Background: an optimization exercise with open tools, aiming at small area and a short achievable clock period. Do not read the settings as production practice. At most, simulation tests tie the RTL to the original design; equivalence was not proved. The series may have gaps, and a smaller design here may also do less where the tests do not look. Only the layout flow was run in run 1; the RTL was not checked for function there.

==> flow/design.v, too long to show whole: its modules and the start of the top module <==
// module direct_FIR: 1614 lines
// module fa3: 6 lines
// module synthesis_direct_FIR: 8 lines
module synthesis_direct_FIR(out, inp, clk, rstn);
  // ...
==> flow/run.sh <==
#!/bin/bash
# synth_recipe.tcl (not shown) runs the flow's synth.tcl, then flattens the netlist and writes it again
# the make line also repeats each setting of config.mk as NAME=value (left out here)
make -C /OpenROAD-flow-scripts/flow DESIGN_CONFIG=/design/flow/config.mk WORK_HOME=/design/flow/orfs CLKGATE_MAP_FILE= SYNTH_SCRIPT=/design/flow/synth_recipe.tcl finish
==> flow/config.mk <==
export PLATFORM = sky130hd
export DESIGN_NAME = synthesis_direct_FIR
export DESIGN_NICKNAME = synthesis_direct_FIR
export VERILOG_FILES = /design/flow/design.v
export SDC_FILE = /design/flow/constraint.sdc
export NUM_CORES = 4
export LEC_CHECK = 0
export CAP_MARGIN = 20
export CORE_MARGIN = 2
export CORE_UTILIZATION = 40
export SLEW_MARGIN = 20
export SYNTH_HIERARCHICAL = 1
export SYNTH_MINIMUM_KEEP_SIZE = 0
==> flow/constraint.sdc <==
create_clock -name core_clock -period 11.5 [get_ports {clk}]
set_input_delay 2.3000 -clock core_clock [delete_from_list [all_inputs] [get_ports {clk}]]
set_output_delay 2.3000 -clock core_clock [all_outputs]
set_load 0.01 [all_outputs]
Run 1, metal 2:
The bar under the picture is 50 um long.
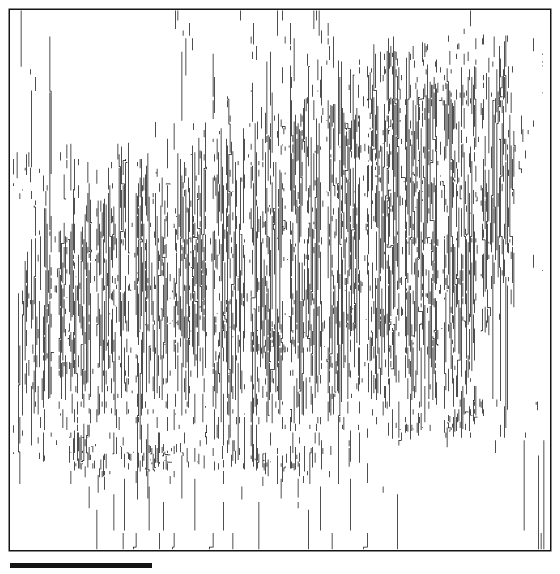
- longest straight run: 83.6 um
- nets with wire on the layer: 1363
- main direction: vertical
- share of all routed wire: 51%
- wire length on this layer: 19000 um
vias post-DR: 7441
WL final: 37000 um
met2 usage: 0.374

Run 1, sizing map:
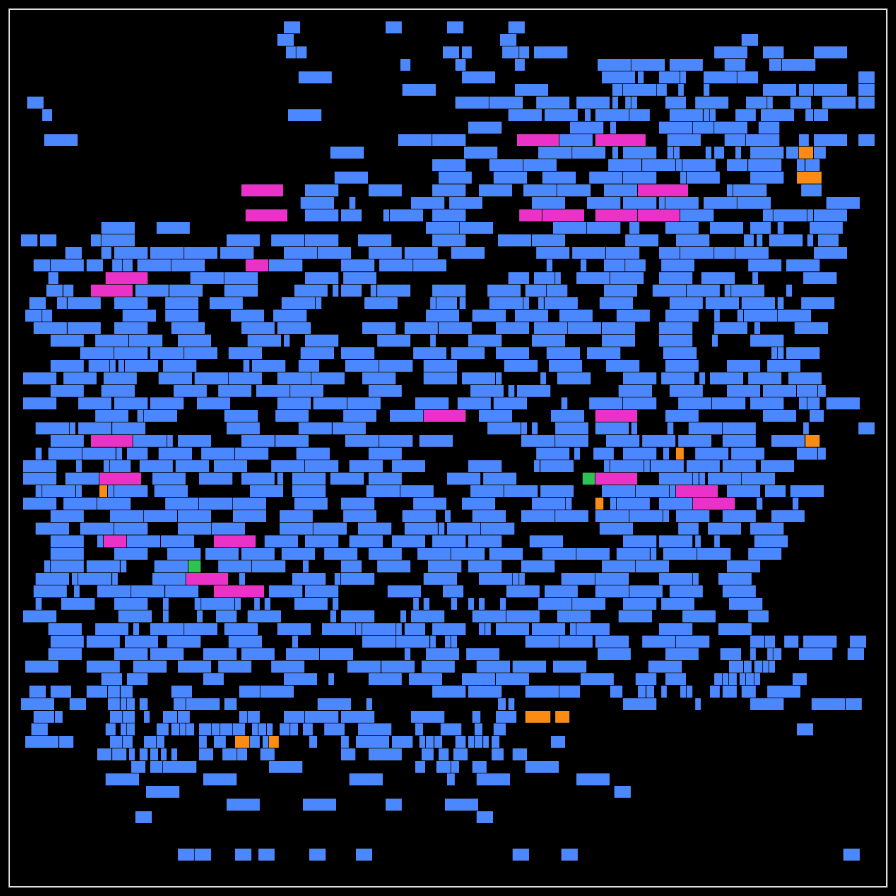
- blue: x1 and smaller (cells 962)
- orange: x2 (cells 10)
- green: x3 and x4 (cells 2)
- magenta: x6 and larger (cells 23)

Run 1, gate families picked out:
The bar under the picture is 50 um long.
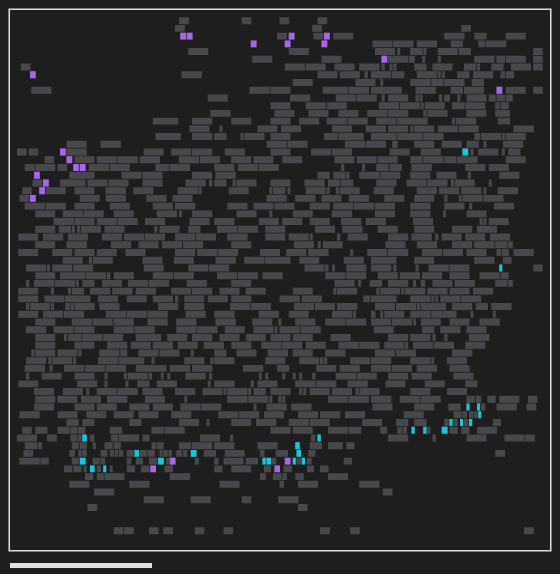
- cyan: nand cells (cells 25)
- purple: and/or cells (cells 22)
Non-Filler Instances: 1452
multi-input gate share of the layout cell area: 0.706

Run 1, cells colored by class:
The bar under the picture is 50 um long. Fill, decap, tap and diode cells in gray.
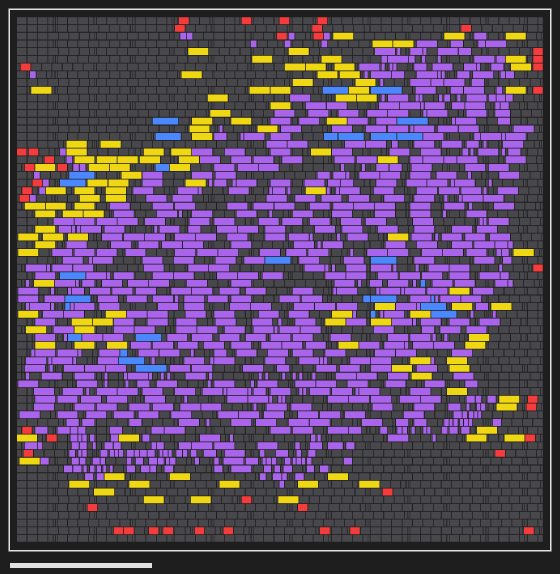
- red: remaining buffers and delay cells (cells 43; share of their area 2.9%)
- purple: remaining logic cells (cells 803; share of their area 77%)
- yellow: registers (cells 122; share of their area 16%)
- blue: clock drivers and dummy loads (cells 29; share of their area 4.0%)
Rows: 68
fraction of area in registers: 0.158

==> flow_summary.yaml, run 1 <==
status:
  status: "timing/DRC/antenna clean"
floorplan:
  die_h_um: 190
  core_area_mm2: 0.0343
  die_area_mm2: 0.0361
timing:
  rsz0062_at_grt: "false"
  fmax_mhz: 155
  tightest_slew_ns: 0.881
  period_share: 0.561
  layout_setup_ws_ns: 5.04
route:
  routedWlPerCell_um: 25.5
  avgViaCountPerCell: 5.12
  dr_wl_met2_um: 19000
synth:
  synth_top_family_by_area: "adder cells"
  syn_inst: 932
  synth_area_leaders: "fa_1, dfxtp_1, ha_1"
  async_flop_share: 0
  syn_nets: 1467
  netlist_area_mm2: 0.0138
  synth-compound-area-share: 0.0317
  yosys.area.top_type: "fa_1"
  synth_xor_area_frac: 0.0133
  synthAdderAreaFrac: 0.716
place:
  placed_area_mm2: 0.0148
  port_buffers: 43
  preCtsSetupSlack_ns: 5.08
clock_tree:
  insertion_delay_ns: 0.43
  clkTransAtPathRegs_ns: 0.06
  postCtsHoldBufs: 0
worst_setup_path:
  cpMostUsedCell: "fa_1"
  path_max_fanout: 8
  path_buf_inv: 0
  critical_path_class: "flip-flop to flip-flop"
  start_kind: "flip-flop"
cells_and_area:
  num-multi-input-gates: 670
  antenna_cells: 0
  buffers_excl_clock: 43
  multi_input_area_mm2: 0.0109
  largest_reg_flops: 26
  n_sequential_cell: 122
  layout_commonest_cell: "fa_1"
global_route:
  grt_max_degree: 17
  antenna_found_initial: 0
  grt_pass1_wl_um: 56100
  busiest_layer: "met2"
  grt_pass1_vias: 8931
worst_hold_path:
  hp-class: "flip-flop to flip-flop"
==> run 2, diff against run 1 <==
--- a/flow/design.v
+++ b/flow/design.v
@@ -1611,3 +1611,5 @@
     wire [25:0] rb = {1'b0, c976, s1023, s1021, s1019, s1017, s1015, s1013, s1011, s1009, s1007, s1005, s1003, s1001, s999, s997, s995, s993, s991, s989, s987, s985, s983, s981, s979, s839};
-    wire [25:0] sum = ra + rb;
+    reg [25:0] pa, pb;
+    always @(posedge clk) begin pa <= ra; pb <= rb; end
+    wire [25:0] sum = pa + pb;
     always @(posedge clk) out <= sum;
Run 2, cells colored by class:
The bar under the picture is 50 um long. Fill, decap, tap and diode cells in gray.
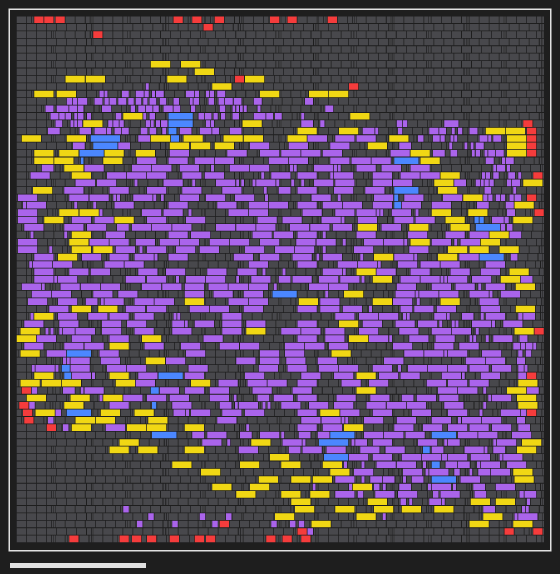
- blue: clock drivers and dummy loads (cells 32; share of their area 3.6%)
- purple: remaining logic cells (cells 839; share of their area 72%)
- red: remaining buffers and delay cells (cells 43; share of their area 2.7%)
- yellow: registers (cells 172; share of their area 21%)

==> run 2 against run 1 <==
Compared with the run above:
- via count rose by 6.8%
- critical path type unchanged
- routed wire length rose by 7.5%
- worst hold slack got worse by 0.086 ns
- still clean on timing, DRC and antenna
- count of clock-buffer cells in the layout fell by 3
- global-route usage rose by 0.17 points
==> flow_summary.yaml, run 2 <==
status:
  status: "timing/DRC/antenna clean"
cells_and_area:
  multi_input_area_mm2: 0.0111
  seq_share: 0.206
  num-multi-input-gates: 702
  buffers_excl_clock: 43
  n_sequential_cell: 172
synth:
  netlist_area_mm2: 0.0151
  synth_xor_area_frac: 0.0116
  synth-compound-area-share: 0.0353
  yosys.area.top_type: "fa_1"
  synthAdderAreaFrac: 0.658
  syn_nets: 1553
timing:
  rsz0062_at_grt: "false"
  period_share: 0.405
  layout_setup_ws_ns: 6.85
worst_hold_path:
  hp-class: "flip-flop to flip-flop"
floorplan:
  die_area_mm2: 0.0392
  core_area_mm2: 0.0374
  core.rowCount: 71
global_route:
  antenna_found_initial: 0
  busiest_layer: "met2"
  grt_max_degree: 17
worst_setup_path:
  start_kind: "flip-flop"
place:
  port_buffers: 43
route:
  dr_wl_met2_um: 19800
Run 2, metal 2:
The bar under the picture is 50 um long.
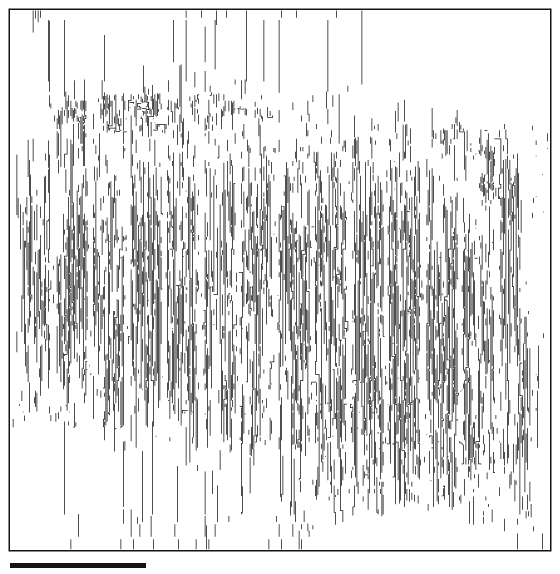
- longest straight run: 76.0 um
- share of all routed wire: 50%
- main direction: vertical
- nets with wire on the layer: 1438

==> run 3, diff against run 2 <==
--- a/flow/design.v
+++ b/flow/design.v
@@ -19,2 +19,3 @@
     end
+    reg q0, q1, q2, q3, q4, q5, q6, q7, q8, q9, q10, q11, q12, q13, q14, q15, q16, q17, q18, q19, q20, q21, q22, q23, q24, q25, q26, q27, q28, q29, q30, q31, q32, q33, q34, q35, q36, q37, q38, q39, q40, q41, q42, q43, q44, q45, q46, q47, q48, q49, q50, q51, q52, q53, q54, q55, q56, q57, q58, q59, q60, q61, q62, q63, q64, q65, q66, q67, q68, q69, q70, q71, q72, q73, q74, q75, q76, q77, q78, q79, q80, q81, q82, q83, q84, q85, q86, q87, q88, q89, q90, q91, q92, q93, q94, q95;
     wire s1;
@@ -1559,57 +1560,153 @@
     fa3 us927 (.a(s837), .b(c834), .c(c836), .s(s927), .co(c928));
-    assign s929 = c56 ^ s709;
-    assign c930 = c56 & s709;
-    fa3 us931 (.a(c710), .b(s843), .c(s841), .s(s931), .co(c932));
-    fa3 us933 (.a(c844), .b(s845), .c(c842), .s(s933), .co(c934));
-    fa3 us935 (.a(c846), .b(s849), .c(c848), .s(s935), .co(c936));
-    fa3 us937 (.a(c850), .b(s853), .c(c852), .s(s937), .co(c938));
-    fa3 us939 (.a(c854), .b(s857), .c(c856), .s(s939), .co(c940));
-    fa3 us941 (.a(c858), .b(s861), .c(c860), .s(s941), .co(c942));
-    fa3 us943 (.a(c862), .b(s865), .c(c864), .s(s943), .co(c944));
-    fa3 us945 (.a(c866), .b(s869), .c(c868), .s(s945), .co(c946));
-    fa3 us947 (.a(c870), .b(s873), .c(c872), .s(s947), .co(c948));
-    fa3 us949 (.a(c874), .b(s877), .c(c876), .s(s949), .co(c950));
-    fa3 us951 (.a(c878), .b(s881), .c(c880), .s(s951), .co(c952));
-    fa3 us953 (.a(c882), .b(s885), .c(c884), .s(s953), .co(c954));
-    fa3 us955 (.a(s889), .b(c886), .c(c888), .s(s955), .co(c956));
-    fa3 us957 (.a(c890), .b(s893), .c(c892), .s(s957), .co(c958));
-    fa3 us959 (.a(c894), .b(s897), .c(s899), .s(s959), .co(c960));
-    fa3 us961 (.a(c898), .b(s901), .c(s903), .s(s961), .co(c962));
-    fa3 us963 (.a(s905), .b(c902), .c(s907), .s(s963), .co(c964));
-    fa3 us965 (.a(s909), .b(c906), .c(s911), .s(s965), .co(c966));
-    fa3 us967 (.a(s913), .b(c910), .c(c912), .s(s967), .co(c968));
-    fa3 us969 (.a(s917), .b(c914), .c(s919), .s(s969), .co(c970));
-    fa3 us971 (.a(s921), .b(c918), .c(s923), .s(s971), .co(c972));
-    fa3 us973 (.a(s925), .b(c922), .c(s927), .s(s973), .co(c974));
-    fa3 us975 (.a(~x3[15]), .b(c838), .c(c926), .s(s975), .co(c976));
-    assign s977 = c14 ^ s929;
-    assign c978 = c14 & s929;
-    fa3 us979 (.a(c930), .b(c840), .c(s931), .s(s979), .co(c980));
-    fa3 us981 (.a(s847), .b(c932), .c(s933), .s(s981), .co(c982));
-    fa3 us983 (.a(c934), .b(s851), .c(s935), .s(s983), .co(c984));
-    fa3 us985 (.a(s855), .b(c936), .c(s937), .s(s985), .co(c986));
-    fa3 us987 (.a(s859), .b(c938), .c(s939), .s(s987), .co(c988));
-    fa3 us989 (.a(s863), .b(c940), .c(s941), .s(s989), .co(c990));
-    fa3 us991 (.a(s867), .b(c942), .c(s943), .s(s991), .co(c992));
-    fa3 us993 (.a(s871), .b(c944), .c(s945), .s(s993), .co(c994));
-    fa3 us995 (.a(s875), .b(c946), .c(s947), .s(s995), .co(c996));
-    fa3 us997 (.a(s879), .b(c948), .c(s949), .s(s997), .co(c998));
-    fa3 us999 (.a(s883), .b(c950), .c(s951), .s(s999), .co(c1000));
-    fa3 us1001 (.a(s887), .b(c952), .c(s953), .s(s1001), .co(c1002));
-    fa3 us1003 (.a(s891), .b(c954), .c(s955), .s(s1003), .co(c1004));
-    fa3 us1005 (.a(s895), .b(c956), .c(s957), .s(s1005), .co(c1006));
-    fa3 us1007 (.a(c896), .b(c958), .c(s959), .s(s1007), .co(c1008));
-    fa3 us1009 (.a(c900), .b(s961), .c(c960), .s(s1009), .co(c1010));
-    fa3 us1011 (.a(c904), .b(s963), .c(c962), .s(s1011), .co(c1012));
-    fa3 us1013 (.a(c908), .b(s965), .c(c964), .s(s1013), .co(c1014));
-    fa3 us1015 (.a(s915), .b(c966), .c(s967), .s(s1015), .co(c1016));
-    fa3 us1017 (.a(c916), .b(s969), .c(c968), .s(s1017), .co(c1018));
-    fa3 us1019 (.a(c920), .b(s971), .c(c970), .s(s1019), .co(c1020));
-    fa3 us1021 (.a(c924), .b(s973), .c(c972), .s(s1021), .co(c1022));
-    fa3 us1023 (.a(c928), .b(s975), .c(c974), .s(s1023), .co(c1024));
+    assign s929 = q0 ^ q1;
+    assign c930 = q0 & q1;
+    fa3 us931 (.a(q4), .b(q5), .c(q6), .s(s931), .co(c932));
+    fa3 us933 (.a(q8), .b(q9), .c(q10), .s(s933), .co(c934));
+    fa3 us935 (.a(q12), .b(q13), .c(q14), .s(s935), .co(c936));
+    fa3 us937 (.a(q16), .b(q17), .c(q18), .s(s937), .co(c938));
+    fa3 us939 (.a(q20), .b(q21), .c(q22), .s(s939), .co(c940));
+    fa3 us941 (.a(q24), .b(q25), .c(q26), .s(s941), .co(c942));
+    fa3 us943 (.a(q28), .b(q29), .c(q30), .s(s943), .co(c944));
+    fa3 us945 (.a(q32), .b(q33), .c(q34), .s(s945), .co(c946));
+    fa3 us947 (.a(q36), .b(q37), .c(q38), .s(s947), .co(c948));
+    fa3 us949 (.a(q40), .b(q41), .c(q42), .s(s949), .co(c950));
+    fa3 us951 (.a(q44), .b(q45), .c(q46), .s(s951), .co(c952));
+    fa3 us953 (.a(q48), .b(q49), .c(q50), .s(s953), .co(c954));
+    fa3 us955 (.a(q52), .b(q53), .c(q54), .s(s955), .co(c956));
+    fa3 us957 (.a(q56), .b(q57), .c(q58), .s(s957), .co(c958));
+    fa3 us959 (.a(q60), .b(q61), .c(q62), .s(s959), .co(c960));
+    fa3 us961 (.a(q64), .b(q65), .c(q66), .s(s961), .co(c962));
+    fa3 us963 (.a(q68), .b(q69), .c(q70), .s(s963), .co(c964));
+    fa3 us965 (.a(q72), .b(q73), .c(q74), .s(s965), .co(c966));
+    fa3 us967 (.a(q76), .b(q77), .c(q78), .s(s967), .co(c968));
+    fa3 us969 (.a(q80), .b(q81), .c(q82), .s(s969), .co(c970));
+    fa3 us971 (.a(q84), .b(q85), .c(q86), .s(s971), .co(c972));
+    fa3 us973 (.a(q88), .b(q89), .c(q90), .s(s973), .co(c974));
+    fa3 us975 (.a(q92), .b(q93), .c(q95), .s(s975), .co(c976));
+    assign s977 = q2 ^ q3;
+    assign c978 = q2 & q3;
+    fa3 us979 (.a(q7), .b(c930), .c(s931), .s(s979), .co(c980));
+    fa3 us981 (.a(q11), .b(c932), .c(s933), .s(s981), .co(c982));
+    fa3 us983 (.a(q15), .b(c934), .c(s935), .s(s983), .co(c984));
+    fa3 us985 (.a(q19), .b(c936), .c(s937), .s(s985), .co(c986));
+    fa3 us987 (.a(q23), .b(c938), .c(s939), .s(s987), .co(c988));
+    fa3 us989 (.a(q27), .b(c940), .c(s941), .s(s989), .co(c990));
+    fa3 us991 (.a(q31), .b(c942), .c(s943), .s(s991), .co(c992));
+    fa3 us993 (.a(q35), .b(c944), .c(s945), .s(s993), .co(c994));
+    fa3 us995 (.a(q39), .b(c946), .c(s947), .s(s995), .co(c996));
+    fa3 us997 (.a(q43), .b(c948), .c(s949), .s(s997), .co(c998));
+    fa3 us999 (.a(q47), .b(c950), .c(s951), .s(s999), .co(c1000));
+    fa3 us1001 (.a(q51), .b(c952), .c(s953), .s(s1001), .co(c1002));
+    fa3 us1003 (.a(q55), .b(c954), .c(s955), .s(s1003), .co(c1004));
+    fa3 us1005 (.a(q59), .b(c956), .c(s957), .s(s1005), .co(c1006));
+    fa3 us1007 (.a(q63), .b(c958), .c(s959), .s(s1007), .co(c1008));
+    fa3 us1009 (.a(q67), .b(c960), .c(s961), .s(s1009), .co(c1010));
+    fa3 us1011 (.a(q71), .b(c962), .c(s963), .s(s1011), .co(c1012));
+    fa3 us1013 (.a(q75), .b(c964), .c(s965), .s(s1013), .co(c1014));
+    fa3 us1015 (.a(q79), .b(c966), .c(s967), .s(s1015), .co(c1016));
+    fa3 us1017 (.a(q83), .b(c968), .c(s969), .s(s1017), .co(c1018));
+    fa3 us1019 (.a(q87), .b(c970), .c(s971), .s(s1019), .co(c1020));
+    fa3 us1021 (.a(q91), .b(c972), .c(s973), .s(s1021), .co(c1022));
+    fa3 us1023 (.a(~q94), .b(c974), .c(s975), .s(s1023), .co(c1024));
     wire [25:0] ra = {~1'b0, c1024, c1022, c1020, c1018, c1016, c1014, c1012, c1010, c1008, c1006, c1004, c1002, c1000, c998, c996, c994, c992, c990, c988, c986, c984, c982, c980, c978, s977};
-    wire [25:0] rb = {1'b0, c976, s1023, s1021, s1019, s1017, s1015, s1013, s1011, s1009, s1007, s1005, s1003, s1001, s999, s997, s995, s993, s991, s989, s987, s985, s983, s981, s979, s839};
-    reg [25:0] pa, pb;
-    always @(posedge clk) begin pa <= ra; pb <= rb; end
-    wire [25:0] sum = pa + pb;
+    wire [25:0] rb = {1'b0, c976, s1023, s1021, s1019, s1017, s1015, s1013, s1011, s1009, s1007, s1005, s1003, s1001, s999, s997, s995, s993, s991, s989, s987, s985, s983, s981, s979, s929};
+    always @(posedge clk) begin
+        q0 <= s839;
+        q1 <= c56;
+        q2 <= s709;
+        q3 <= c14;
+        q4 <= c840;
+        q5 <= s841;
+        q6 <= s843;
+        q7 <= c710;
+        q8 <= c842;
+        q9 <= c844;
+        q10 <= s845;
+        q11 <= s847;
+        q12 <= c846;
+        q13 <= c848;
+        q14 <= s849;
+        q15 <= s851;
+        q16 <= c850;
+        q17 <= c852;
+        q18 <= s853;
+        q19 <= s855;
+        q20 <= c854;
+        q21 <= c856;
+        q22 <= s857;
+        q23 <= s859;
+        q24 <= c858;
+        q25 <= c860;
+        q26 <= s861;
+        q27 <= s863;
+        q28 <= c862;
+        q29 <= c864;
+        q30 <= s865;
+        q31 <= s867;
+        q32 <= c866;
+        q33 <= c868;
+        q34 <= s869;
+        q35 <= s871;
+        q36 <= c870;
+        q37 <= c872;
+        q38 <= s873;
+        q39 <= s875;
+        q40 <= c874;
+        q41 <= c876;
+        q42 <= s877;
+        q43 <= s879;
+        q44 <= c878;
+        q45 <= c880;
+        q46 <= s881;
+        q47 <= s883;
+        q48 <= c882;
+        q49 <= c884;
+        q50 <= s885;
+        q51 <= s887;
+        q52 <= c886;
+        q53 <= c888;
+        q54 <= s889;
+        q55 <= s891;
+        q56 <= c890;
+        q57 <= c892;
+        q58 <= s893;
+        q59 <= s895;
+        q60 <= c894;
+        q61 <= c896;
+        q62 <= s897;
+        q63 <= s899;
+        q64 <= c898;
+        q65 <= c900;
+        q66 <= s901;
+        q67 <= s903;
+        q68 <= c902;
+        q69 <= c904;
+        q70 <= s905;
+        q71 <= s907;
+        q72 <= c906;
+        q73 <= c908;
+        q74 <= s909;
+        q75 <= s911;
+        q76 <= c910;
+        q77 <= c912;
+        q78 <= s913;
+        q79 <= s915;
+        q80 <= c914;
+        q81 <= c916;
+        q82 <= s917;
+        q83 <= s919;
+        q84 <= c918;
+        q85 <= c920;
+        q86 <= s921;
+        q87 <= s923;
+        q88 <= c922;
+        q89 <= c924;
+        q90 <= s925;
+        q91 <= s927;
+        q92 <= c926;
+        q93 <= c928;
+        q94 <= x3[15];
+        q95 <= c838;
+    end
+    wire [25:0] sum = ra + rb;
     always @(posedge clk) out <= sum;
--- a/flow/config.mk
+++ b/flow/config.mk
@@ -10,2 +10,5 @@
 export CORE_UTILIZATION = 40
+export CTS_BUF_LIST = sky130_fd_sc_hd__clkbuf_4 sky130_fd_sc_hd__clkbuf_8
+export CTS_CLUSTER_DIAMETER = 60
+export CTS_CLUSTER_SIZE = 30
 export SLEW_MARGIN = 20
Run 3, sizing map:
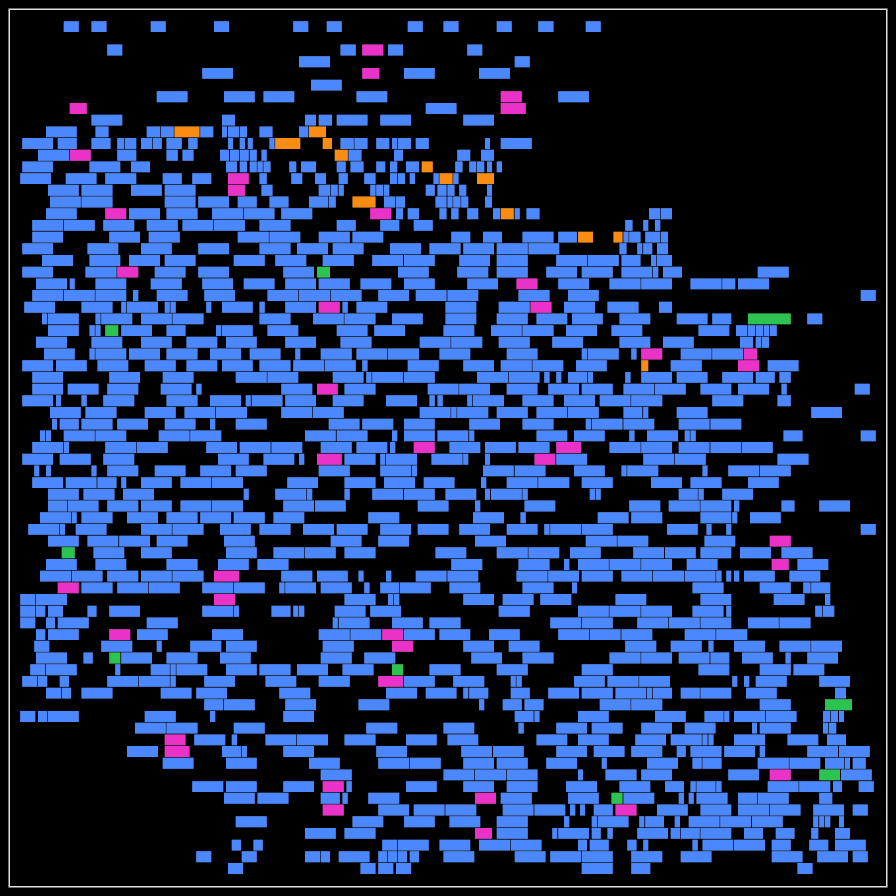
fin worst setup slack: 7.65 ns
count of non-CTS buffers in the layout: 43
Layout area overhead: 10.3%
Final Cell Area: 0.0176 mm2

==> run 3 against run 2 <==
Compared with the run above:
- final cell count is 3.9% higher
- largest cell class unchanged
- still clean
- first-iteration DRC count is 15% lower
- cell area is 5.6% higher
- die area is 5.9% higher
- fmax is 21% higher
- routed wire length is 5.2% higher
- sequential share of layout area is 4.0 points higher
- clock skew is 0.014 ns higher
- via count is 2.6% higher
- core utilization hardly changed
==> flow_summary.yaml, run 3 <==
timing:
  tightest_slew_ns: 0.856
  report.final.slew_viol_count: 0
  whs_ns: 0.530
  fmax_mhz: 260
  period_share: 0.335
  rsz0062_at_grt: "false"
route:
  routedWlPerCell_um: 25.2
  wl_um: 41800
  via_count: 8159
global_route:
  grt_overflow: 0
  grt_pass1_vias: 10100
  busiest_layer: "met2"
  grt_util_met2: 0.403
  antenna_found_initial: 1
  grt_max_degree: 19
  grt_pass1_wl_um: 65400
floorplan:
  core.rowCount: 73
  die_w_um: 204
  die_h_um: 204
  die_area_mm2: 0.0415
worst_setup_path:
  cpMostUsedCell: "fa_1"
  critical_path_class: "flip-flop to flip-flop"
  start_kind: "flip-flop"
  path_max_fanout: 7
cells_and_area:
  n_sequential_cell: 217
  layout_commonest_cell: "fa_1"
  regArea_mm2: 0.00434
  drive_above_1_share: 0.0538
  largest_reg_flops: 26
  antenna_cells: 1
  seq_share: 0.247
  multi_input_area_share: 0.629
  num-multi-input-gates: 692
  multi_input_area_mm2: 0.0111
synth:
  yosys.cell_types.count: 53
  async_flop_share: 0
  synthAdderAreaFrac: 0.621
  syn_inst: 1050
  yosys.area.top_type: "fa_1"
  synth_area_leaders: "fa_1, dfxtp_1, ha_1"
  netlist_area_mm2: 0.0160
  syn_nets: 1585
  synth_xor_area_frac: 0.0104
  ys_top_cells_by_count: "fa_1, dfxtp_1, inv_1"
  synth_top_family_by_area: "adder cells"
status:
  status: "timing/DRC/antenna clean"
place:
  placed_area_mm2: 0.0170
  preCtsSetupSlack_ns: 7.63
  port_buffers: 43
clock_tree:
  postCtsHoldBufs: 0
  clkTransAtPathRegs_ns: 0.11
worst_hold_path:
  hp-class: "flip-flop to flip-flop"
Run 3, clock wiring as the flow saved it:
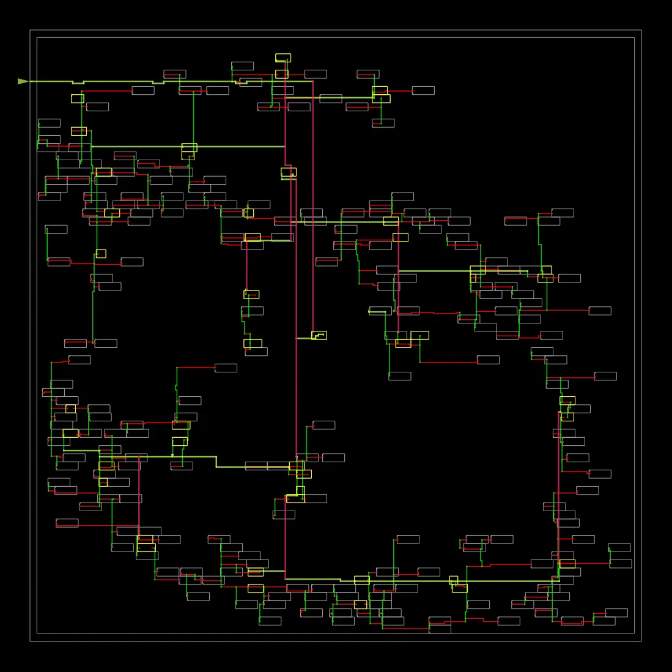
Inserted Clock Buffers: 25
clock insertion delay at the later pin of the skew report: 0.60 ns
Worst Skew: 0.0306 ns

==> run 4, diff against run 3 <==
--- a/flow/config.mk
+++ b/flow/config.mk
@@ -10,5 +10,2 @@
 export CORE_UTILIZATION = 40
-export CTS_BUF_LIST = sky130_fd_sc_hd__clkbuf_4 sky130_fd_sc_hd__clkbuf_8
-export CTS_CLUSTER_DIAMETER = 60
-export CTS_CLUSTER_SIZE = 30
 export SLEW_MARGIN = 20
Run 4, gate families picked out:
The bar under the picture is 50 um long.
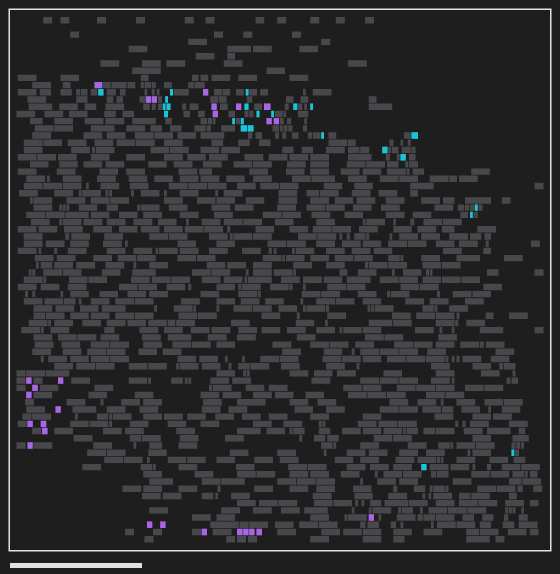
multi-input gate share of the layout cell area: 0.617
commonest non-fill, non-tap cell in the layout: fa_1

==> run 4 against run 3 <==
Compared with the run above:
- worst hold slack improved by 0.011 ns
- die area unchanged
- routed wire length increased by 1.3%
- via count increased by 1.7%
- clock skew decreased by 0.017 ns
- sequential share of layout area decreased by 0.47 points
- non-clock buffer count unchanged
- critical path depth unchanged
- worst setup slack improved by 0.019 ns
- count of clock-buffer cells in the layout increased by 8
- core utilization increased by 0.87 points
- largest cell class unchanged
==> flow_summary.yaml, run 4 <==
cells_and_area:
  seq_share: 0.242
  largest_reg_flops: 26
  buffers_excl_clock: 43
  multi_input_area_mm2: 0.0111
  regArea_mm2: 0.00434
  syn_to_final_growth_pct: 12.5
  final_cells: 1662
  num-multi-input-gates: 692
  antenna_cells: 0
  fin_area_mm2: 0.0180
  drive_above_1_share: 0.0545
worst_setup_path:
  start_kind: "flip-flop"
  path_max_fanout: 6
  critical_path_class: "flip-flop to flip-flop"
  worstPathRequired_ns: 11.93
  path_buf_inv: 0
  cpMostUsedCell: "fa_1"
synth:
  async_flop_share: 0
  synth_xor_area_frac: 0.0104
  synth-compound-area-share: 0.0335
  syn_inst: 1050
  yosys.area.top_type: "fa_1"
  yosys.cell_types.count: 53
  ys_top_cells_by_count: "fa_1, dfxtp_1, inv_1"
  syn_nets: 1585
  netlist_area_mm2: 0.0160
global_route:
  grt_max_degree: 17
  busiest_layer: "met2"
  grt_pass1_vias: 10200
  antenna_found_initial: 1
  grt_pass1_wl_um: 65700
  grt_util_met2: 0.391
floorplan:
  nWellTaps: 525
  die_area_mm2: 0.0415
  core_area_mm2: 0.0395
clock_tree:
  clkTransAtPathRegs_ns: 0.06
  postCtsHoldBufs: 0
  cts_resized: 0
place:
  preCtsSetupSlack_ns: 7.63
  port_buffers: 43
  placed_area_mm2: 0.0170
worst_hold_path:
  hp-class: "flip-flop to flip-flop"
status:
  status: "timing/DRC/antenna clean"
route:
  wl_um: 42400
  routedWlPerCell_um: 25.5
  dr_wl_met2_um: 21600
  first_pass_iters: 5
timing:
  rsz0062_at_grt: "false"
  fmax_mhz: 261
  tightest_slew_ns: 0.857
  whs_ns: 0.541
Run 4, clock wiring as the flow saved it:
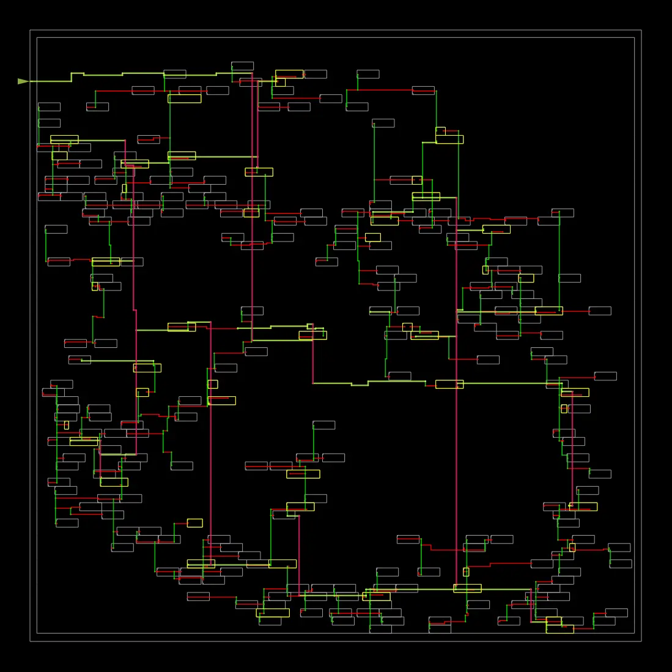
clk sinks: 217
Worst Skew: 0.0135 ns
seq_cells: 217
clock insertion delay at the later pin of the skew report: 0.55 ns

==> run 5, diff against run 4 <==
--- a/flow/config.mk
+++ b/flow/config.mk
@@ -10,2 +10,4 @@
 export CORE_UTILIZATION = 40
+export CTS_BUF_LIST = sky130_fd_sc_hd__clkbuf_8
+export CTS_CLUSTER_SIZE = 20
 export SLEW_MARGIN = 20
Run 5, metal 2:
The bar under the picture is 50 um long.
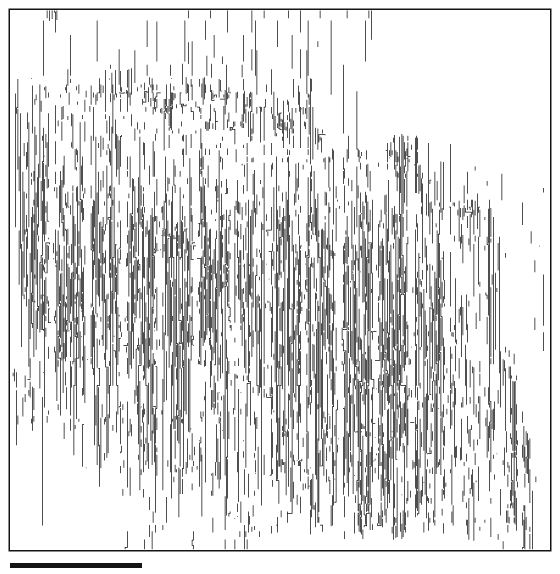
met2 usage: 0.394
vias post-DR: 8294
WL final: 42500 um

==> run 5 against run 4 <==
Compared with the run above:
- via count about the same
- critical path type unchanged
- core utilization decreased by 0.21 points
- synthesized cell count unchanged
==> flow_summary.yaml, run 5 <==
status:
  status: "timing/DRC/antenna clean"
clock_tree:
  clock-sinks: 217
  cts_resized: 0
  postCtsHoldBufs: 0
route:
  avgViaCountPerCell: 4.93
global_route:
  busiest_layer: "met2"
place:
  preCtsSetupSlack_ns: 7.63
cells_and_area:
  buffers_excl_clock: 43
  drive_above_1_share: 0.0673
floorplan:
  core_area_mm2: 0.0395
  die_area_mm2: 0.0415
  die_h_um: 204
synth:
  netlist_area_mm2: 0.0160
  syn_inst: 1050
  syn_nets: 1585
  synth_xor_area_frac: 0.0104
  synthAdderAreaFrac: 0.621
timing:
  whs_ns: 0.535
  layout_setup_ws_ns: 7.65
  report.final.slew_viol_count: 0
worst_setup_path:
  start_kind: "flip-flop"
  worstPathRequired_ns: 11.95
  cpMostUsedCell: "fa_1"
worst_hold_path:
  hp-class: "flip-flop to flip-flop"
Run 5, clock wiring as the flow saved it:
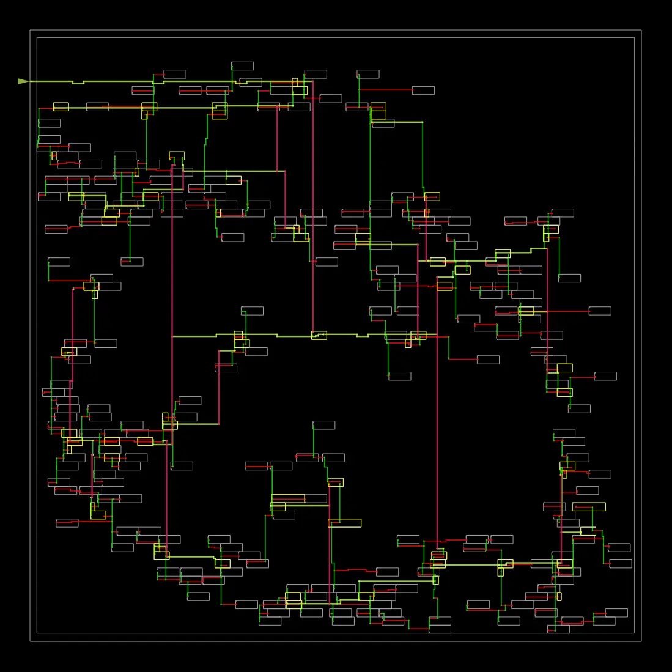
clock insertion delay at the later pin of the skew report: 0.59 ns
final-layout clock buffer total: 49
Inserted Clock Buffers: 41
Worst Skew: 0.0207 ns

==> run 6, diff against run 5 <==
==> flow/flow/run.sh (new file) <==
#!/bin/bash
# Own layout flow: the standard ORFS flow, with the port buffers built
# from regular buffers instead of delay buffers, and setup repair asked to
# leave a margin (SETUP_MARGIN ns) so that it also works on paths that
# already meet the design's clock period.
set -euo pipefail
cd "$(dirname "$0")/.."
export BUFFER_PORTS_ARGS="-buffer_cell sky130_fd_sc_hd__buf_4"
export SETUP_SLACK_MARGIN=${SETUP_MARGIN:-0}
bash standard.sh > standard_make.log 2>&1
==> flow/standard.sh (new file) <==
#!/bin/bash
# synth_recipe.tcl (not shown) runs the flow's synth.tcl, then flattens the netlist and writes it again
# the make line also repeats each setting of config.mk as NAME=value (left out here)
make -C /OpenROAD-flow-scripts/flow DESIGN_CONFIG=/design/flow/config.mk WORK_HOME=/design/flow/orfs CLKGATE_MAP_FILE= SYNTH_SCRIPT=/design/flow/synth_recipe.tcl "${@:-finish}"
--- a/flow/config.mk
+++ b/flow/config.mk
@@ -10,4 +10,5 @@
 export CORE_UTILIZATION = 40
-export CTS_BUF_LIST = sky130_fd_sc_hd__clkbuf_8
-export CTS_CLUSTER_SIZE = 20
+export CTS_BUF_LIST = sky130_fd_sc_hd__clkbuf_4 sky130_fd_sc_hd__clkbuf_8
+export CTS_CLUSTER_DIAMETER = 60
+export CTS_CLUSTER_SIZE = 30
 export SLEW_MARGIN = 20
removed: flow/run.sh
Run 6, sizing map:
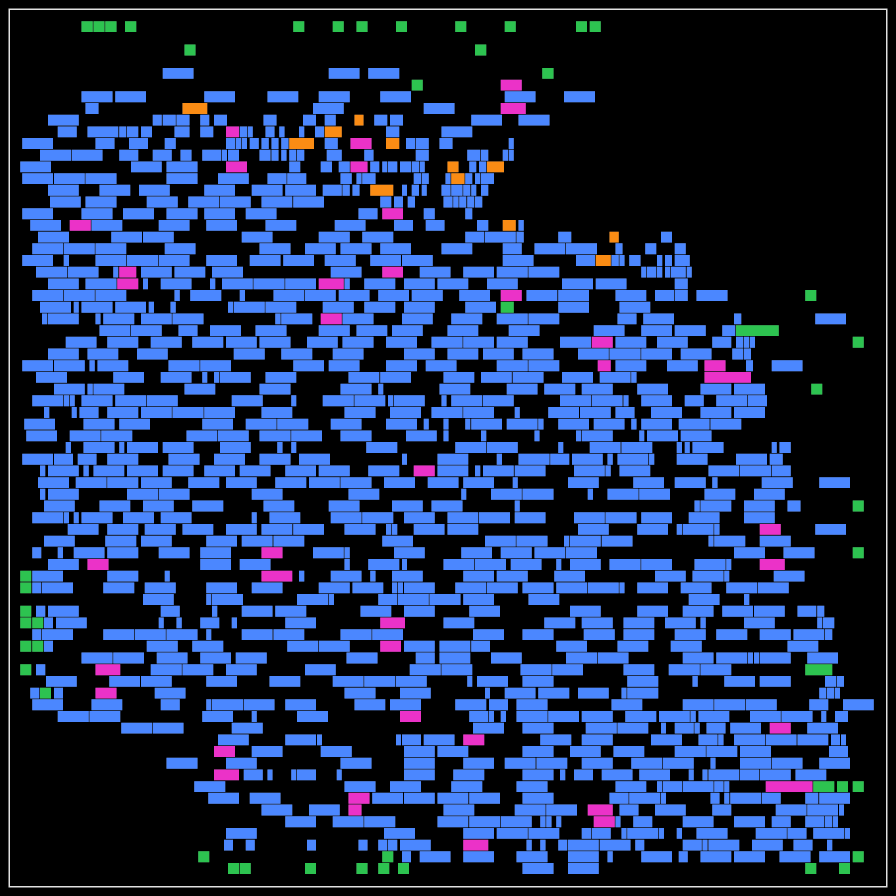
Final Cell Area: 0.0175 mm2
fin worst setup slack: 7.61 ns
Layout area overhead: 9.62%

==> run 6 against run 5 <==
Compared with the run above:
- register-to-register slack worse by 0.04 ns
- first-iteration DRC count down 11%
- critical path depth is the same
- final cell count down 1.8%
- still clean on timing, DRC and antenna
- highest routed layer unchanged
- non-clock buffer count unchanged
==> flow_summary.yaml, run 6 <==
status:
  status: "timing/DRC/antenna clean"
timing:
  fmax_mhz: 257
  whs_ns: 0.527
  period_share: 0.338
  rsz0062_at_grt: "false"
  tightest_slew_ns: 0.758
  skew_ns: 0.0465
global_route:
  busiest_layer: "met2"
  grt_pass1_wl_um: 65300
  grt_max_degree: 23
  grt_overflow: 0
cells_and_area:
  layout_commonest_cell: "fa_1"
  antenna_cells: 0
  multi_input_area_mm2: 0.0111
  seq_share: 0.248
  multi_input_area_share: 0.633
  buffers_excl_clock: 43
  num-multi-input-gates: 692
route:
  dr_wl_met2_um: 21500
  routedWlPerCell_um: 25.2
synth:
  synth-compound-area-share: 0.0335
  syn_nets: 1585
clock_tree:
  insertion_delay_ns: 0.59
  clkTransAtPathRegs_ns: 0.12
  clock-sinks: 217
place:
  preCtsSetupSlack_ns: 7.63
  port_buffers: 43
floorplan:
  die_area_mm2: 0.0415
  die_h_um: 204
worst_hold_path:
  hp-class: "flip-flop to flip-flop"
Run 6, cells colored by class:
The bar under the picture is 50 um long. Fill, decap, tap and diode cells in gray.
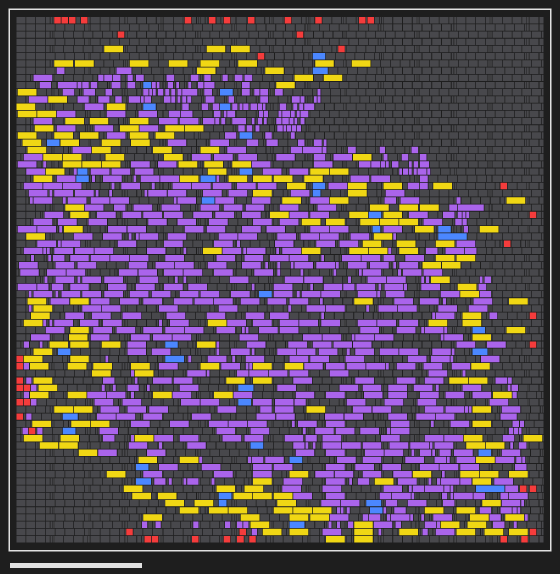
Rows: 73
core box area: 0.0395 mm2
Final Core Density: 0.443

==> run 7, diff against run 6 <==
--- a/flow/flow/run.sh
+++ b/flow/flow/run.sh
@@ -8,3 +8,3 @@
 export BUFFER_PORTS_ARGS="-buffer_cell sky130_fd_sc_hd__buf_4"
-export SETUP_SLACK_MARGIN=${SETUP_MARGIN:-0}
+export SETUP_SLACK_MARGIN=${SETUP_MARGIN:-8}
 bash standard.sh > standard_make.log 2>&1
Run 7, gate families picked out:
The bar under the picture is 50 um long.
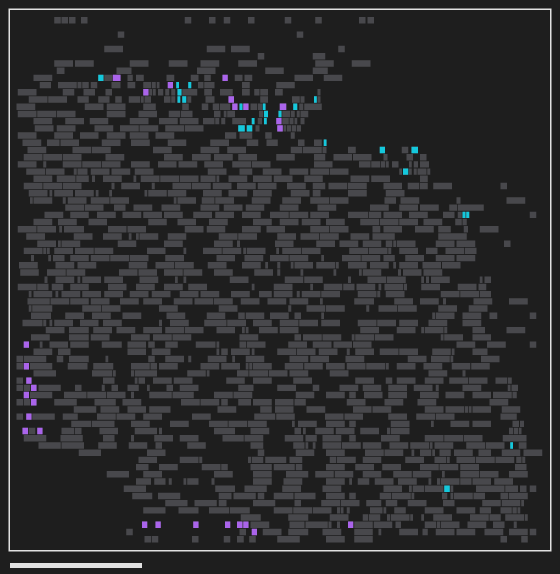
multi-input gate share of the layout cell area: 0.620
Non-Filler Instances: 1684

==> run 7 against run 6 <==
Compared with the run above:
- synthesized cell count unchanged
- global-route usage is essentially flat
- critical path depth stayed put
- critical path type unchanged
- highest routed layer unchanged
==> flow_summary.yaml, run 7 <==
timing:
  fmax_mhz: 286
  tightest_slew_ns: 0.702
  period_share: 0.304
  layout_setup_ws_ns: 8.01
  report.final.slew_viol_count: 0
  rsz0062_at_grt: "true"
worst_setup_path:
  cpMostUsedCell: "fa_1"
  start_kind: "flip-flop"
  path_max_fanout: 6
  worstPathRequired_ns: 11.95
synth:
  syn_nets: 1585
  yosys.area.top_type: "fa_1"
  synth_area_leaders: "fa_1, dfxtp_1, ha_1"
  ys_top_cells_by_count: "fa_1, dfxtp_1, inv_1"
  synthAdderAreaFrac: 0.621
  synth-compound-area-share: 0.0335
  synth_xor_area_frac: 0.0104
route:
  avgViaCountPerCell: 4.96
  dr_wl_met2_um: 21400
  first_pass_iters: 5
  routedWlPerCell_um: 24.8
cells_and_area:
  buffers_excl_clock: 74
  drive_above_1_share: 0.170
  regArea_mm2: 0.00450
  clkbuf_count: 23
  syn_to_final_growth_pct: 12.3
  antenna_cells: 0
place:
  preCtsSetupSlack_ns: 7.63
  port_buffers: 43
floorplan:
  core_area_mm2: 0.0395
  nWellTaps: 525
  die_area_mm2: 0.0415
clock_tree:
  cts_resized: 59
  insertion_delay_ns: 0.59
  clock-sinks: 217
status:
  status: "timing/DRC/antenna clean"
global_route:
  grt_overflow: 0
worst_hold_path:
  hp-class: "flip-flop to flip-flop"
Run 7, cells colored by class:
The bar under the picture is 50 um long. Fill, decap, tap and diode cells in gray.
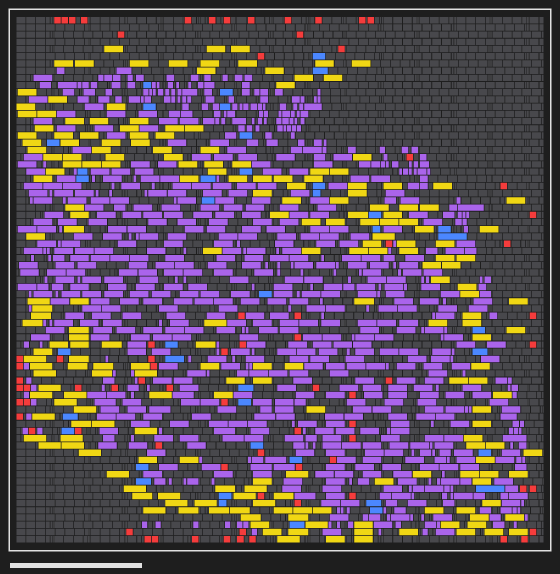
fraction of area in registers: 0.251
Final Core Density: 0.453
Final Cell Area: 0.0179 mm2

==> run 8: too many edits to list; what changed since run 7 <==
flow/design.v: 1727 -> 1801 lines; modules unchanged: 2
  direct_FIR: edited, 1713 -> 1787 lines
--- a/flow/config.mk
+++ b/flow/config.mk
@@ -9,7 +9,7 @@
 export CORE_MARGIN = 2
 export CORE_UTILIZATION = 40
-export CTS_BUF_LIST = sky130_fd_sc_hd__clkbuf_4 sky130_fd_sc_hd__clkbuf_8
-export CTS_CLUSTER_DIAMETER = 60
-export CTS_CLUSTER_SIZE = 30
+export CTS_BUF_LIST = sky130_fd_sc_hd__clkbuf_8
+export CTS_CLUSTER_DIAMETER = 50
+export CTS_CLUSTER_SIZE = 20
 export SLEW_MARGIN = 20
 export SYNTH_HIERARCHICAL = 1
Run 8, sizing map:
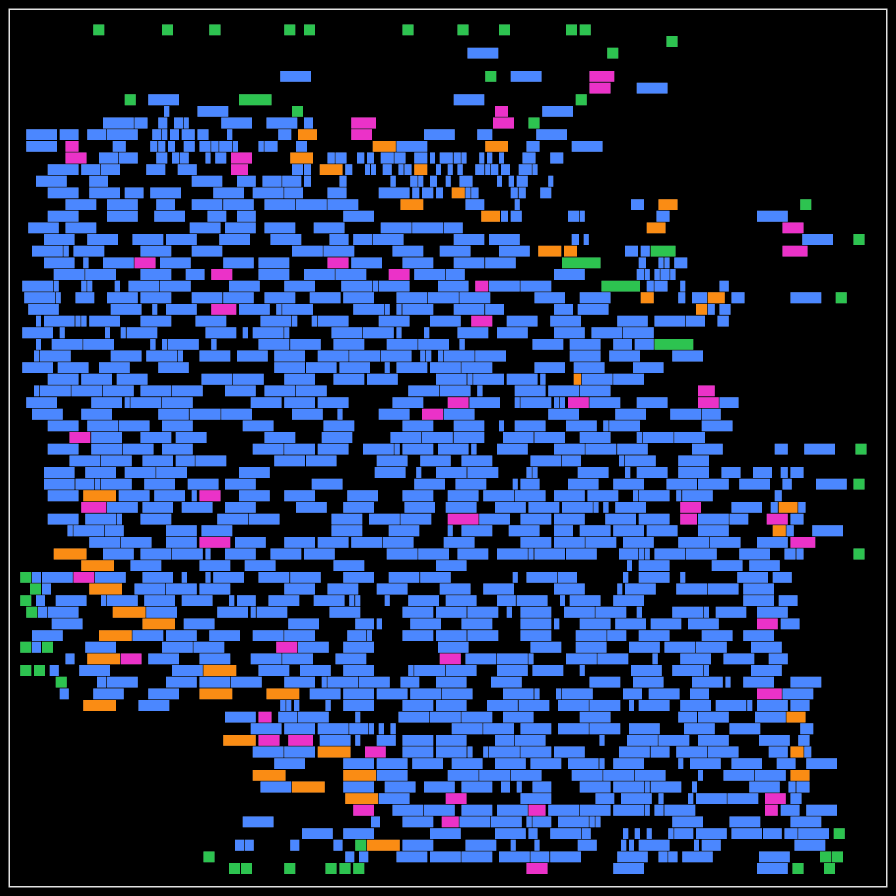
- orange: x2 (cells 41)
- green: x3 and x4 (cells 50)
- magenta: x6 and larger (cells 50)
- blue: x1 and smaller (cells 1014)
count of non-CTS buffers in the layout: 45
fin worst setup slack: 8.05 ns
Layout area overhead: 11.1%
Final Cell Area: 0.0179 mm2

==> run 8 against run 7 <==
Compared with the run above:
- sequential share of layout area is 0.88 points lower
- register-to-register slack better by 0.04 ns
- core utilization is 0.34 points lower
- count of clock-buffer cells in the layout is 7 higher
- clock skew is 0.0036 ns higher
- critical endpoint is now DIR_FIR.q52$_DFF_P_
- area after synthesis is 0.78% higher
==> flow_summary.yaml, run 8 <==
status:
  status: "timing/DRC/antenna clean"
cells_and_area:
  regArea_mm2: 0.00433
  seq_share: 0.242
  drive_above_1_share: 0.122
  multi_input_area_mm2: 0.0114
  layout_commonest_cell: "fa_1"
  largest_reg_flops: 26
  utilization: 0.450
floorplan:
  die_area_mm2: 0.0418
  die_h_um: 205
  die_w_um: 205
timing:
  tightest_slew_ns: 0.723
  report.final.slew_viol_count: 0
  skew_ns: 0.0568
  fmax_mhz: 289
  period_share: 0.300
  whs_ns: 0.453
route:
  wl_um: 42000
  avgViaCountPerCell: 5.03
  dr_wl_met2_um: 21300
synth:
  synth-compound-area-share: 0.0317
  yosys.cell_types.count: 46
  syn_nets: 1618
  synth_xor_area_frac: 0.0125
  synthAdderAreaFrac: 0.631
  netlist_area_mm2: 0.0161
global_route:
  grt_util_met2: 0.380
  grt_pass1_vias: 10400
  antenna_found_initial: 0
  grt_max_degree: 20
  grt_overflow: 0
clock_tree:
  cts_inserted_buffers: 29
  cts_resized: 12
  postCtsHoldBufs: 0
  insertion_delay_ns: 0.65
worst_setup_path:
  path_max_fanout: 7
  cpMostUsedCell: "fa_1"
place:
  port_buffers: 43
worst_hold_path:
  hp-class: "flip-flop to flip-flop"
Run 8, gate families picked out:
The bar under the picture is 50 um long.
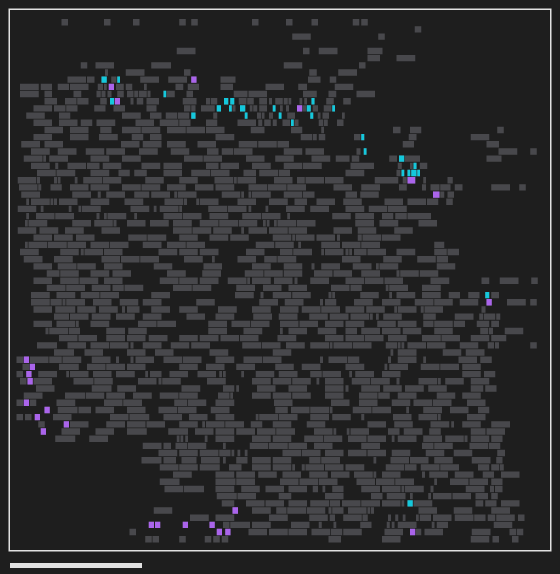
multi-input gate share of the layout cell area: 0.635
Non-Filler Instances: 1680

==> run 9, diff against run 8 <==
--- a/flow/config.mk
+++ b/flow/config.mk
@@ -9,3 +9,3 @@
 export CORE_MARGIN = 2
-export CORE_UTILIZATION = 40
+export CORE_UTILIZATION = 65
 export CTS_BUF_LIST = sky130_fd_sc_hd__clkbuf_8
Run 9, clock wiring as the flow saved it:
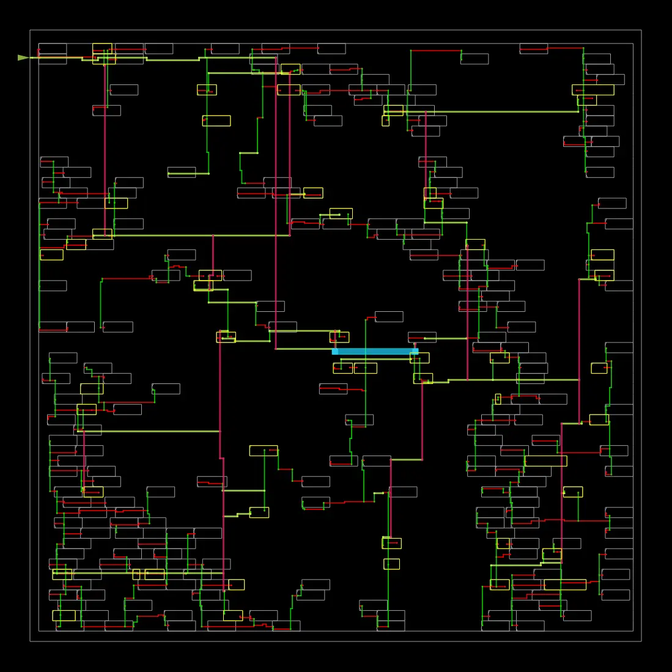
Worst Skew: 0.0554 ns
seq_cells: 215

==> run 9 against run 8 <==
Compared with the run above:
- worst setup slack worse by 0.0027 ns
- first-iteration DRC count grew 67%
- global-route usage grew 11 points
- non-clock buffer count fell by 2
- fmax about the same
- cell area decreased by 1.6%
- worst hold slack got worse by 0.014 ns
- count of clock-buffer cells in the layout shrank 1
- core utilization rose by 27 points
- via count is 1.3% higher
==> flow_summary.yaml, run 9 <==
status:
  status: "timing/DRC/antenna clean"
synth:
  synthAdderAreaFrac: 0.631
  syn_nets: 1618
  synth-compound-area-share: 0.0317
  yosys.cell_types.count: 46
  synth_area_leaders: "fa_1, dfxtp_1, ha_1"
  yosys.area.top_type: "fa_1"
  async_flop_share: 0
  netlist_area_mm2: 0.0161
cells_and_area:
  largest_reg_flops: 26
  antenna_cells: 0
  layout_commonest_cell: "fa_1"
  multi_input_area_share: 0.641
  num-multi-input-gates: 706
  clkbuf_count: 29
  seq_share: 0.245
  utilization: 0.723
timing:
  tightest_slew_ns: 0.710
  period_share: 0.301
  whs_ns: 0.439
clock_tree:
  cts_resized: 1
  clock-sinks: 215
  cts_inserted_buffers: 28
  postCtsHoldBufs: 0
  clkTransAtPathRegs_ns: 0.11
  insertion_delay_ns: 0.63
floorplan:
  core.rowCount: 57
  die_h_um: 161
  die_w_um: 161
  core_area_mm2: 0.0243
global_route:
  grt_util_met2: 0.466
  grt_overflow: 0
  grt_max_degree: 21
  grt_pass1_wl_um: 61200
  grt_pass1_vias: 9734
  antenna_found_initial: 0
worst_setup_path:
  worstPathRequired_ns: 11.96
  path_max_fanout: 8
  critical_path_class: "flip-flop to flip-flop"
worst_hold_path:
  hp-class: "flip-flop to flip-flop"
route:
  avgViaCountPerCell: 5.79
  wl_um: 40100
  via_count: 8557
  dr_wl_met2_um: 16700
place:
  preCtsSetupSlack_ns: 7.99
  port_buffers: 43
Run 9, sizing map:
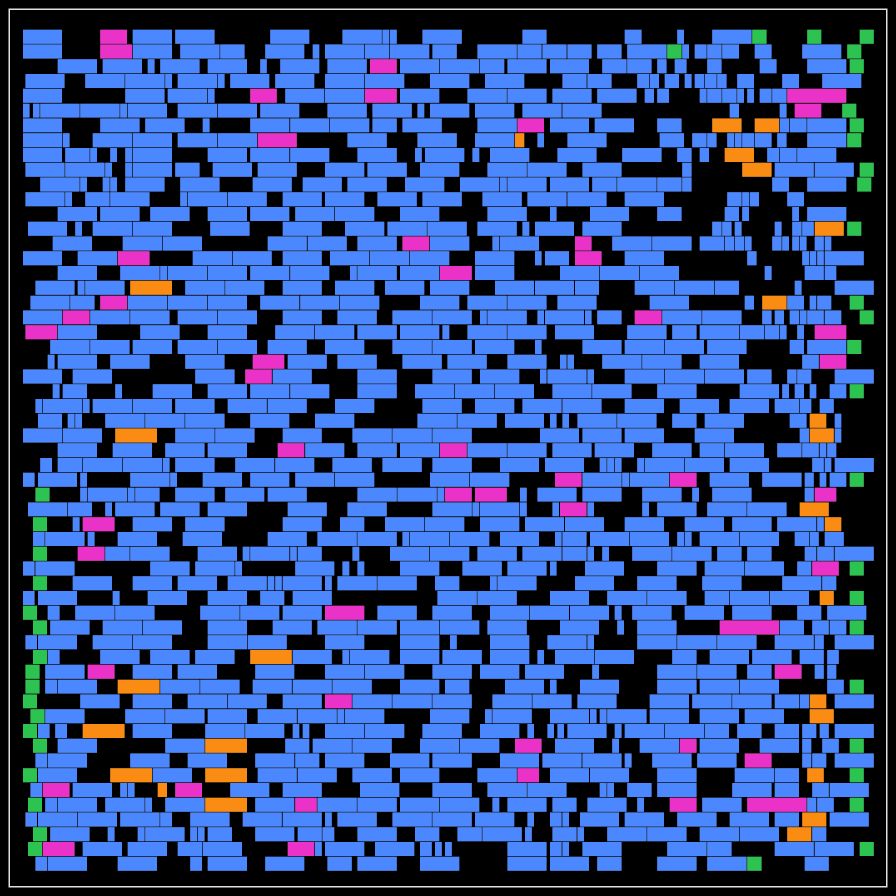
fin worst setup slack: 8.04 ns
Final Cell Area: 0.0176 mm2
Layout area overhead: 9.31%

==> run 10, diff against run 9 <==
--- a/flow/flow/run.sh
+++ b/flow/flow/run.sh
@@ -8,3 +8,3 @@
 export BUFFER_PORTS_ARGS="-buffer_cell sky130_fd_sc_hd__buf_4"
-export SETUP_SLACK_MARGIN=${SETUP_MARGIN:-8}
+export SETUP_SLACK_MARGIN=${SETUP_MARGIN:-8.12}
 bash standard.sh > standard_make.log 2>&1
Run 10, metal 2:
The bar under the picture is 50 um long.
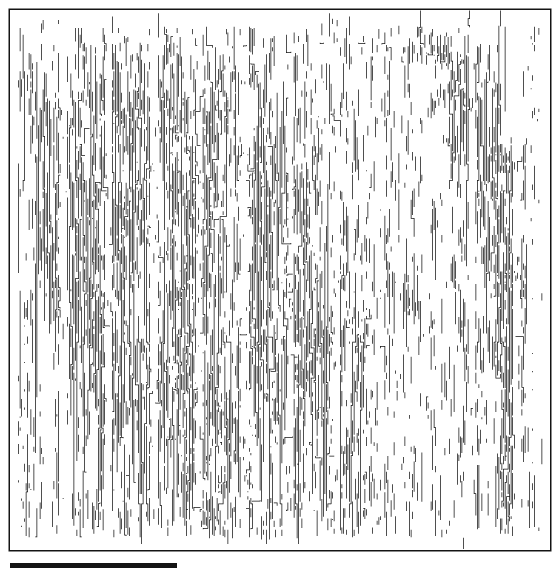
- wire length on this layer: 16800 um
- main direction: vertical
- longest straight run: 74.8 um
vias post-DR: 8610
WL final: 40200 um
met2 usage: 0.467

==> run 10 against run 9 <==
Compared with the run above:
- core utilization is 0.67 points higher
- highest routed layer is now met4
- register-to-register slack gained 0.12 ns
- die area unchanged
- clock skew shrank 0.0010 ns
- still clean on timing, DRC and antenna
- count of clock-buffer cells in the layout unchanged
- critical path type unchanged
- synthesized cell count stayed put
==> flow_summary.yaml, run 10 <==
timing:
  fmax_mhz: 299
  period_share: 0.290
  rsz0062_at_grt: "false"
clock_tree:
  clock-sinks: 215
  insertion_delay_ns: 0.63
  postCtsHoldBufs: 0
cells_and_area:
  multi_input_area_mm2: 0.0114
  buffers_excl_clock: 44
  n_sequential_cell: 215
  multi_input_area_share: 0.641
synth:
  synth_top_family_by_area: "adder cells"
  synth_area_leaders: "fa_1, dfxtp_1, ha_1"
  netlist_area_mm2: 0.0161
  syn_inst: 1064
  syn_nets: 1618
status:
  status: "timing/DRC/antenna clean"
route:
  dr_wl_met2_um: 16800
  routedWlPerCell_um: 27.2
worst_hold_path:
  hp-class: "flip-flop to flip-flop"
global_route:
  antenna_found_initial: 0
  grt_pass1_vias: 9719
floorplan:
  nWellTaps: 324
  core.rowCount: 57
Run 10, gate families picked out:
The bar under the picture is 50 um long.
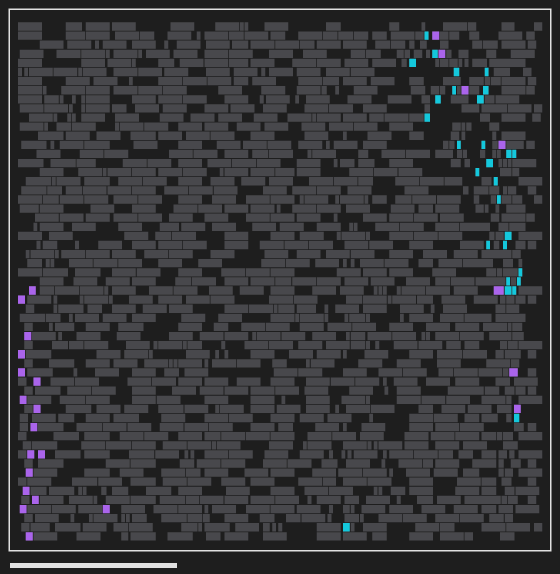
- purple: and/or cells (cells 24; where spread over the die)
- cyan: nand cells (cells 28)

==> run 11, diff against run 10 <==
--- a/flow/config.mk
+++ b/flow/config.mk
@@ -9,3 +9,3 @@
 export CORE_MARGIN = 2
-export CORE_UTILIZATION = 65
+export CORE_UTILIZATION = 40
 export CTS_BUF_LIST = sky130_fd_sc_hd__clkbuf_8
Run 11, gate families picked out:
The bar under the picture is 50 um long.
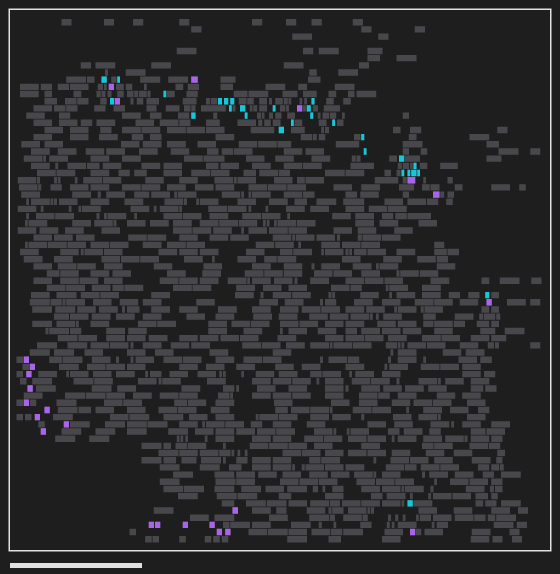
- purple: and/or cells (cells 24; where spread over the die)
- cyan: nand cells (cells 28)
Non-Filler Instances: 1687
multi-input gate share of the layout cell area: 0.629

==> run 11 against run 10 <==
Compared with the run above:
- non-clock buffer count up 8
- final cell count up 14%
- register-to-register slack worse by 0.02 ns
- fmax down 1.2%
- critical path type is now flip-flop to primary output
==> flow_summary.yaml, run 11 <==
cells_and_area:
  buffers_excl_clock: 52
  multi_input_area_mm2: 0.0115
  num-multi-input-gates: 706
  fin_area_mm2: 0.0182
  largest_reg_flops: 26
  utilization: 0.459
  clkbuf_count: 30
  seq_share: 0.242
  layout_commonest_cell: "fa_1"
  antenna_cells: 0
timing:
  whs_ns: 0.453
  tightest_slew_ns: 0.623
  layout_setup_ws_ns: 8.12
  skew_ns: 0.0568
  report.final.slew_viol_count: 0
  fmax_mhz: 296
worst_setup_path:
  path_buf_inv: 1
  path_max_fanout: 1
floorplan:
  die_w_um: 205
  core.rowCount: 73
  die_h_um: 205
global_route:
  grt_pass1_wl_um: 64500
  grt_util_met2: 0.382
  grt_overflow: 0
  busiest_layer: "met2"
synth:
  yosys.cell_types.count: 46
  yosys.area.top_type: "fa_1"
  synth_area_leaders: "fa_1, dfxtp_1, ha_1"
  ys_top_cells_by_count: "fa_1, dfxtp_1, inv_1"
  synthAdderAreaFrac: 0.631
  synth-compound-area-share: 0.0317
  synth_xor_area_frac: 0.0125
clock_tree:
  cts_resized: 92
  postCtsHoldBufs: 0
route:
  via_count: 8494
  first_pass_iters: 5
  wl_um: 42200
place:
  preCtsSetupSlack_ns: 7.82
status:
  status: "timing/DRC/antenna clean"
Run 11, sizing map:
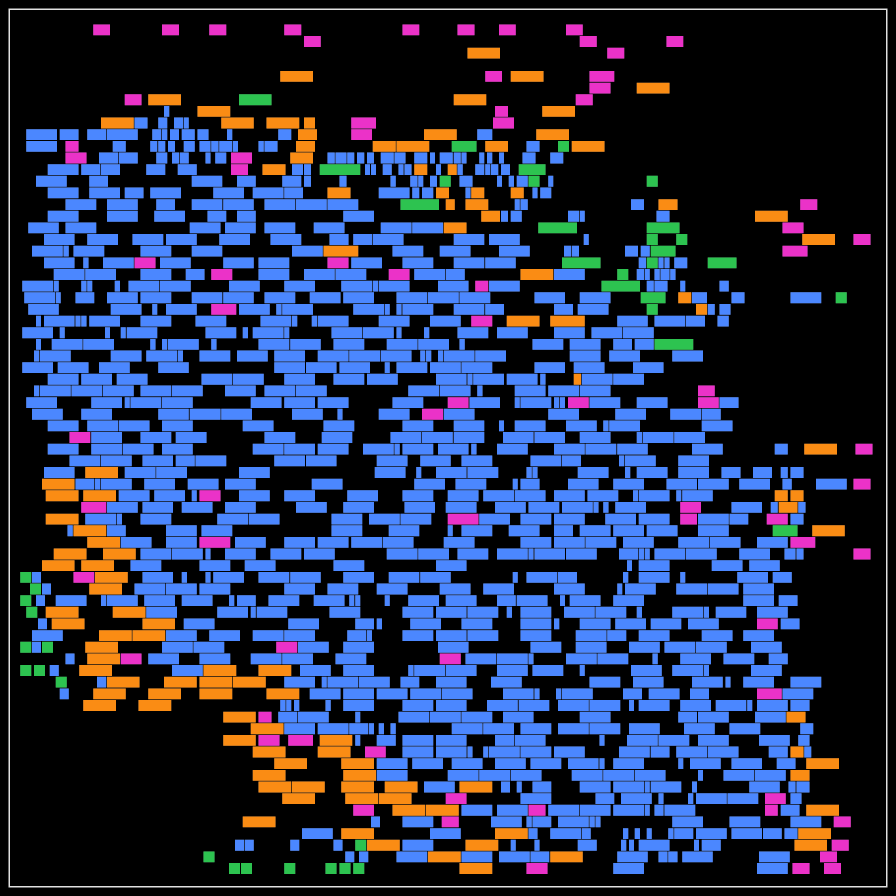
- orange: x2 (cells 116)
- magenta: x6 and larger (cells 75)
- green: x3 and x4 (cells 41)
- blue: x1 and smaller (cells 930)

==> run 12, diff against run 11 <==
--- a/flow/config.mk
+++ b/flow/config.mk
@@ -9,6 +9,5 @@
 export CORE_MARGIN = 2
-export CORE_UTILIZATION = 40
-export CTS_BUF_LIST = sky130_fd_sc_hd__clkbuf_8
-export CTS_CLUSTER_DIAMETER = 50
-export CTS_CLUSTER_SIZE = 20
+export CORE_UTILIZATION = 65
+export CTS_CLUSTER_DIAMETER = 70
+export CTS_CLUSTER_SIZE = 40
 export SLEW_MARGIN = 20
Run 12, sizing map:
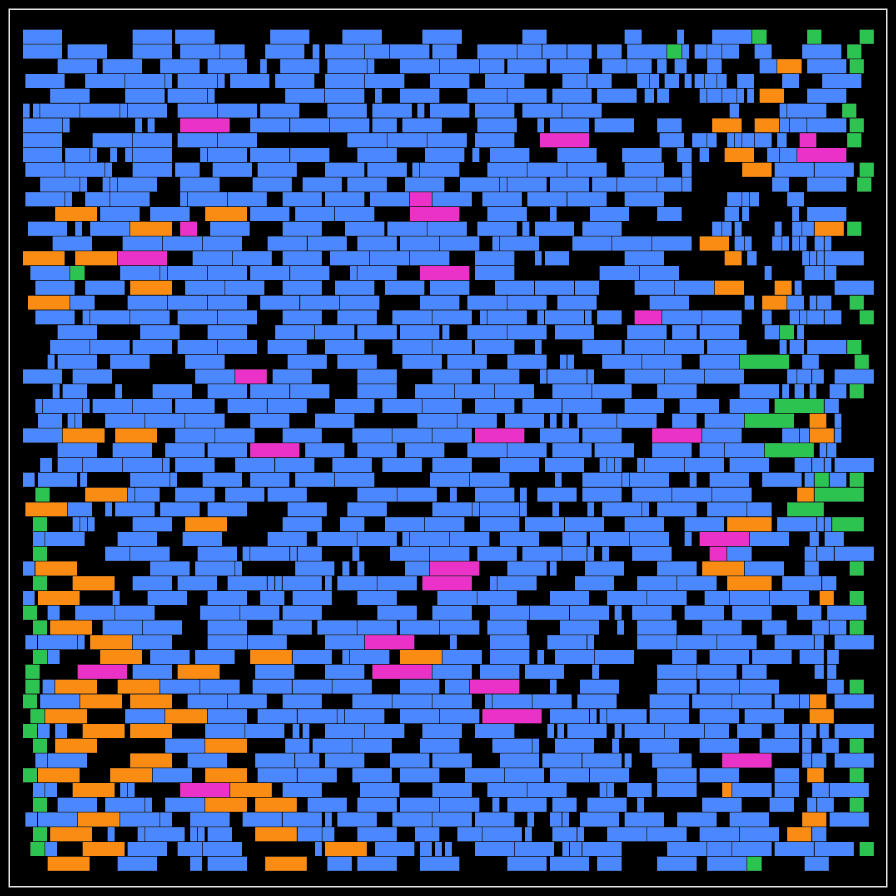
- blue: x1 and smaller (cells 983)
- magenta: x6 and larger (cells 25)
- orange: x2 (cells 71)
- green: x3 and x4 (cells 54)

==> run 12 against run 11 <==
Compared with the run above:
- fmax increased by 1.3%
- worst hold slack improved by 0.0027 ns
- register-to-register slack improved by 0.02 ns
- sequential share of layout area increased by 0.62 points
- synthesized cell count unchanged
- worst setup slack improved by 0.043 ns
- routed wire length decreased by 4.1%
- via count decreased by 0.22%
- critical endpoint is now DIR_FIR.q52$_DFF_P_
- highest routed layer unchanged
==> flow_summary.yaml, run 12 <==
status:
  status: "timing/DRC/antenna clean"
cells_and_area:
  regArea_mm2: 0.00436
  final_cells: 1457
  multi_input_area_share: 0.647
  n_sequential_cell: 215
  num-multi-input-gates: 706
  antenna_cells: 0
  layout_commonest_cell: "fa_1"
  drive_above_1_share: 0.132
  utilization: 0.723
floorplan:
  core_area_mm2: 0.0243
  die_h_um: 161
global_route:
  busiest_layer: "met1"
  grt_util_met2: 0.485
  grt_pass1_wl_um: 60900
  grt_overflow: 0
  grt_pass1_vias: 9673
timing:
  rsz0062_at_grt: "true"
  report.final.slew_viol_count: 0
  period_share: 0.290
  fmax_mhz: 299
worst_setup_path:
  critical_path_class: "flip-flop to flip-flop"
  start_kind: "flip-flop"
  path_buf_inv: 0
route:
  via_count: 8475
  routedWlPerCell_um: 27.8
  first_pass_iters: 5
  dr_wl_met2_um: 17400
  avgViaCountPerCell: 5.82
  wl_um: 40400
synth:
  synth_area_leaders: "fa_1, dfxtp_1, ha_1"
  synth_top_family_by_area: "adder cells"
  synthAdderAreaFrac: 0.631
  yosys.cell_types.count: 46
  syn_inst: 1064
clock_tree:
  cts_inserted_buffers: 16
  insertion_delay_ns: 0.51
  postCtsHoldBufs: 0
  cts_resized: 18
place:
  preCtsSetupSlack_ns: 7.99
  port_buffers: 43
  placed_area_mm2: 0.0168
worst_hold_path:
  hp-class: "flip-flop to flip-flop"
Run 12, clock wiring as the flow saved it:
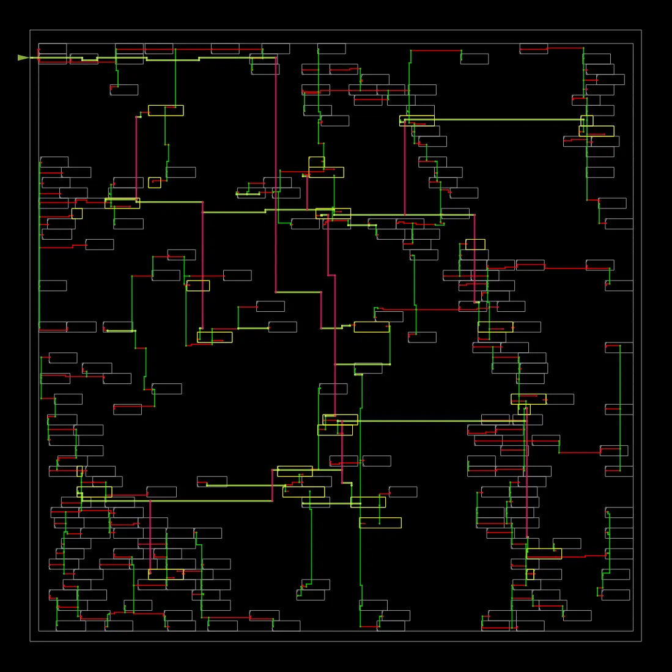
Worst Skew: 0.0137 ns
final-layout clock buffer total: 19

==> run 13, diff against run 12 <==
--- a/flow/config.mk
+++ b/flow/config.mk
@@ -10,4 +10,5 @@
 export CORE_UTILIZATION = 65
-export CTS_CLUSTER_DIAMETER = 70
-export CTS_CLUSTER_SIZE = 40
+export CTS_BUF_LIST = sky130_fd_sc_hd__clkbuf_16
+export CTS_CLUSTER_DIAMETER = 80
+export CTS_CLUSTER_SIZE = 25
 export SLEW_MARGIN = 20
Run 13, sizing map:
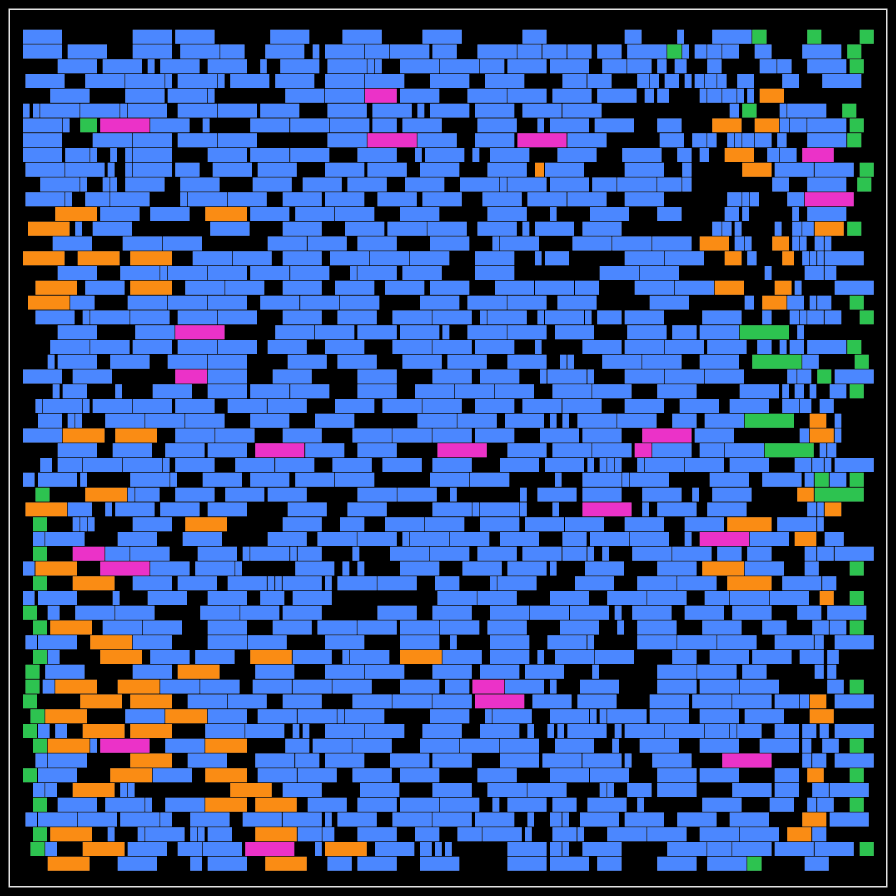
- blue: x1 and smaller (cells 984)
- magenta: x6 and larger (cells 21)
- orange: x2 (cells 73)
- green: x3 and x4 (cells 53)

==> run 13 against run 12 <==
Compared with the run above:
- routed wire length down 1.2%
- still clean
- final cell count down 0.14%
- core utilization down 0.37 points
- area after synthesis unchanged
- cell area down 0.51%
==> flow_summary.yaml, run 13 <==
global_route:
  grt_pass1_wl_um: 60700
  grt_max_degree: 26
  grt_util_met2: 0.472
  busiest_layer: "met1"
  grt_overflow: 0
  antenna_found_initial: 2
  grt_pass1_vias: 9615
route:
  routedWlPerCell_um: 27.5
  first_pass_iters: 5
  via_count: 8483
  dr_wl_met2_um: 16900
cells_and_area:
  fin_area_mm2: 0.0175
  drive_above_1_share: 0.130
  regArea_mm2: 0.00436
  largest_reg_flops: 26
  utilization: 0.719
  num-multi-input-gates: 706
  antenna_cells: 0
  syn_to_final_growth_pct: 8.71
  multi_input_area_share: 0.650
  layout_commonest_cell: "fa_1"
  buffers_excl_clock: 47
  n_sequential_cell: 215
synth:
  synth-compound-area-share: 0.0317
  yosys.cell_types.count: 46
  synth_area_leaders: "fa_1, dfxtp_1, ha_1"
  ys_top_cells_by_count: "fa_1, dfxtp_1, inv_1"
  netlist_area_mm2: 0.0161
  synthAdderAreaFrac: 0.631
  synth_top_family_by_area: "adder cells"
floorplan:
  die_h_um: 161
  core.rowCount: 57
  die_w_um: 161
  core_area_mm2: 0.0243
  die_area_mm2: 0.0260
place:
  port_buffers: 43
  placed_area_mm2: 0.0168
  preCtsSetupSlack_ns: 7.99
timing:
  rsz0062_at_grt: "true"
  fmax_mhz: 298
  whs_ns: 0.454
  period_share: 0.292
  skew_ns: 0.0296
worst_hold_path:
  hp-class: "flip-flop to flip-flop"
worst_setup_path:
  critical_path_class: "flip-flop to flip-flop"
  cpMostUsedCell: "fa_1"
  path_max_fanout: 6
  worstPathRequired_ns: 11.88
  start_kind: "flip-flop"
status:
  status: "timing/DRC/antenna clean"
clock_tree:
  postCtsHoldBufs: 0
  cts_inserted_buffers: 15
  clkTransAtPathRegs_ns: 0.10
  cts_resized: 16
Run 13, clock wiring as the flow saved it:
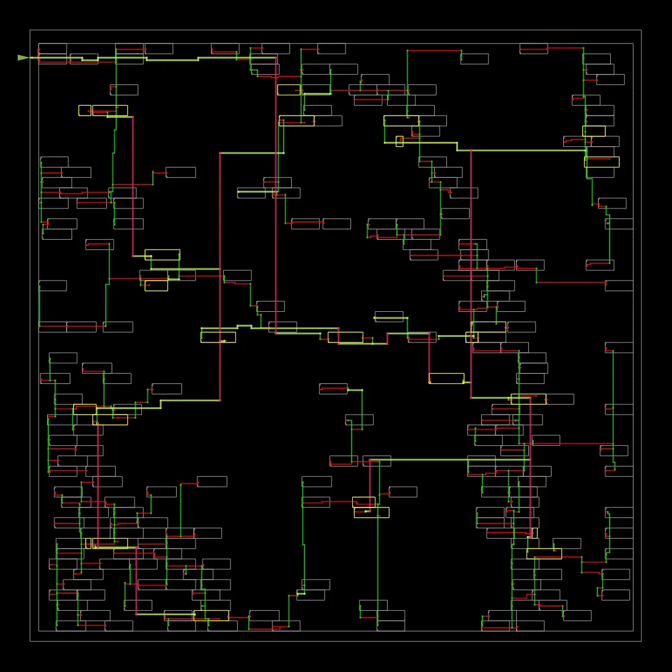
clock insertion delay at the later pin of the skew report: 0.51 ns

==> run 14, diff against run 13 <==
--- a/flow/flow/run.sh
+++ b/flow/flow/run.sh
@@ -8,3 +8,3 @@
 export BUFFER_PORTS_ARGS="-buffer_cell sky130_fd_sc_hd__buf_4"
-export SETUP_SLACK_MARGIN=${SETUP_MARGIN:-8.12}
+export SETUP_SLACK_MARGIN=${SETUP_MARGIN:-8.25}
 bash standard.sh > standard_make.log 2>&1
Run 14, gate families picked out:
The bar under the picture is 50 um long.
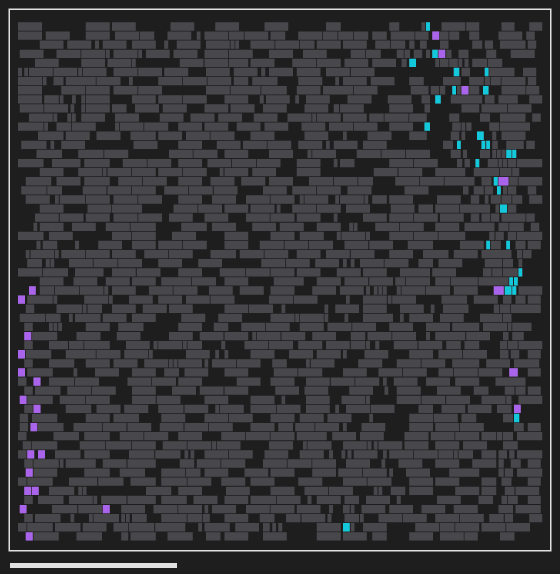
- cyan: nand cells (cells 28)
- purple: and/or cells (cells 24; where spread over the die)
Non-Filler Instances: 1468
multi-input gate share of the layout cell area: 0.644

==> run 14 against run 13 <==
Compared with the run above:
- still clean on timing, DRC and antenna
- area after synthesis unchanged
- largest cell class unchanged
- register-to-register slack better by 0.12 ns
- routed wire length up 0.95%
- critical endpoint is now DIR_FIR.out[23]$_DFF_P_
==> flow_summary.yaml, run 14 <==
timing:
  whs_ns: 0.454
  report.final.slew_viol_count: 0
floorplan:
  die_w_um: 161
  die_h_um: 161
  die_area_mm2: 0.0260
  core.rowCount: 57
cells_and_area:
  buffers_excl_clock: 57
  num-multi-input-gates: 706
  layout_commonest_cell: "fa_1"
  seq_share: 0.249
  regArea_mm2: 0.00444
  n_sequential_cell: 215
  largest_reg_flops: 26
  fin_area_mm2: 0.0178
synth:
  async_flop_share: 0
  synth_top_family_by_area: "adder cells"
  synthAdderAreaFrac: 0.631
  yosys.cell_types.count: 46
  synth-compound-area-share: 0.0317
  yosys.area.top_type: "fa_1"
  synth_xor_area_frac: 0.0125
global_route:
  antenna_found_initial: 3
place:
  placed_area_mm2: 0.0168
status:
  status: "timing/DRC/antenna clean"
clock_tree:
  cts_resized: 94
  postCtsHoldBufs: 0
worst_setup_path:
  critical_path_class: "flip-flop to flip-flop"
Run 14, sizing map:
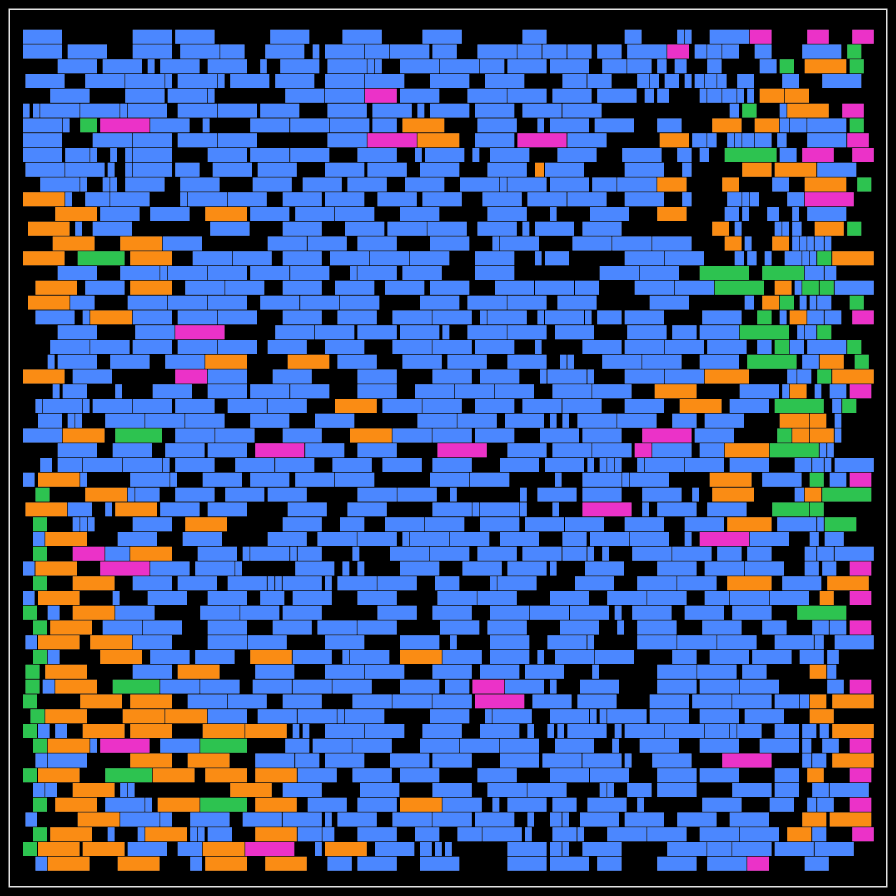
- magenta: x6 and larger (cells 40)
- green: x3 and x4 (cells 58)
- blue: x1 and smaller (cells 919)
- orange: x2 (cells 124)

==> run 15, diff against run 14 <==
--- a/flow/config.mk
+++ b/flow/config.mk
@@ -11,4 +11,4 @@
 export CTS_BUF_LIST = sky130_fd_sc_hd__clkbuf_16
-export CTS_CLUSTER_DIAMETER = 80
-export CTS_CLUSTER_SIZE = 25
+export CTS_CLUSTER_DIAMETER = 100
+export CTS_CLUSTER_SIZE = 40
 export SLEW_MARGIN = 20
Run 15, cells colored by class:
The bar under the picture is 50 um long. Fill, decap, tap and diode cells in gray.
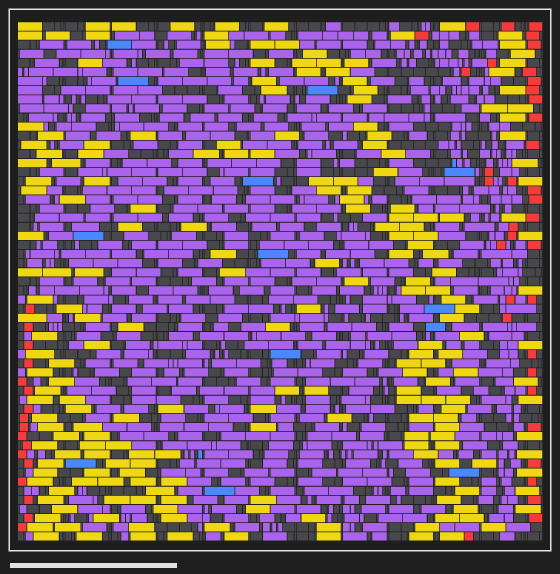
- purple: remaining logic cells (cells 844; share of their area 70%)
- yellow: registers (cells 215; share of their area 26%)
- red: remaining buffers and delay cells (cells 53; share of their area 2.8%)
- blue: clock drivers and dummy loads (cells 15; share of their area 1.9%)
core box area: 0.0243 mm2
Final Core Density: 0.724

==> run 15 against run 14 <==
Compared with the run above:
- still clean on timing, DRC and antenna
- first-iteration DRC count shrank 18%
- sequential cell count is the same
- fmax shrank 0.26%
- register-to-register slack is essentially flat
- die area is the same
- clock skew is essentially flat
- core utilization shrank 0.99 points
- via count shrank 0.56%
==> flow_summary.yaml, run 15 <==
timing:
  layout_setup_ws_ns: 8.25
  whs_ns: 0.448
  tightest_slew_ns: 0.575
  period_share: 0.282
  fmax_mhz: 308
  rsz0062_at_grt: "true"
synth:
  synth_xor_area_frac: 0.0125
  synthAdderAreaFrac: 0.631
  syn_inst: 1064
  synth-compound-area-share: 0.0317
  yosys.cell_types.count: 46
  ys_top_cells_by_count: "fa_1, dfxtp_1, inv_1"
  yosys.area.top_type: "fa_1"
  netlist_area_mm2: 0.0161
  synth_edf_count: 0
global_route:
  grt_overflow: 0
  antenna_found_initial: 1
  grt_util_met2: 0.473
  grt_pass1_vias: 9681
  grt_max_degree: 32
  busiest_layer: "met1"
  grt_pass1_wl_um: 60700
route:
  wl_um: 40100
  via_count: 8500
  routedWlPerCell_um: 27.6
  first_pass_iters: 4
  dr_wl_met2_um: 17000
cells_and_area:
  n_sequential_cell: 215
  syn_to_final_growth_pct: 9.40
  multi_input_area_mm2: 0.0114
  final_cells: 1452
  buffers_excl_clock: 53
  multi_input_area_share: 0.650
  seq_share: 0.253
  fin_area_mm2: 0.0176
  drive_above_1_share: 0.183
  regArea_mm2: 0.00445
floorplan:
  die_area_mm2: 0.0260
  core.rowCount: 57
  die_w_um: 161
worst_hold_path:
  hp-class: "flip-flop to flip-flop"
clock_tree:
  cts_resized: 89
  insertion_delay_ns: 0.50
  postCtsHoldBufs: 0
  clkTransAtPathRegs_ns: 0.12
  cts_inserted_buffers: 11
place:
  placed_area_mm2: 0.0168
  port_buffers: 43
worst_setup_path:
  critical_path_class: "flip-flop to flip-flop"
  cpMostUsedCell: "fa_1"
  path_buf_inv: 0
  worstPathRequired_ns: 11.88
status:
  status: "timing/DRC/antenna clean"
Run 15, clock wiring as the flow saved it:
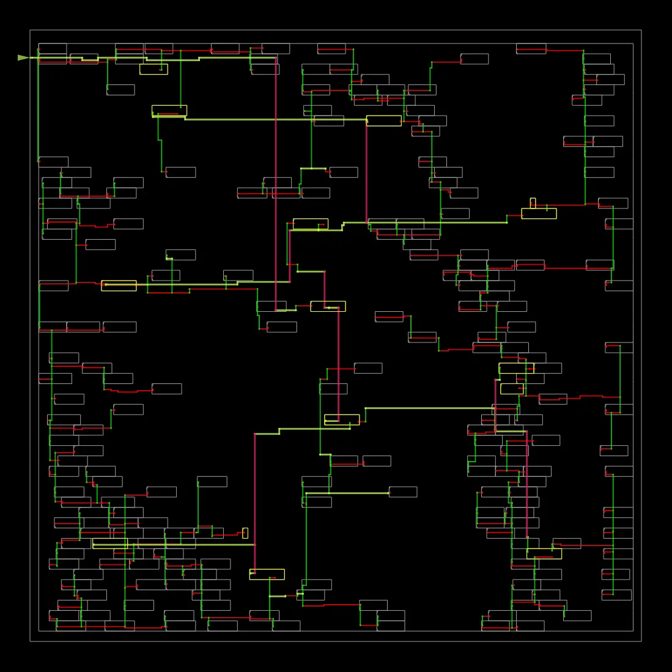
clk sinks: 215
Worst Skew: 0.0273 ns

==> run 16, diff against run 15 <==
--- a/flow/config.mk
+++ b/flow/config.mk
@@ -12,3 +12,3 @@
 export CTS_CLUSTER_DIAMETER = 100
-export CTS_CLUSTER_SIZE = 40
+export CTS_CLUSTER_SIZE = 30
 export SLEW_MARGIN = 20
Run 16, clock wiring as the flow saved it:
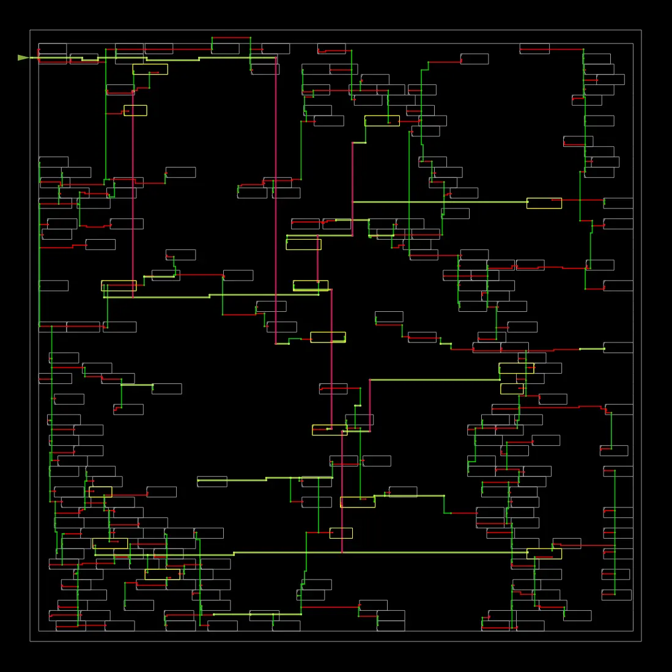
Inserted Clock Buffers: 12
Worst Skew: 0.0286 ns
final-layout clock buffer total: 13

==> run 16 against run 15 <==
Compared with the run above:
- count of clock-buffer cells in the layout is 2 higher
- worst setup slack worse by 0.027 ns
- core utilization increased by 0.49 points
- final cell count grew 0.14%
==> flow_summary.yaml, run 16 <==
synth:
  syn_nets: 1618
  synth_top_family_by_area: "adder cells"
  netlist_area_mm2: 0.0161
  async_flop_share: 0
  synth_area_leaders: "fa_1, dfxtp_1, ha_1"
  synth_xor_area_frac: 0.0125
  synthAdderAreaFrac: 0.631
cells_and_area:
  antenna_cells: 1
  layout_commonest_cell: "fa_1"
  num-multi-input-gates: 706
  largest_reg_flops: 26
  n_sequential_cell: 215
  syn_to_final_growth_pct: 10.1
  final_cells: 1454
clock_tree:
  insertion_delay_ns: 0.51
  clock-sinks: 215
route:
  first_pass_iters: 5
  routedWlPerCell_um: 27.9
  dr_wl_met2_um: 17400
  wl_um: 40500
timing:
  period_share: 0.285
  fmax_mhz: 305
floorplan:
  nWellTaps: 324
  core.rowCount: 57
  die_h_um: 161
  die_area_mm2: 0.0260
worst_hold_path:
  hp-class: "flip-flop to flip-flop"
worst_setup_path:
  start_kind: "flip-flop"
  worstPathRequired_ns: 11.94
  cpMostUsedCell: "fa_1"
status:
  status: "timing/DRC/antenna clean"
global_route:
  grt_pass1_vias: 9595
Run 16, cells colored by class:
The bar under the picture is 50 um long. Fill, decap, tap and diode cells in gray.
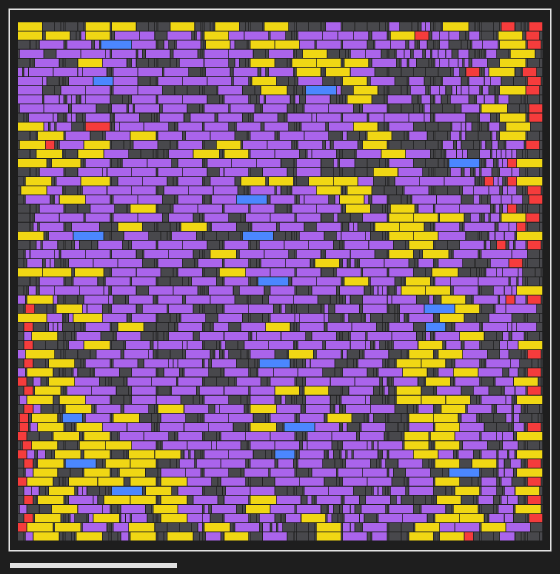
fraction of area in registers: 0.251
Final Cell Area: 0.0177 mm2
Final Core Density: 0.729

==> run 17, diff against run 16 <==
--- a/flow/config.mk
+++ b/flow/config.mk
@@ -11,4 +11,4 @@
 export CTS_BUF_LIST = sky130_fd_sc_hd__clkbuf_16
-export CTS_CLUSTER_DIAMETER = 100
-export CTS_CLUSTER_SIZE = 30
+export CTS_CLUSTER_DIAMETER = 90
+export CTS_CLUSTER_SIZE = 32
 export SLEW_MARGIN = 20
Run 17, gate families picked out:
The bar under the picture is 50 um long.
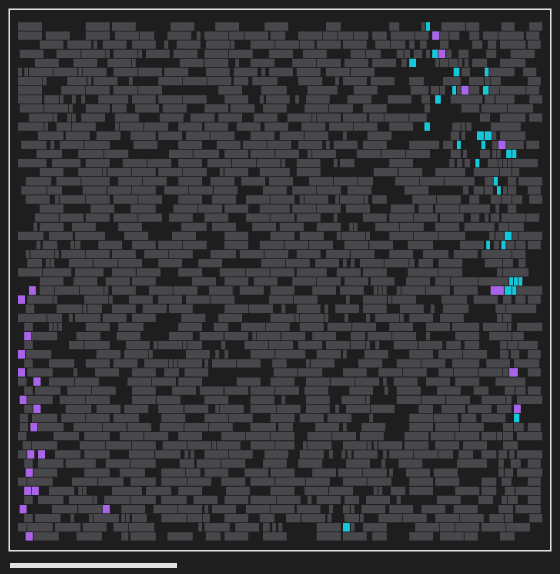
Non-Filler Instances: 1456
multi-input gate share of the layout cell area: 0.647

==> run 17 against run 16 <==
Compared with the run above:
- still clean on timing, DRC and antenna
- sequential share of layout area decreased by 0.080 points
- global-route usage about the same
- clock skew increased by 0.0026 ns
- sequential cell count unchanged
- die area unchanged
- count of clock-buffer cells in the layout unchanged
- via count about the same
- core utilization increased by 0.25 points
- critical path type is now flip-flop to primary output
- critical endpoint is now out[1]
==> flow_summary.yaml, run 17 <==
timing:
  skew_ns: 0.0312
  period_share: 0.283
  fmax_mhz: 308
route:
  first_pass_iters: 5
  via_count: 8572
  avgViaCountPerCell: 5.89
floorplan:
  die_w_um: 161
  die_h_um: 161
global_route:
  grt_max_degree: 33
  antenna_found_initial: 2
synth:
  yosys.cell_types.count: 46
  synth_top_family_by_area: "adder cells"
  synth_area_leaders: "fa_1, dfxtp_1, ha_1"
  synth-compound-area-share: 0.0317
  netlist_area_mm2: 0.0161
  synth_edf_count: 0
clock_tree:
  postCtsHoldBufs: 0
  cts_resized: 101
  insertion_delay_ns: 0.51
worst_setup_path:
  path_buf_inv: 1
cells_and_area:
  multi_input_area_mm2: 0.0115
  regArea_mm2: 0.00445
  antenna_cells: 1
  n_sequential_cell: 215
  largest_reg_flops: 26
worst_hold_path:
  hp-class: "flip-flop to flip-flop"
status:
  status: "timing/DRC/antenna clean"
place:
  preCtsSetupSlack_ns: 7.99
Run 17, cells colored by class:
The bar under the picture is 50 um long. Fill, decap, tap and diode cells in gray.
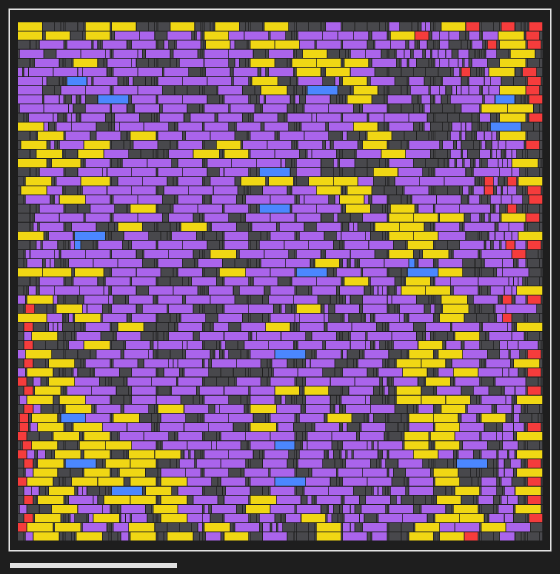
- purple: remaining logic cells (cells 844; share of their area 69%)
- red: remaining buffers and delay cells (cells 53; share of their area 2.9%)
- yellow: registers (cells 215; share of their area 26%)
- blue: clock drivers and dummy loads (cells 19; share of their area 2.3%)
Final Core Density: 0.731
Rows: 57
fraction of area in registers: 0.250
Final Cell Area: 0.0178 mm2

==> run 18, diff against run 17 <==
--- a/flow/flow/run.sh
+++ b/flow/flow/run.sh
@@ -8,3 +8,3 @@
 export BUFFER_PORTS_ARGS="-buffer_cell sky130_fd_sc_hd__buf_4"
-export SETUP_SLACK_MARGIN=${SETUP_MARGIN:-8.25}
+export SETUP_SLACK_MARGIN=${SETUP_MARGIN:-8}
 bash standard.sh > standard_make.log 2>&1
--- a/flow/config.mk
+++ b/flow/config.mk
@@ -9,6 +9,5 @@
 export CORE_MARGIN = 2
-export CORE_UTILIZATION = 65
-export CTS_BUF_LIST = sky130_fd_sc_hd__clkbuf_16
-export CTS_CLUSTER_DIAMETER = 90
-export CTS_CLUSTER_SIZE = 32
+export CORE_UTILIZATION = 40
+export CTS_CLUSTER_DIAMETER = 60
+export CTS_CLUSTER_SIZE = 30
 export SLEW_MARGIN = 20
Run 18, metal 2:
The bar under the picture is 50 um long.
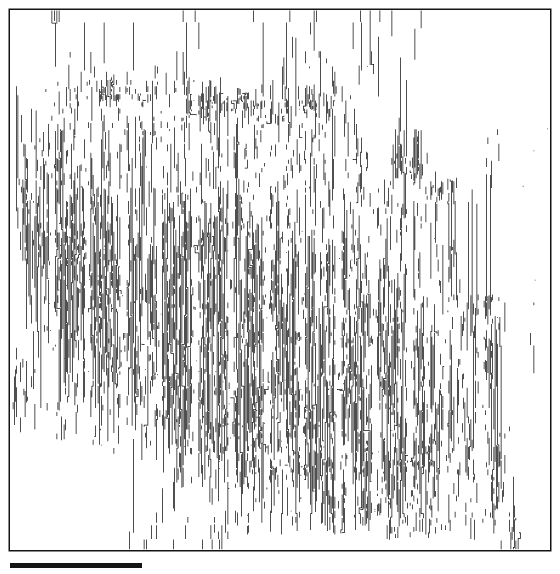
- nets with wire on the layer: 1510
- wire length on this layer: 21.2 mm
- main direction: vertical
- longest straight run: 92.8 um

==> run 18 against run 17 <==
Compared with the run above:
- clock skew up 0.0091 ns
- count of clock-buffer cells in the layout up 13
- non-clock buffer count down 8
- still clean
- worst hold slack better by 0.014 ns
- sequential cell count unchanged
- synthesized cell count unchanged
- via count down 0.75%
==> flow_summary.yaml, run 18 <==
worst_setup_path:
  path_max_fanout: 6
  cpMostUsedCell: "fa_1"
  worstPathRequired_ns: 11.93
  path_buf_inv: 0
  critical_path_class: "flip-flop to flip-flop"
synth:
  syn_inst: 1064
  synth_area_leaders: "fa_1, dfxtp_1, ha_1"
  async_flop_share: 0
  synthAdderAreaFrac: 0.631
  synth_top_family_by_area: "adder cells"
  netlist_area_mm2: 0.0161
global_route:
  grt_pass1_vias: 10300
  grt_overflow: 0
route:
  dr_wl_met2_um: 21200
  avgViaCountPerCell: 5.08
  routedWlPerCell_um: 25.2
  first_pass_iters: 4
clock_tree:
  clkTransAtPathRegs_ns: 0.09
place:
  placed_area_mm2: 0.0170
  port_buffers: 43
timing:
  whs_ns: 0.451
  report.final.slew_viol_count: 0
floorplan:
  core_area_mm2: 0.0397
  nWellTaps: 525
  die_h_um: 205
  die_area_mm2: 0.0418
cells_and_area:
  seq_share: 0.239
  layout_commonest_cell: "fa_1"
  num-multi-input-gates: 706
  regArea_mm2: 0.00432
  utilization: 0.456
  multi_input_area_mm2: 0.0113
  buffers_excl_clock: 45
  drive_above_1_share: 0.115
  multi_input_area_share: 0.627
status:
  status: "timing/DRC/antenna clean"
Run 18, clock wiring as the flow saved it:
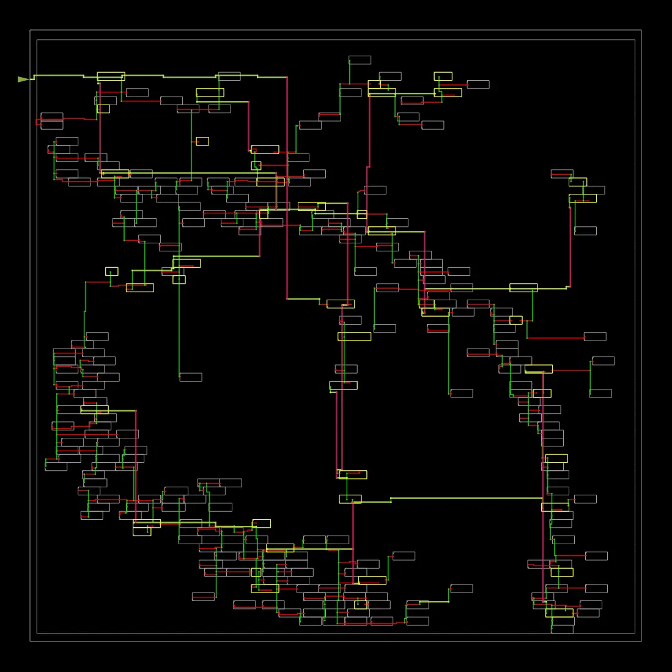
Inserted Clock Buffers: 25
Worst Skew: 0.0403 ns
final-layout clock buffer total: 26
clock insertion delay at the later pin of the skew report: 0.59 ns

==> run 19: too many edits to list; what changed since run 18 <==
flow/design.v: 1801 -> 1756 lines; modules unchanged: 2
  direct_FIR: edited, 1787 -> 1742 lines
--- a/flow/flow/run.sh
+++ b/flow/flow/run.sh
@@ -7,4 +7,4 @@
 cd "$(dirname "$0")/.."
 export BUFFER_PORTS_ARGS="-buffer_cell sky130_fd_sc_hd__buf_4"
-export SETUP_SLACK_MARGIN=${SETUP_MARGIN:-8}
+export SETUP_SLACK_MARGIN=${SETUP_MARGIN:-8.25}
 bash standard.sh > standard_make.log 2>&1
--- a/flow/config.mk
+++ b/flow/config.mk
@@ -8,7 +8,8 @@
 export CAP_MARGIN = 20
 export CORE_MARGIN = 2
-export CORE_UTILIZATION = 40
-export CTS_CLUSTER_DIAMETER = 60
-export CTS_CLUSTER_SIZE = 30
+export CORE_UTILIZATION = 65
+export CTS_BUF_LIST = sky130_fd_sc_hd__clkbuf_16
+export CTS_CLUSTER_DIAMETER = 80
+export CTS_CLUSTER_SIZE = 25
 export SLEW_MARGIN = 20
 export SYNTH_HIERARCHICAL = 1
Run 19, metal 2:
The bar under the picture is 50 um long.
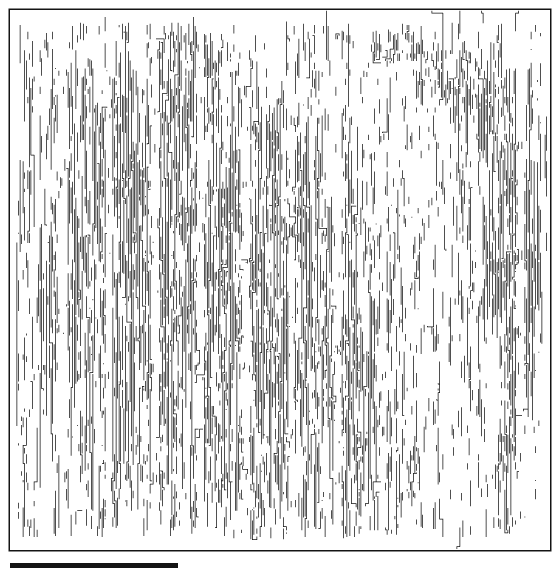
- longest straight run: 55.2 um
- nets with wire on the layer: 1429
vias post-DR: 8250
met2 usage: 0.477
WL final: 39000 um

==> run 19 against run 18 <==
Compared with the run above:
- first-iteration DRC count up 4.6%
- still clean
- core utilization grew 27 points
- register-to-register slack gained 0.12 ns
- worst setup slack better by 0.12 ns
- synthesized cell count shrank 0.66%
- routed wire length shrank 7.7%
- critical path type unchanged
- worst hold slack worse by 0.021 ns
- critical path depth rose by 6
- global-route usage up 11 points
==> flow_summary.yaml, run 19 <==
cells_and_area:
  antenna_cells: 0
  utilization: 0.726
  multi_input_area_share: 0.647
  n_sequential_cell: 211
  num-multi-input-gates: 700
  final_cells: 1447
  layout_commonest_cell: "fa_1"
  multi_input_area_mm2: 0.0114
  seq_share: 0.252
  buffers_excl_clock: 51
  drive_above_1_share: 0.196
  fin_area_mm2: 0.0175
  syn_to_final_growth_pct: 10.3
synth:
  synth_edf_count: 0
  synth_area_leaders: "fa_1, dfxtp_1, ha_1"
  syn_nets: 1603
  synthAdderAreaFrac: 0.630
  yosys.cell_types.count: 46
  syn_inst: 1057
  synth-compound-area-share: 0.0316
  async_flop_share: 0
  synth_xor_area_frac: 0.0127
  synth_top_family_by_area: "adder cells"
timing:
  whs_ns: 0.430
  rsz0062_at_grt: "true"
  report.final.slew_viol_count: 0
  period_share: 0.290
  skew_ns: 0.0167
  fmax_mhz: 300
  tightest_slew_ns: 0.453
worst_setup_path:
  cpMostUsedCell: "fa_1"
  path_max_fanout: 5
  critical_path_class: "flip-flop to flip-flop"
  start_kind: "flip-flop"
  worstPathRequired_ns: 11.87
route:
  first_pass_iters: 5
  dr_wl_met2_um: 17000
  avgViaCountPerCell: 5.70
  routedWlPerCell_um: 26.9
floorplan:
  core_area_mm2: 0.0242
  nWellTaps: 324
  die_h_um: 160
clock_tree:
  cts_resized: 100
  postCtsHoldBufs: 0
place:
  preCtsSetupSlack_ns: 7.94
global_route:
  grt_pass1_wl_um: 60200
  grt_pass1_vias: 9580
  grt_overflow: 0
status:
  status: "timing/DRC/antenna clean"
Run 19, clock wiring as the flow saved it:
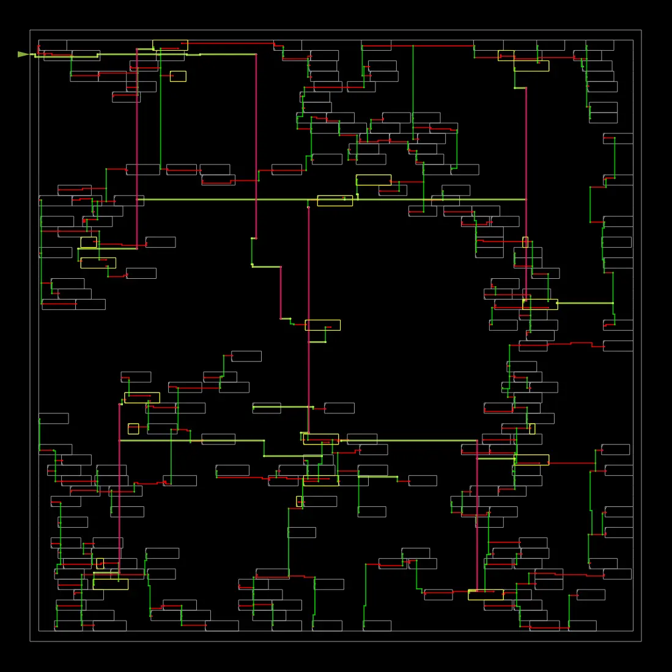
final-layout clock buffer total: 13
clk sinks: 211
clock insertion delay at the later pin of the skew report: 0.49 ns

==> run 20, diff against run 19 <==
--- a/flow/flow/run.sh
+++ b/flow/flow/run.sh
@@ -8,3 +8,3 @@
 export BUFFER_PORTS_ARGS="-buffer_cell sky130_fd_sc_hd__buf_4"
-export SETUP_SLACK_MARGIN=${SETUP_MARGIN:-8.25}
+export SETUP_SLACK_MARGIN=${SETUP_MARGIN:-8.15}
 bash standard.sh > standard_make.log 2>&1
Run 20, clock wiring as the flow saved it:
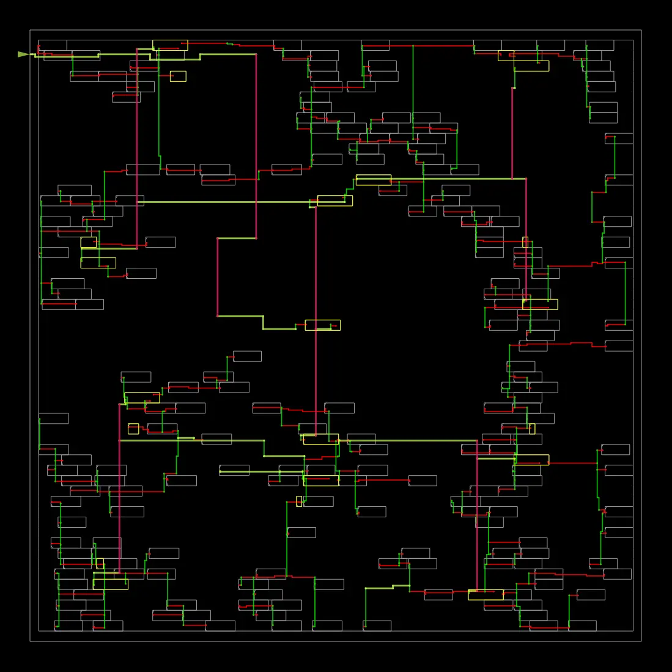
seq_cells: 211
Inserted Clock Buffers: 13
Worst Skew: 0.0171 ns

==> run 20 against run 19 <==
Compared with the run above:
- die area is the same
- routed wire length shrank 1.2%
- final cell count is essentially flat
- first-iteration DRC count grew 7.0%
- clock skew is essentially flat
- sequential cell count is the same
- largest cell class unchanged
==> flow_summary.yaml, run 20 <==
cells_and_area:
  largest_reg_flops: 26
  final_cells: 1446
  utilization: 0.717
  multi_input_area_share: 0.652
  drive_above_1_share: 0.164
  multi_input_area_mm2: 0.0113
clock_tree:
  postCtsHoldBufs: 0
  clkTransAtPathRegs_ns: 0.11
  clock-sinks: 211
synth:
  syn_inst: 1057
  synth_top_family_by_area: "adder cells"
  syn_nets: 1603
  yosys.cell_types.count: 46
  netlist_area_mm2: 0.0159
  async_flop_share: 0
  synth_edf_count: 0
  ys_top_cells_by_count: "fa_1, dfxtp_1, inv_1"
  synthAdderAreaFrac: 0.630
timing:
  tightest_slew_ns: 0.563
  layout_setup_ws_ns: 8.20
  report.final.slew_viol_count: 0
  rsz0062_at_grt: "true"
  fmax_mhz: 303
global_route:
  grt_util_met2: 0.476
  grt_overflow: 0
  grt_pass1_wl_um: 59900
  busiest_layer: "met1"
  antenna_found_initial: 0
  grt_pass1_vias: 9532
floorplan:
  core_area_mm2: 0.0242
  nWellTaps: 324
  core.rowCount: 57
  die_h_um: 160
worst_setup_path:
  path_max_fanout: 6
  path_buf_inv: 0
  start_kind: "flip-flop"
place:
  placed_area_mm2: 0.0166
  preCtsSetupSlack_ns: 7.94
worst_hold_path:
  hp-class: "flip-flop to flip-flop"
status:
  status: "timing/DRC/antenna clean"
Run 20, sizing map:
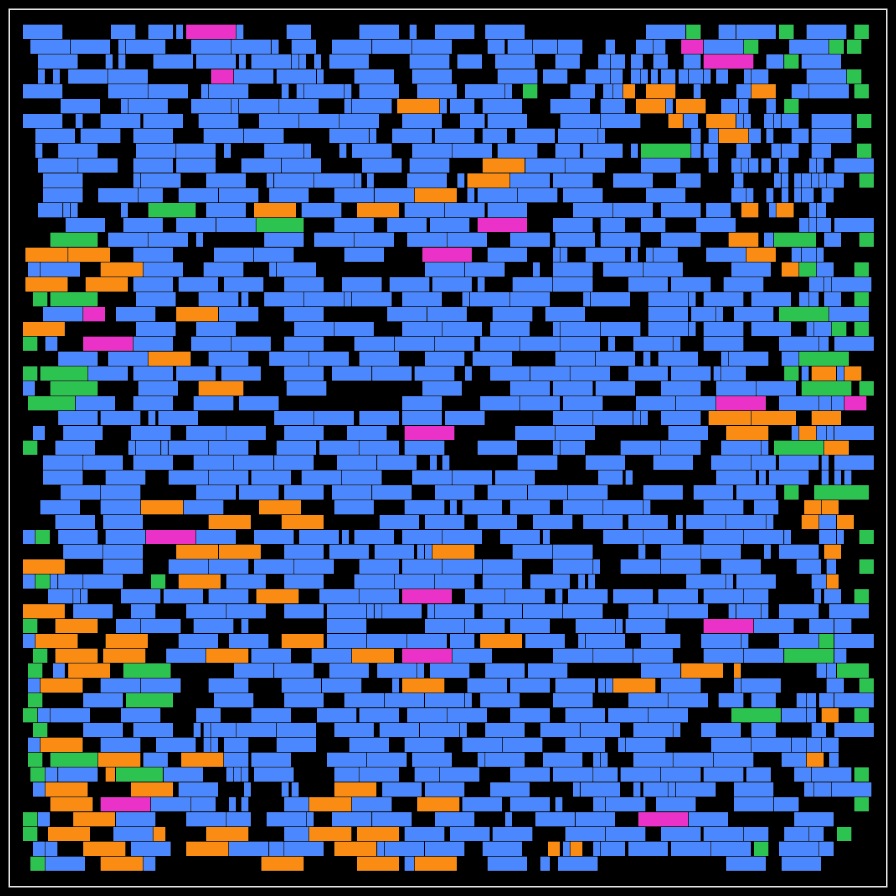
Final Cell Area: 0.0173 mm2
Layout area overhead: 9.10%

==> run 21, diff against run 20 <==
--- a/flow/flow/run.sh
+++ b/flow/flow/run.sh
@@ -7,4 +7,4 @@
 cd "$(dirname "$0")/.."
-export BUFFER_PORTS_ARGS="-buffer_cell sky130_fd_sc_hd__buf_4"
-export SETUP_SLACK_MARGIN=${SETUP_MARGIN:-8.15}
+export BUFFER_PORTS_ARGS="-buffer_cell sky130_fd_sc_hd__buf_2"
+export SETUP_SLACK_MARGIN=${SETUP_MARGIN:-8.25}
 bash standard.sh > standard_make.log 2>&1
Run 21, metal 2:
The bar under the picture is 50 um long.
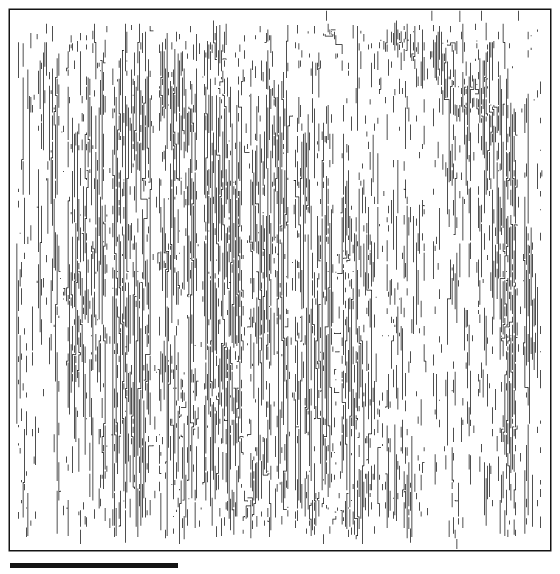
- nets with wire on the layer: 1431
- longest straight run: 80.6 um
- main direction: vertical
WL final: 39000 um
met2 usage: 0.476

==> run 21 against run 20 <==
Compared with the run above:
- final cell count is 0.69% higher
- first-iteration DRC count shrank 7.8%
- largest cell class unchanged
- worst hold slack lost 0.0055 ns
- die area did not move
- global-route usage is essentially flat
- fmax grew 1.6%
- clock skew rose by 0.012 ns
- count of clock-buffer cells in the layout up 2
- non-clock buffer count rose by 7
- core utilization rose by 0.88 points
- still clean on timing, DRC and antenna
==> flow_summary.yaml, run 21 <==
status:
  status: "timing/DRC/antenna clean"
route:
  dr_wl_met2_um: 16700
place:
  placed_area_mm2: 0.0165
  port_buffers: 43
floorplan:
  die_area_mm2: 0.0257
  core_area_mm2: 0.0242
  core.rowCount: 57
timing:
  period_share: 0.283
  whs_ns: 0.424
  fmax_mhz: 308
  skew_ns: 0.0296
cells_and_area:
  antenna_cells: 0
  multi_input_area_share: 0.648
  utilization: 0.726
  largest_reg_flops: 26
  n_sequential_cell: 211
clock_tree:
  cts_resized: 108
  clkTransAtPathRegs_ns: 0.10
  postCtsHoldBufs: 0
worst_setup_path:
  worstPathRequired_ns: 9.20
synth:
  yosys.cell_types.count: 46
  synthAdderAreaFrac: 0.630
  syn_nets: 1603
  async_flop_share: 0
  synth_area_leaders: "fa_1, dfxtp_1, ha_1"
  synth-compound-area-share: 0.0316
  synth_edf_count: 0
global_route:
  grt_pass1_wl_um: 59300
  antenna_found_initial: 0
  grt_overflow: 0
Run 21, cells colored by class:
The bar under the picture is 50 um long. Fill, decap, tap and diode cells in gray.
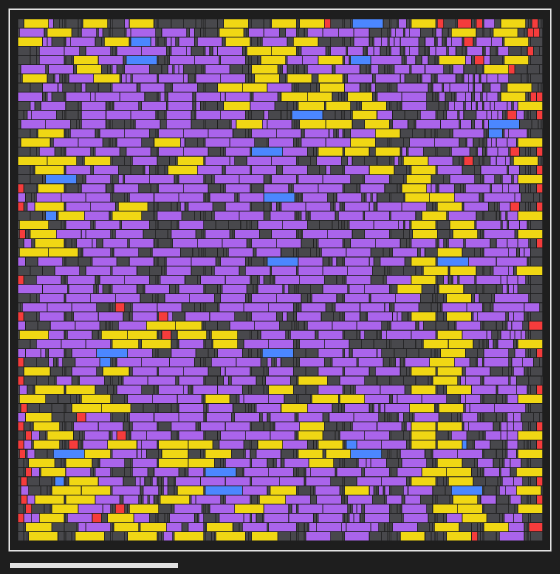
- yellow: registers (cells 211; share of their area 26%)
- red: remaining buffers and delay cells (cells 57; share of their area 2.0%)
- blue: clock drivers and dummy loads (cells 24; share of their area 2.8%)
- purple: remaining logic cells (cells 840; share of their area 69%)

==> run 22, diff against run 21 <==
--- a/flow/config.mk
+++ b/flow/config.mk
@@ -9,3 +9,3 @@
 export CORE_MARGIN = 2
-export CORE_UTILIZATION = 65
+export CORE_UTILIZATION = 80
 export CTS_BUF_LIST = sky130_fd_sc_hd__clkbuf_16
Run 22, metal 2:
The bar under the picture is 50 um long.
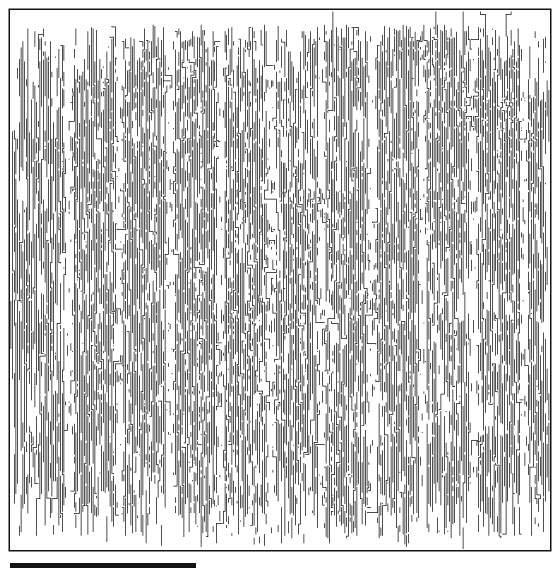
- main direction: vertical
- share of all routed wire: 43%
- nets with wire on the layer: 1624

==> run 22 against run 21 <==
Compared with the run above:
- sequential share of layout area is 0.18 points lower
- critical path depth up 10
- register-to-register slack got worse by 0.39 ns
- non-clock buffer count grew 27
- via count up 30%
- count of clock-buffer cells in the layout decreased by 2
- area after synthesis did not move
- worst setup slack lost 0.39 ns
- largest cell class unchanged
- highest routed layer is now met5
==> flow_summary.yaml, run 22 <==
synth:
  yosys.area.top_type: "fa_1"
  synth_area_leaders: "fa_1, dfxtp_1, ha_1"
  synthAdderAreaFrac: 0.630
  synth-compound-area-share: 0.0316
  synth_edf_count: 0
  yosys.cell_types.count: 46
  syn_inst: 1057
  synth_xor_area_frac: 0.0127
clock_tree:
  clock-sinks: 211
  cts_inserted_buffers: 13
  clkTransAtPathRegs_ns: 0.11
  insertion_delay_ns: 0.53
timing:
  skew_ns: 0.0499
  rsz0062_at_grt: "true"
  fmax_mhz: 275
  period_share: 0.317
  whs_ns: 0.424
  layout_setup_ws_ns: 7.86
global_route:
  grt_util_met2: 0.801
  antenna_found_initial: 1
  grt_pass1_wl_um: 75800
place:
  preCtsSetupSlack_ns: 7.89
worst_hold_path:
  hp-class: "flip-flop to flip-flop"
route:
  avgViaCountPerCell: 7.56
  wl_um: 58800
cells_and_area:
  regArea_mm2: 0.00447
  syn_to_final_growth_pct: 12.2
  fin_area_mm2: 0.0178
  num-multi-input-gates: 700
  n_sequential_cell: 211
  utilization: 0.917
worst_setup_path:
  worstPathRequired_ns: 11.89
  start_kind: "flip-flop"
  path_max_fanout: 7
floorplan:
  nWellTaps: 265
  die_area_mm2: 0.0210
  core_area_mm2: 0.0195
status:
  status: "timing/DRC/antenna clean"
Run 22, cells colored by class:
The bar under the picture is 50 um long. Fill, decap, tap and diode cells in gray.
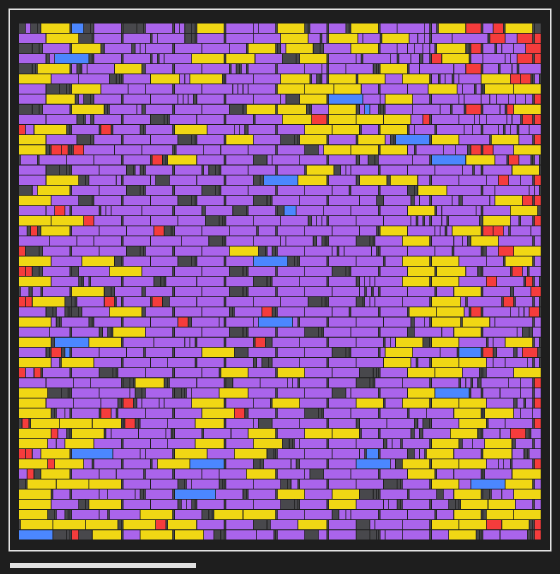
fraction of area in registers: 0.250
Rows: 51

## static timing again, ports no longer ideal
The results above use ideal ports. As a check the final layouts listed here were re-extracted and re-timed, cells and wires unchanged. Step 1 assumes that a clkbuf_16 drives the clock port and a buf_2 every other input. Step 2 also shifts input and output timing later by t, the mid clock arrival at the registers, as if the neighbouring blocks saw the same clock. Slacks: ideal / step 1 / step 2; pairs: ideal / step 1.
run | t, ns | slack for setup (ns) | worst setup path at the end | worst register clock-pin slew, ns
run 1 | 0.475 | 5.044 / 5.044 / 5.044 | register to register | 0.06 / 0.06
run 2 | 0.514 | 6.848 / 6.848 / 6.848 | register to register | 0.08 / 0.08
run 3 | 0.629 | 7.647 / 7.612 / 7.647 | register to register | 0.11 / 0.11
run 4 | 0.601 | 7.667 / 7.648 / 7.667 | register to register | 0.06 / 0.06
run 5 | 0.623 | 7.653 / 7.624 / 7.653 | register to register | 0.07 / 0.07
run 6 | 0.618 | 7.612 / 7.612 / 7.612 | register to register | 0.12 / 0.12
run 7 | 0.616 | 8.009 / 8.009 / 8.009 | register to register | 0.12 / 0.12
run 8 | 0.667 | 8.046 / 8.046 / 8.046 | register to register | 0.10 / 0.10
run 9 | 0.653 | 8.043 / 8.043 / 8.043 | register to register | 0.11 / 0.11
run 10 | 0.649 | 8.159 / 8.125 / 8.159 | register to register | 0.11 / 0.11
run 11 | 0.668 | 8.117 / 8.069 / 8.136 | register to register | 0.11 / 0.11
run 12 | 0.552 | 8.161 / 8.161 / 8.161 | register to register | 0.10 / 0.10
run 13 | 0.550 | 8.146 / 8.146 / 8.146 | register to register | 0.10 / 0.10
run 14 | 0.547 | 8.261 / 8.222 / 8.261 | register to register | 0.10 / 0.10
run 15 | 0.534 | 8.253 / 8.219 / 8.253 | register to register | 0.12 / 0.12
run 16 | 0.540 | 8.226 / 8.201 / 8.226 | register to register | 0.12 / 0.12
run 17 | 0.552 | 8.251 / 8.197 / 8.253 | register to register | 0.12 / 0.12
run 18 | 0.619 | 8.041 / 8.041 / 8.041 | register to register | 0.10 / 0.10
run 19 | 0.532 | 8.162 / 8.162 / 8.162 | register to register | 0.10 / 0.10
run 20 | 0.536 | 8.198 / 8.198 / 8.198 | register to register | 0.11 / 0.11
run 21 | 0.550 | 8.250 / 8.199 / 8.250 | register to register | 0.10 / 0.10
run 22 | 0.550 | 7.857 / 7.857 / 7.857 | register to register | 0.11 / 0.11
After both steps setup and hold are still met in every run listed.
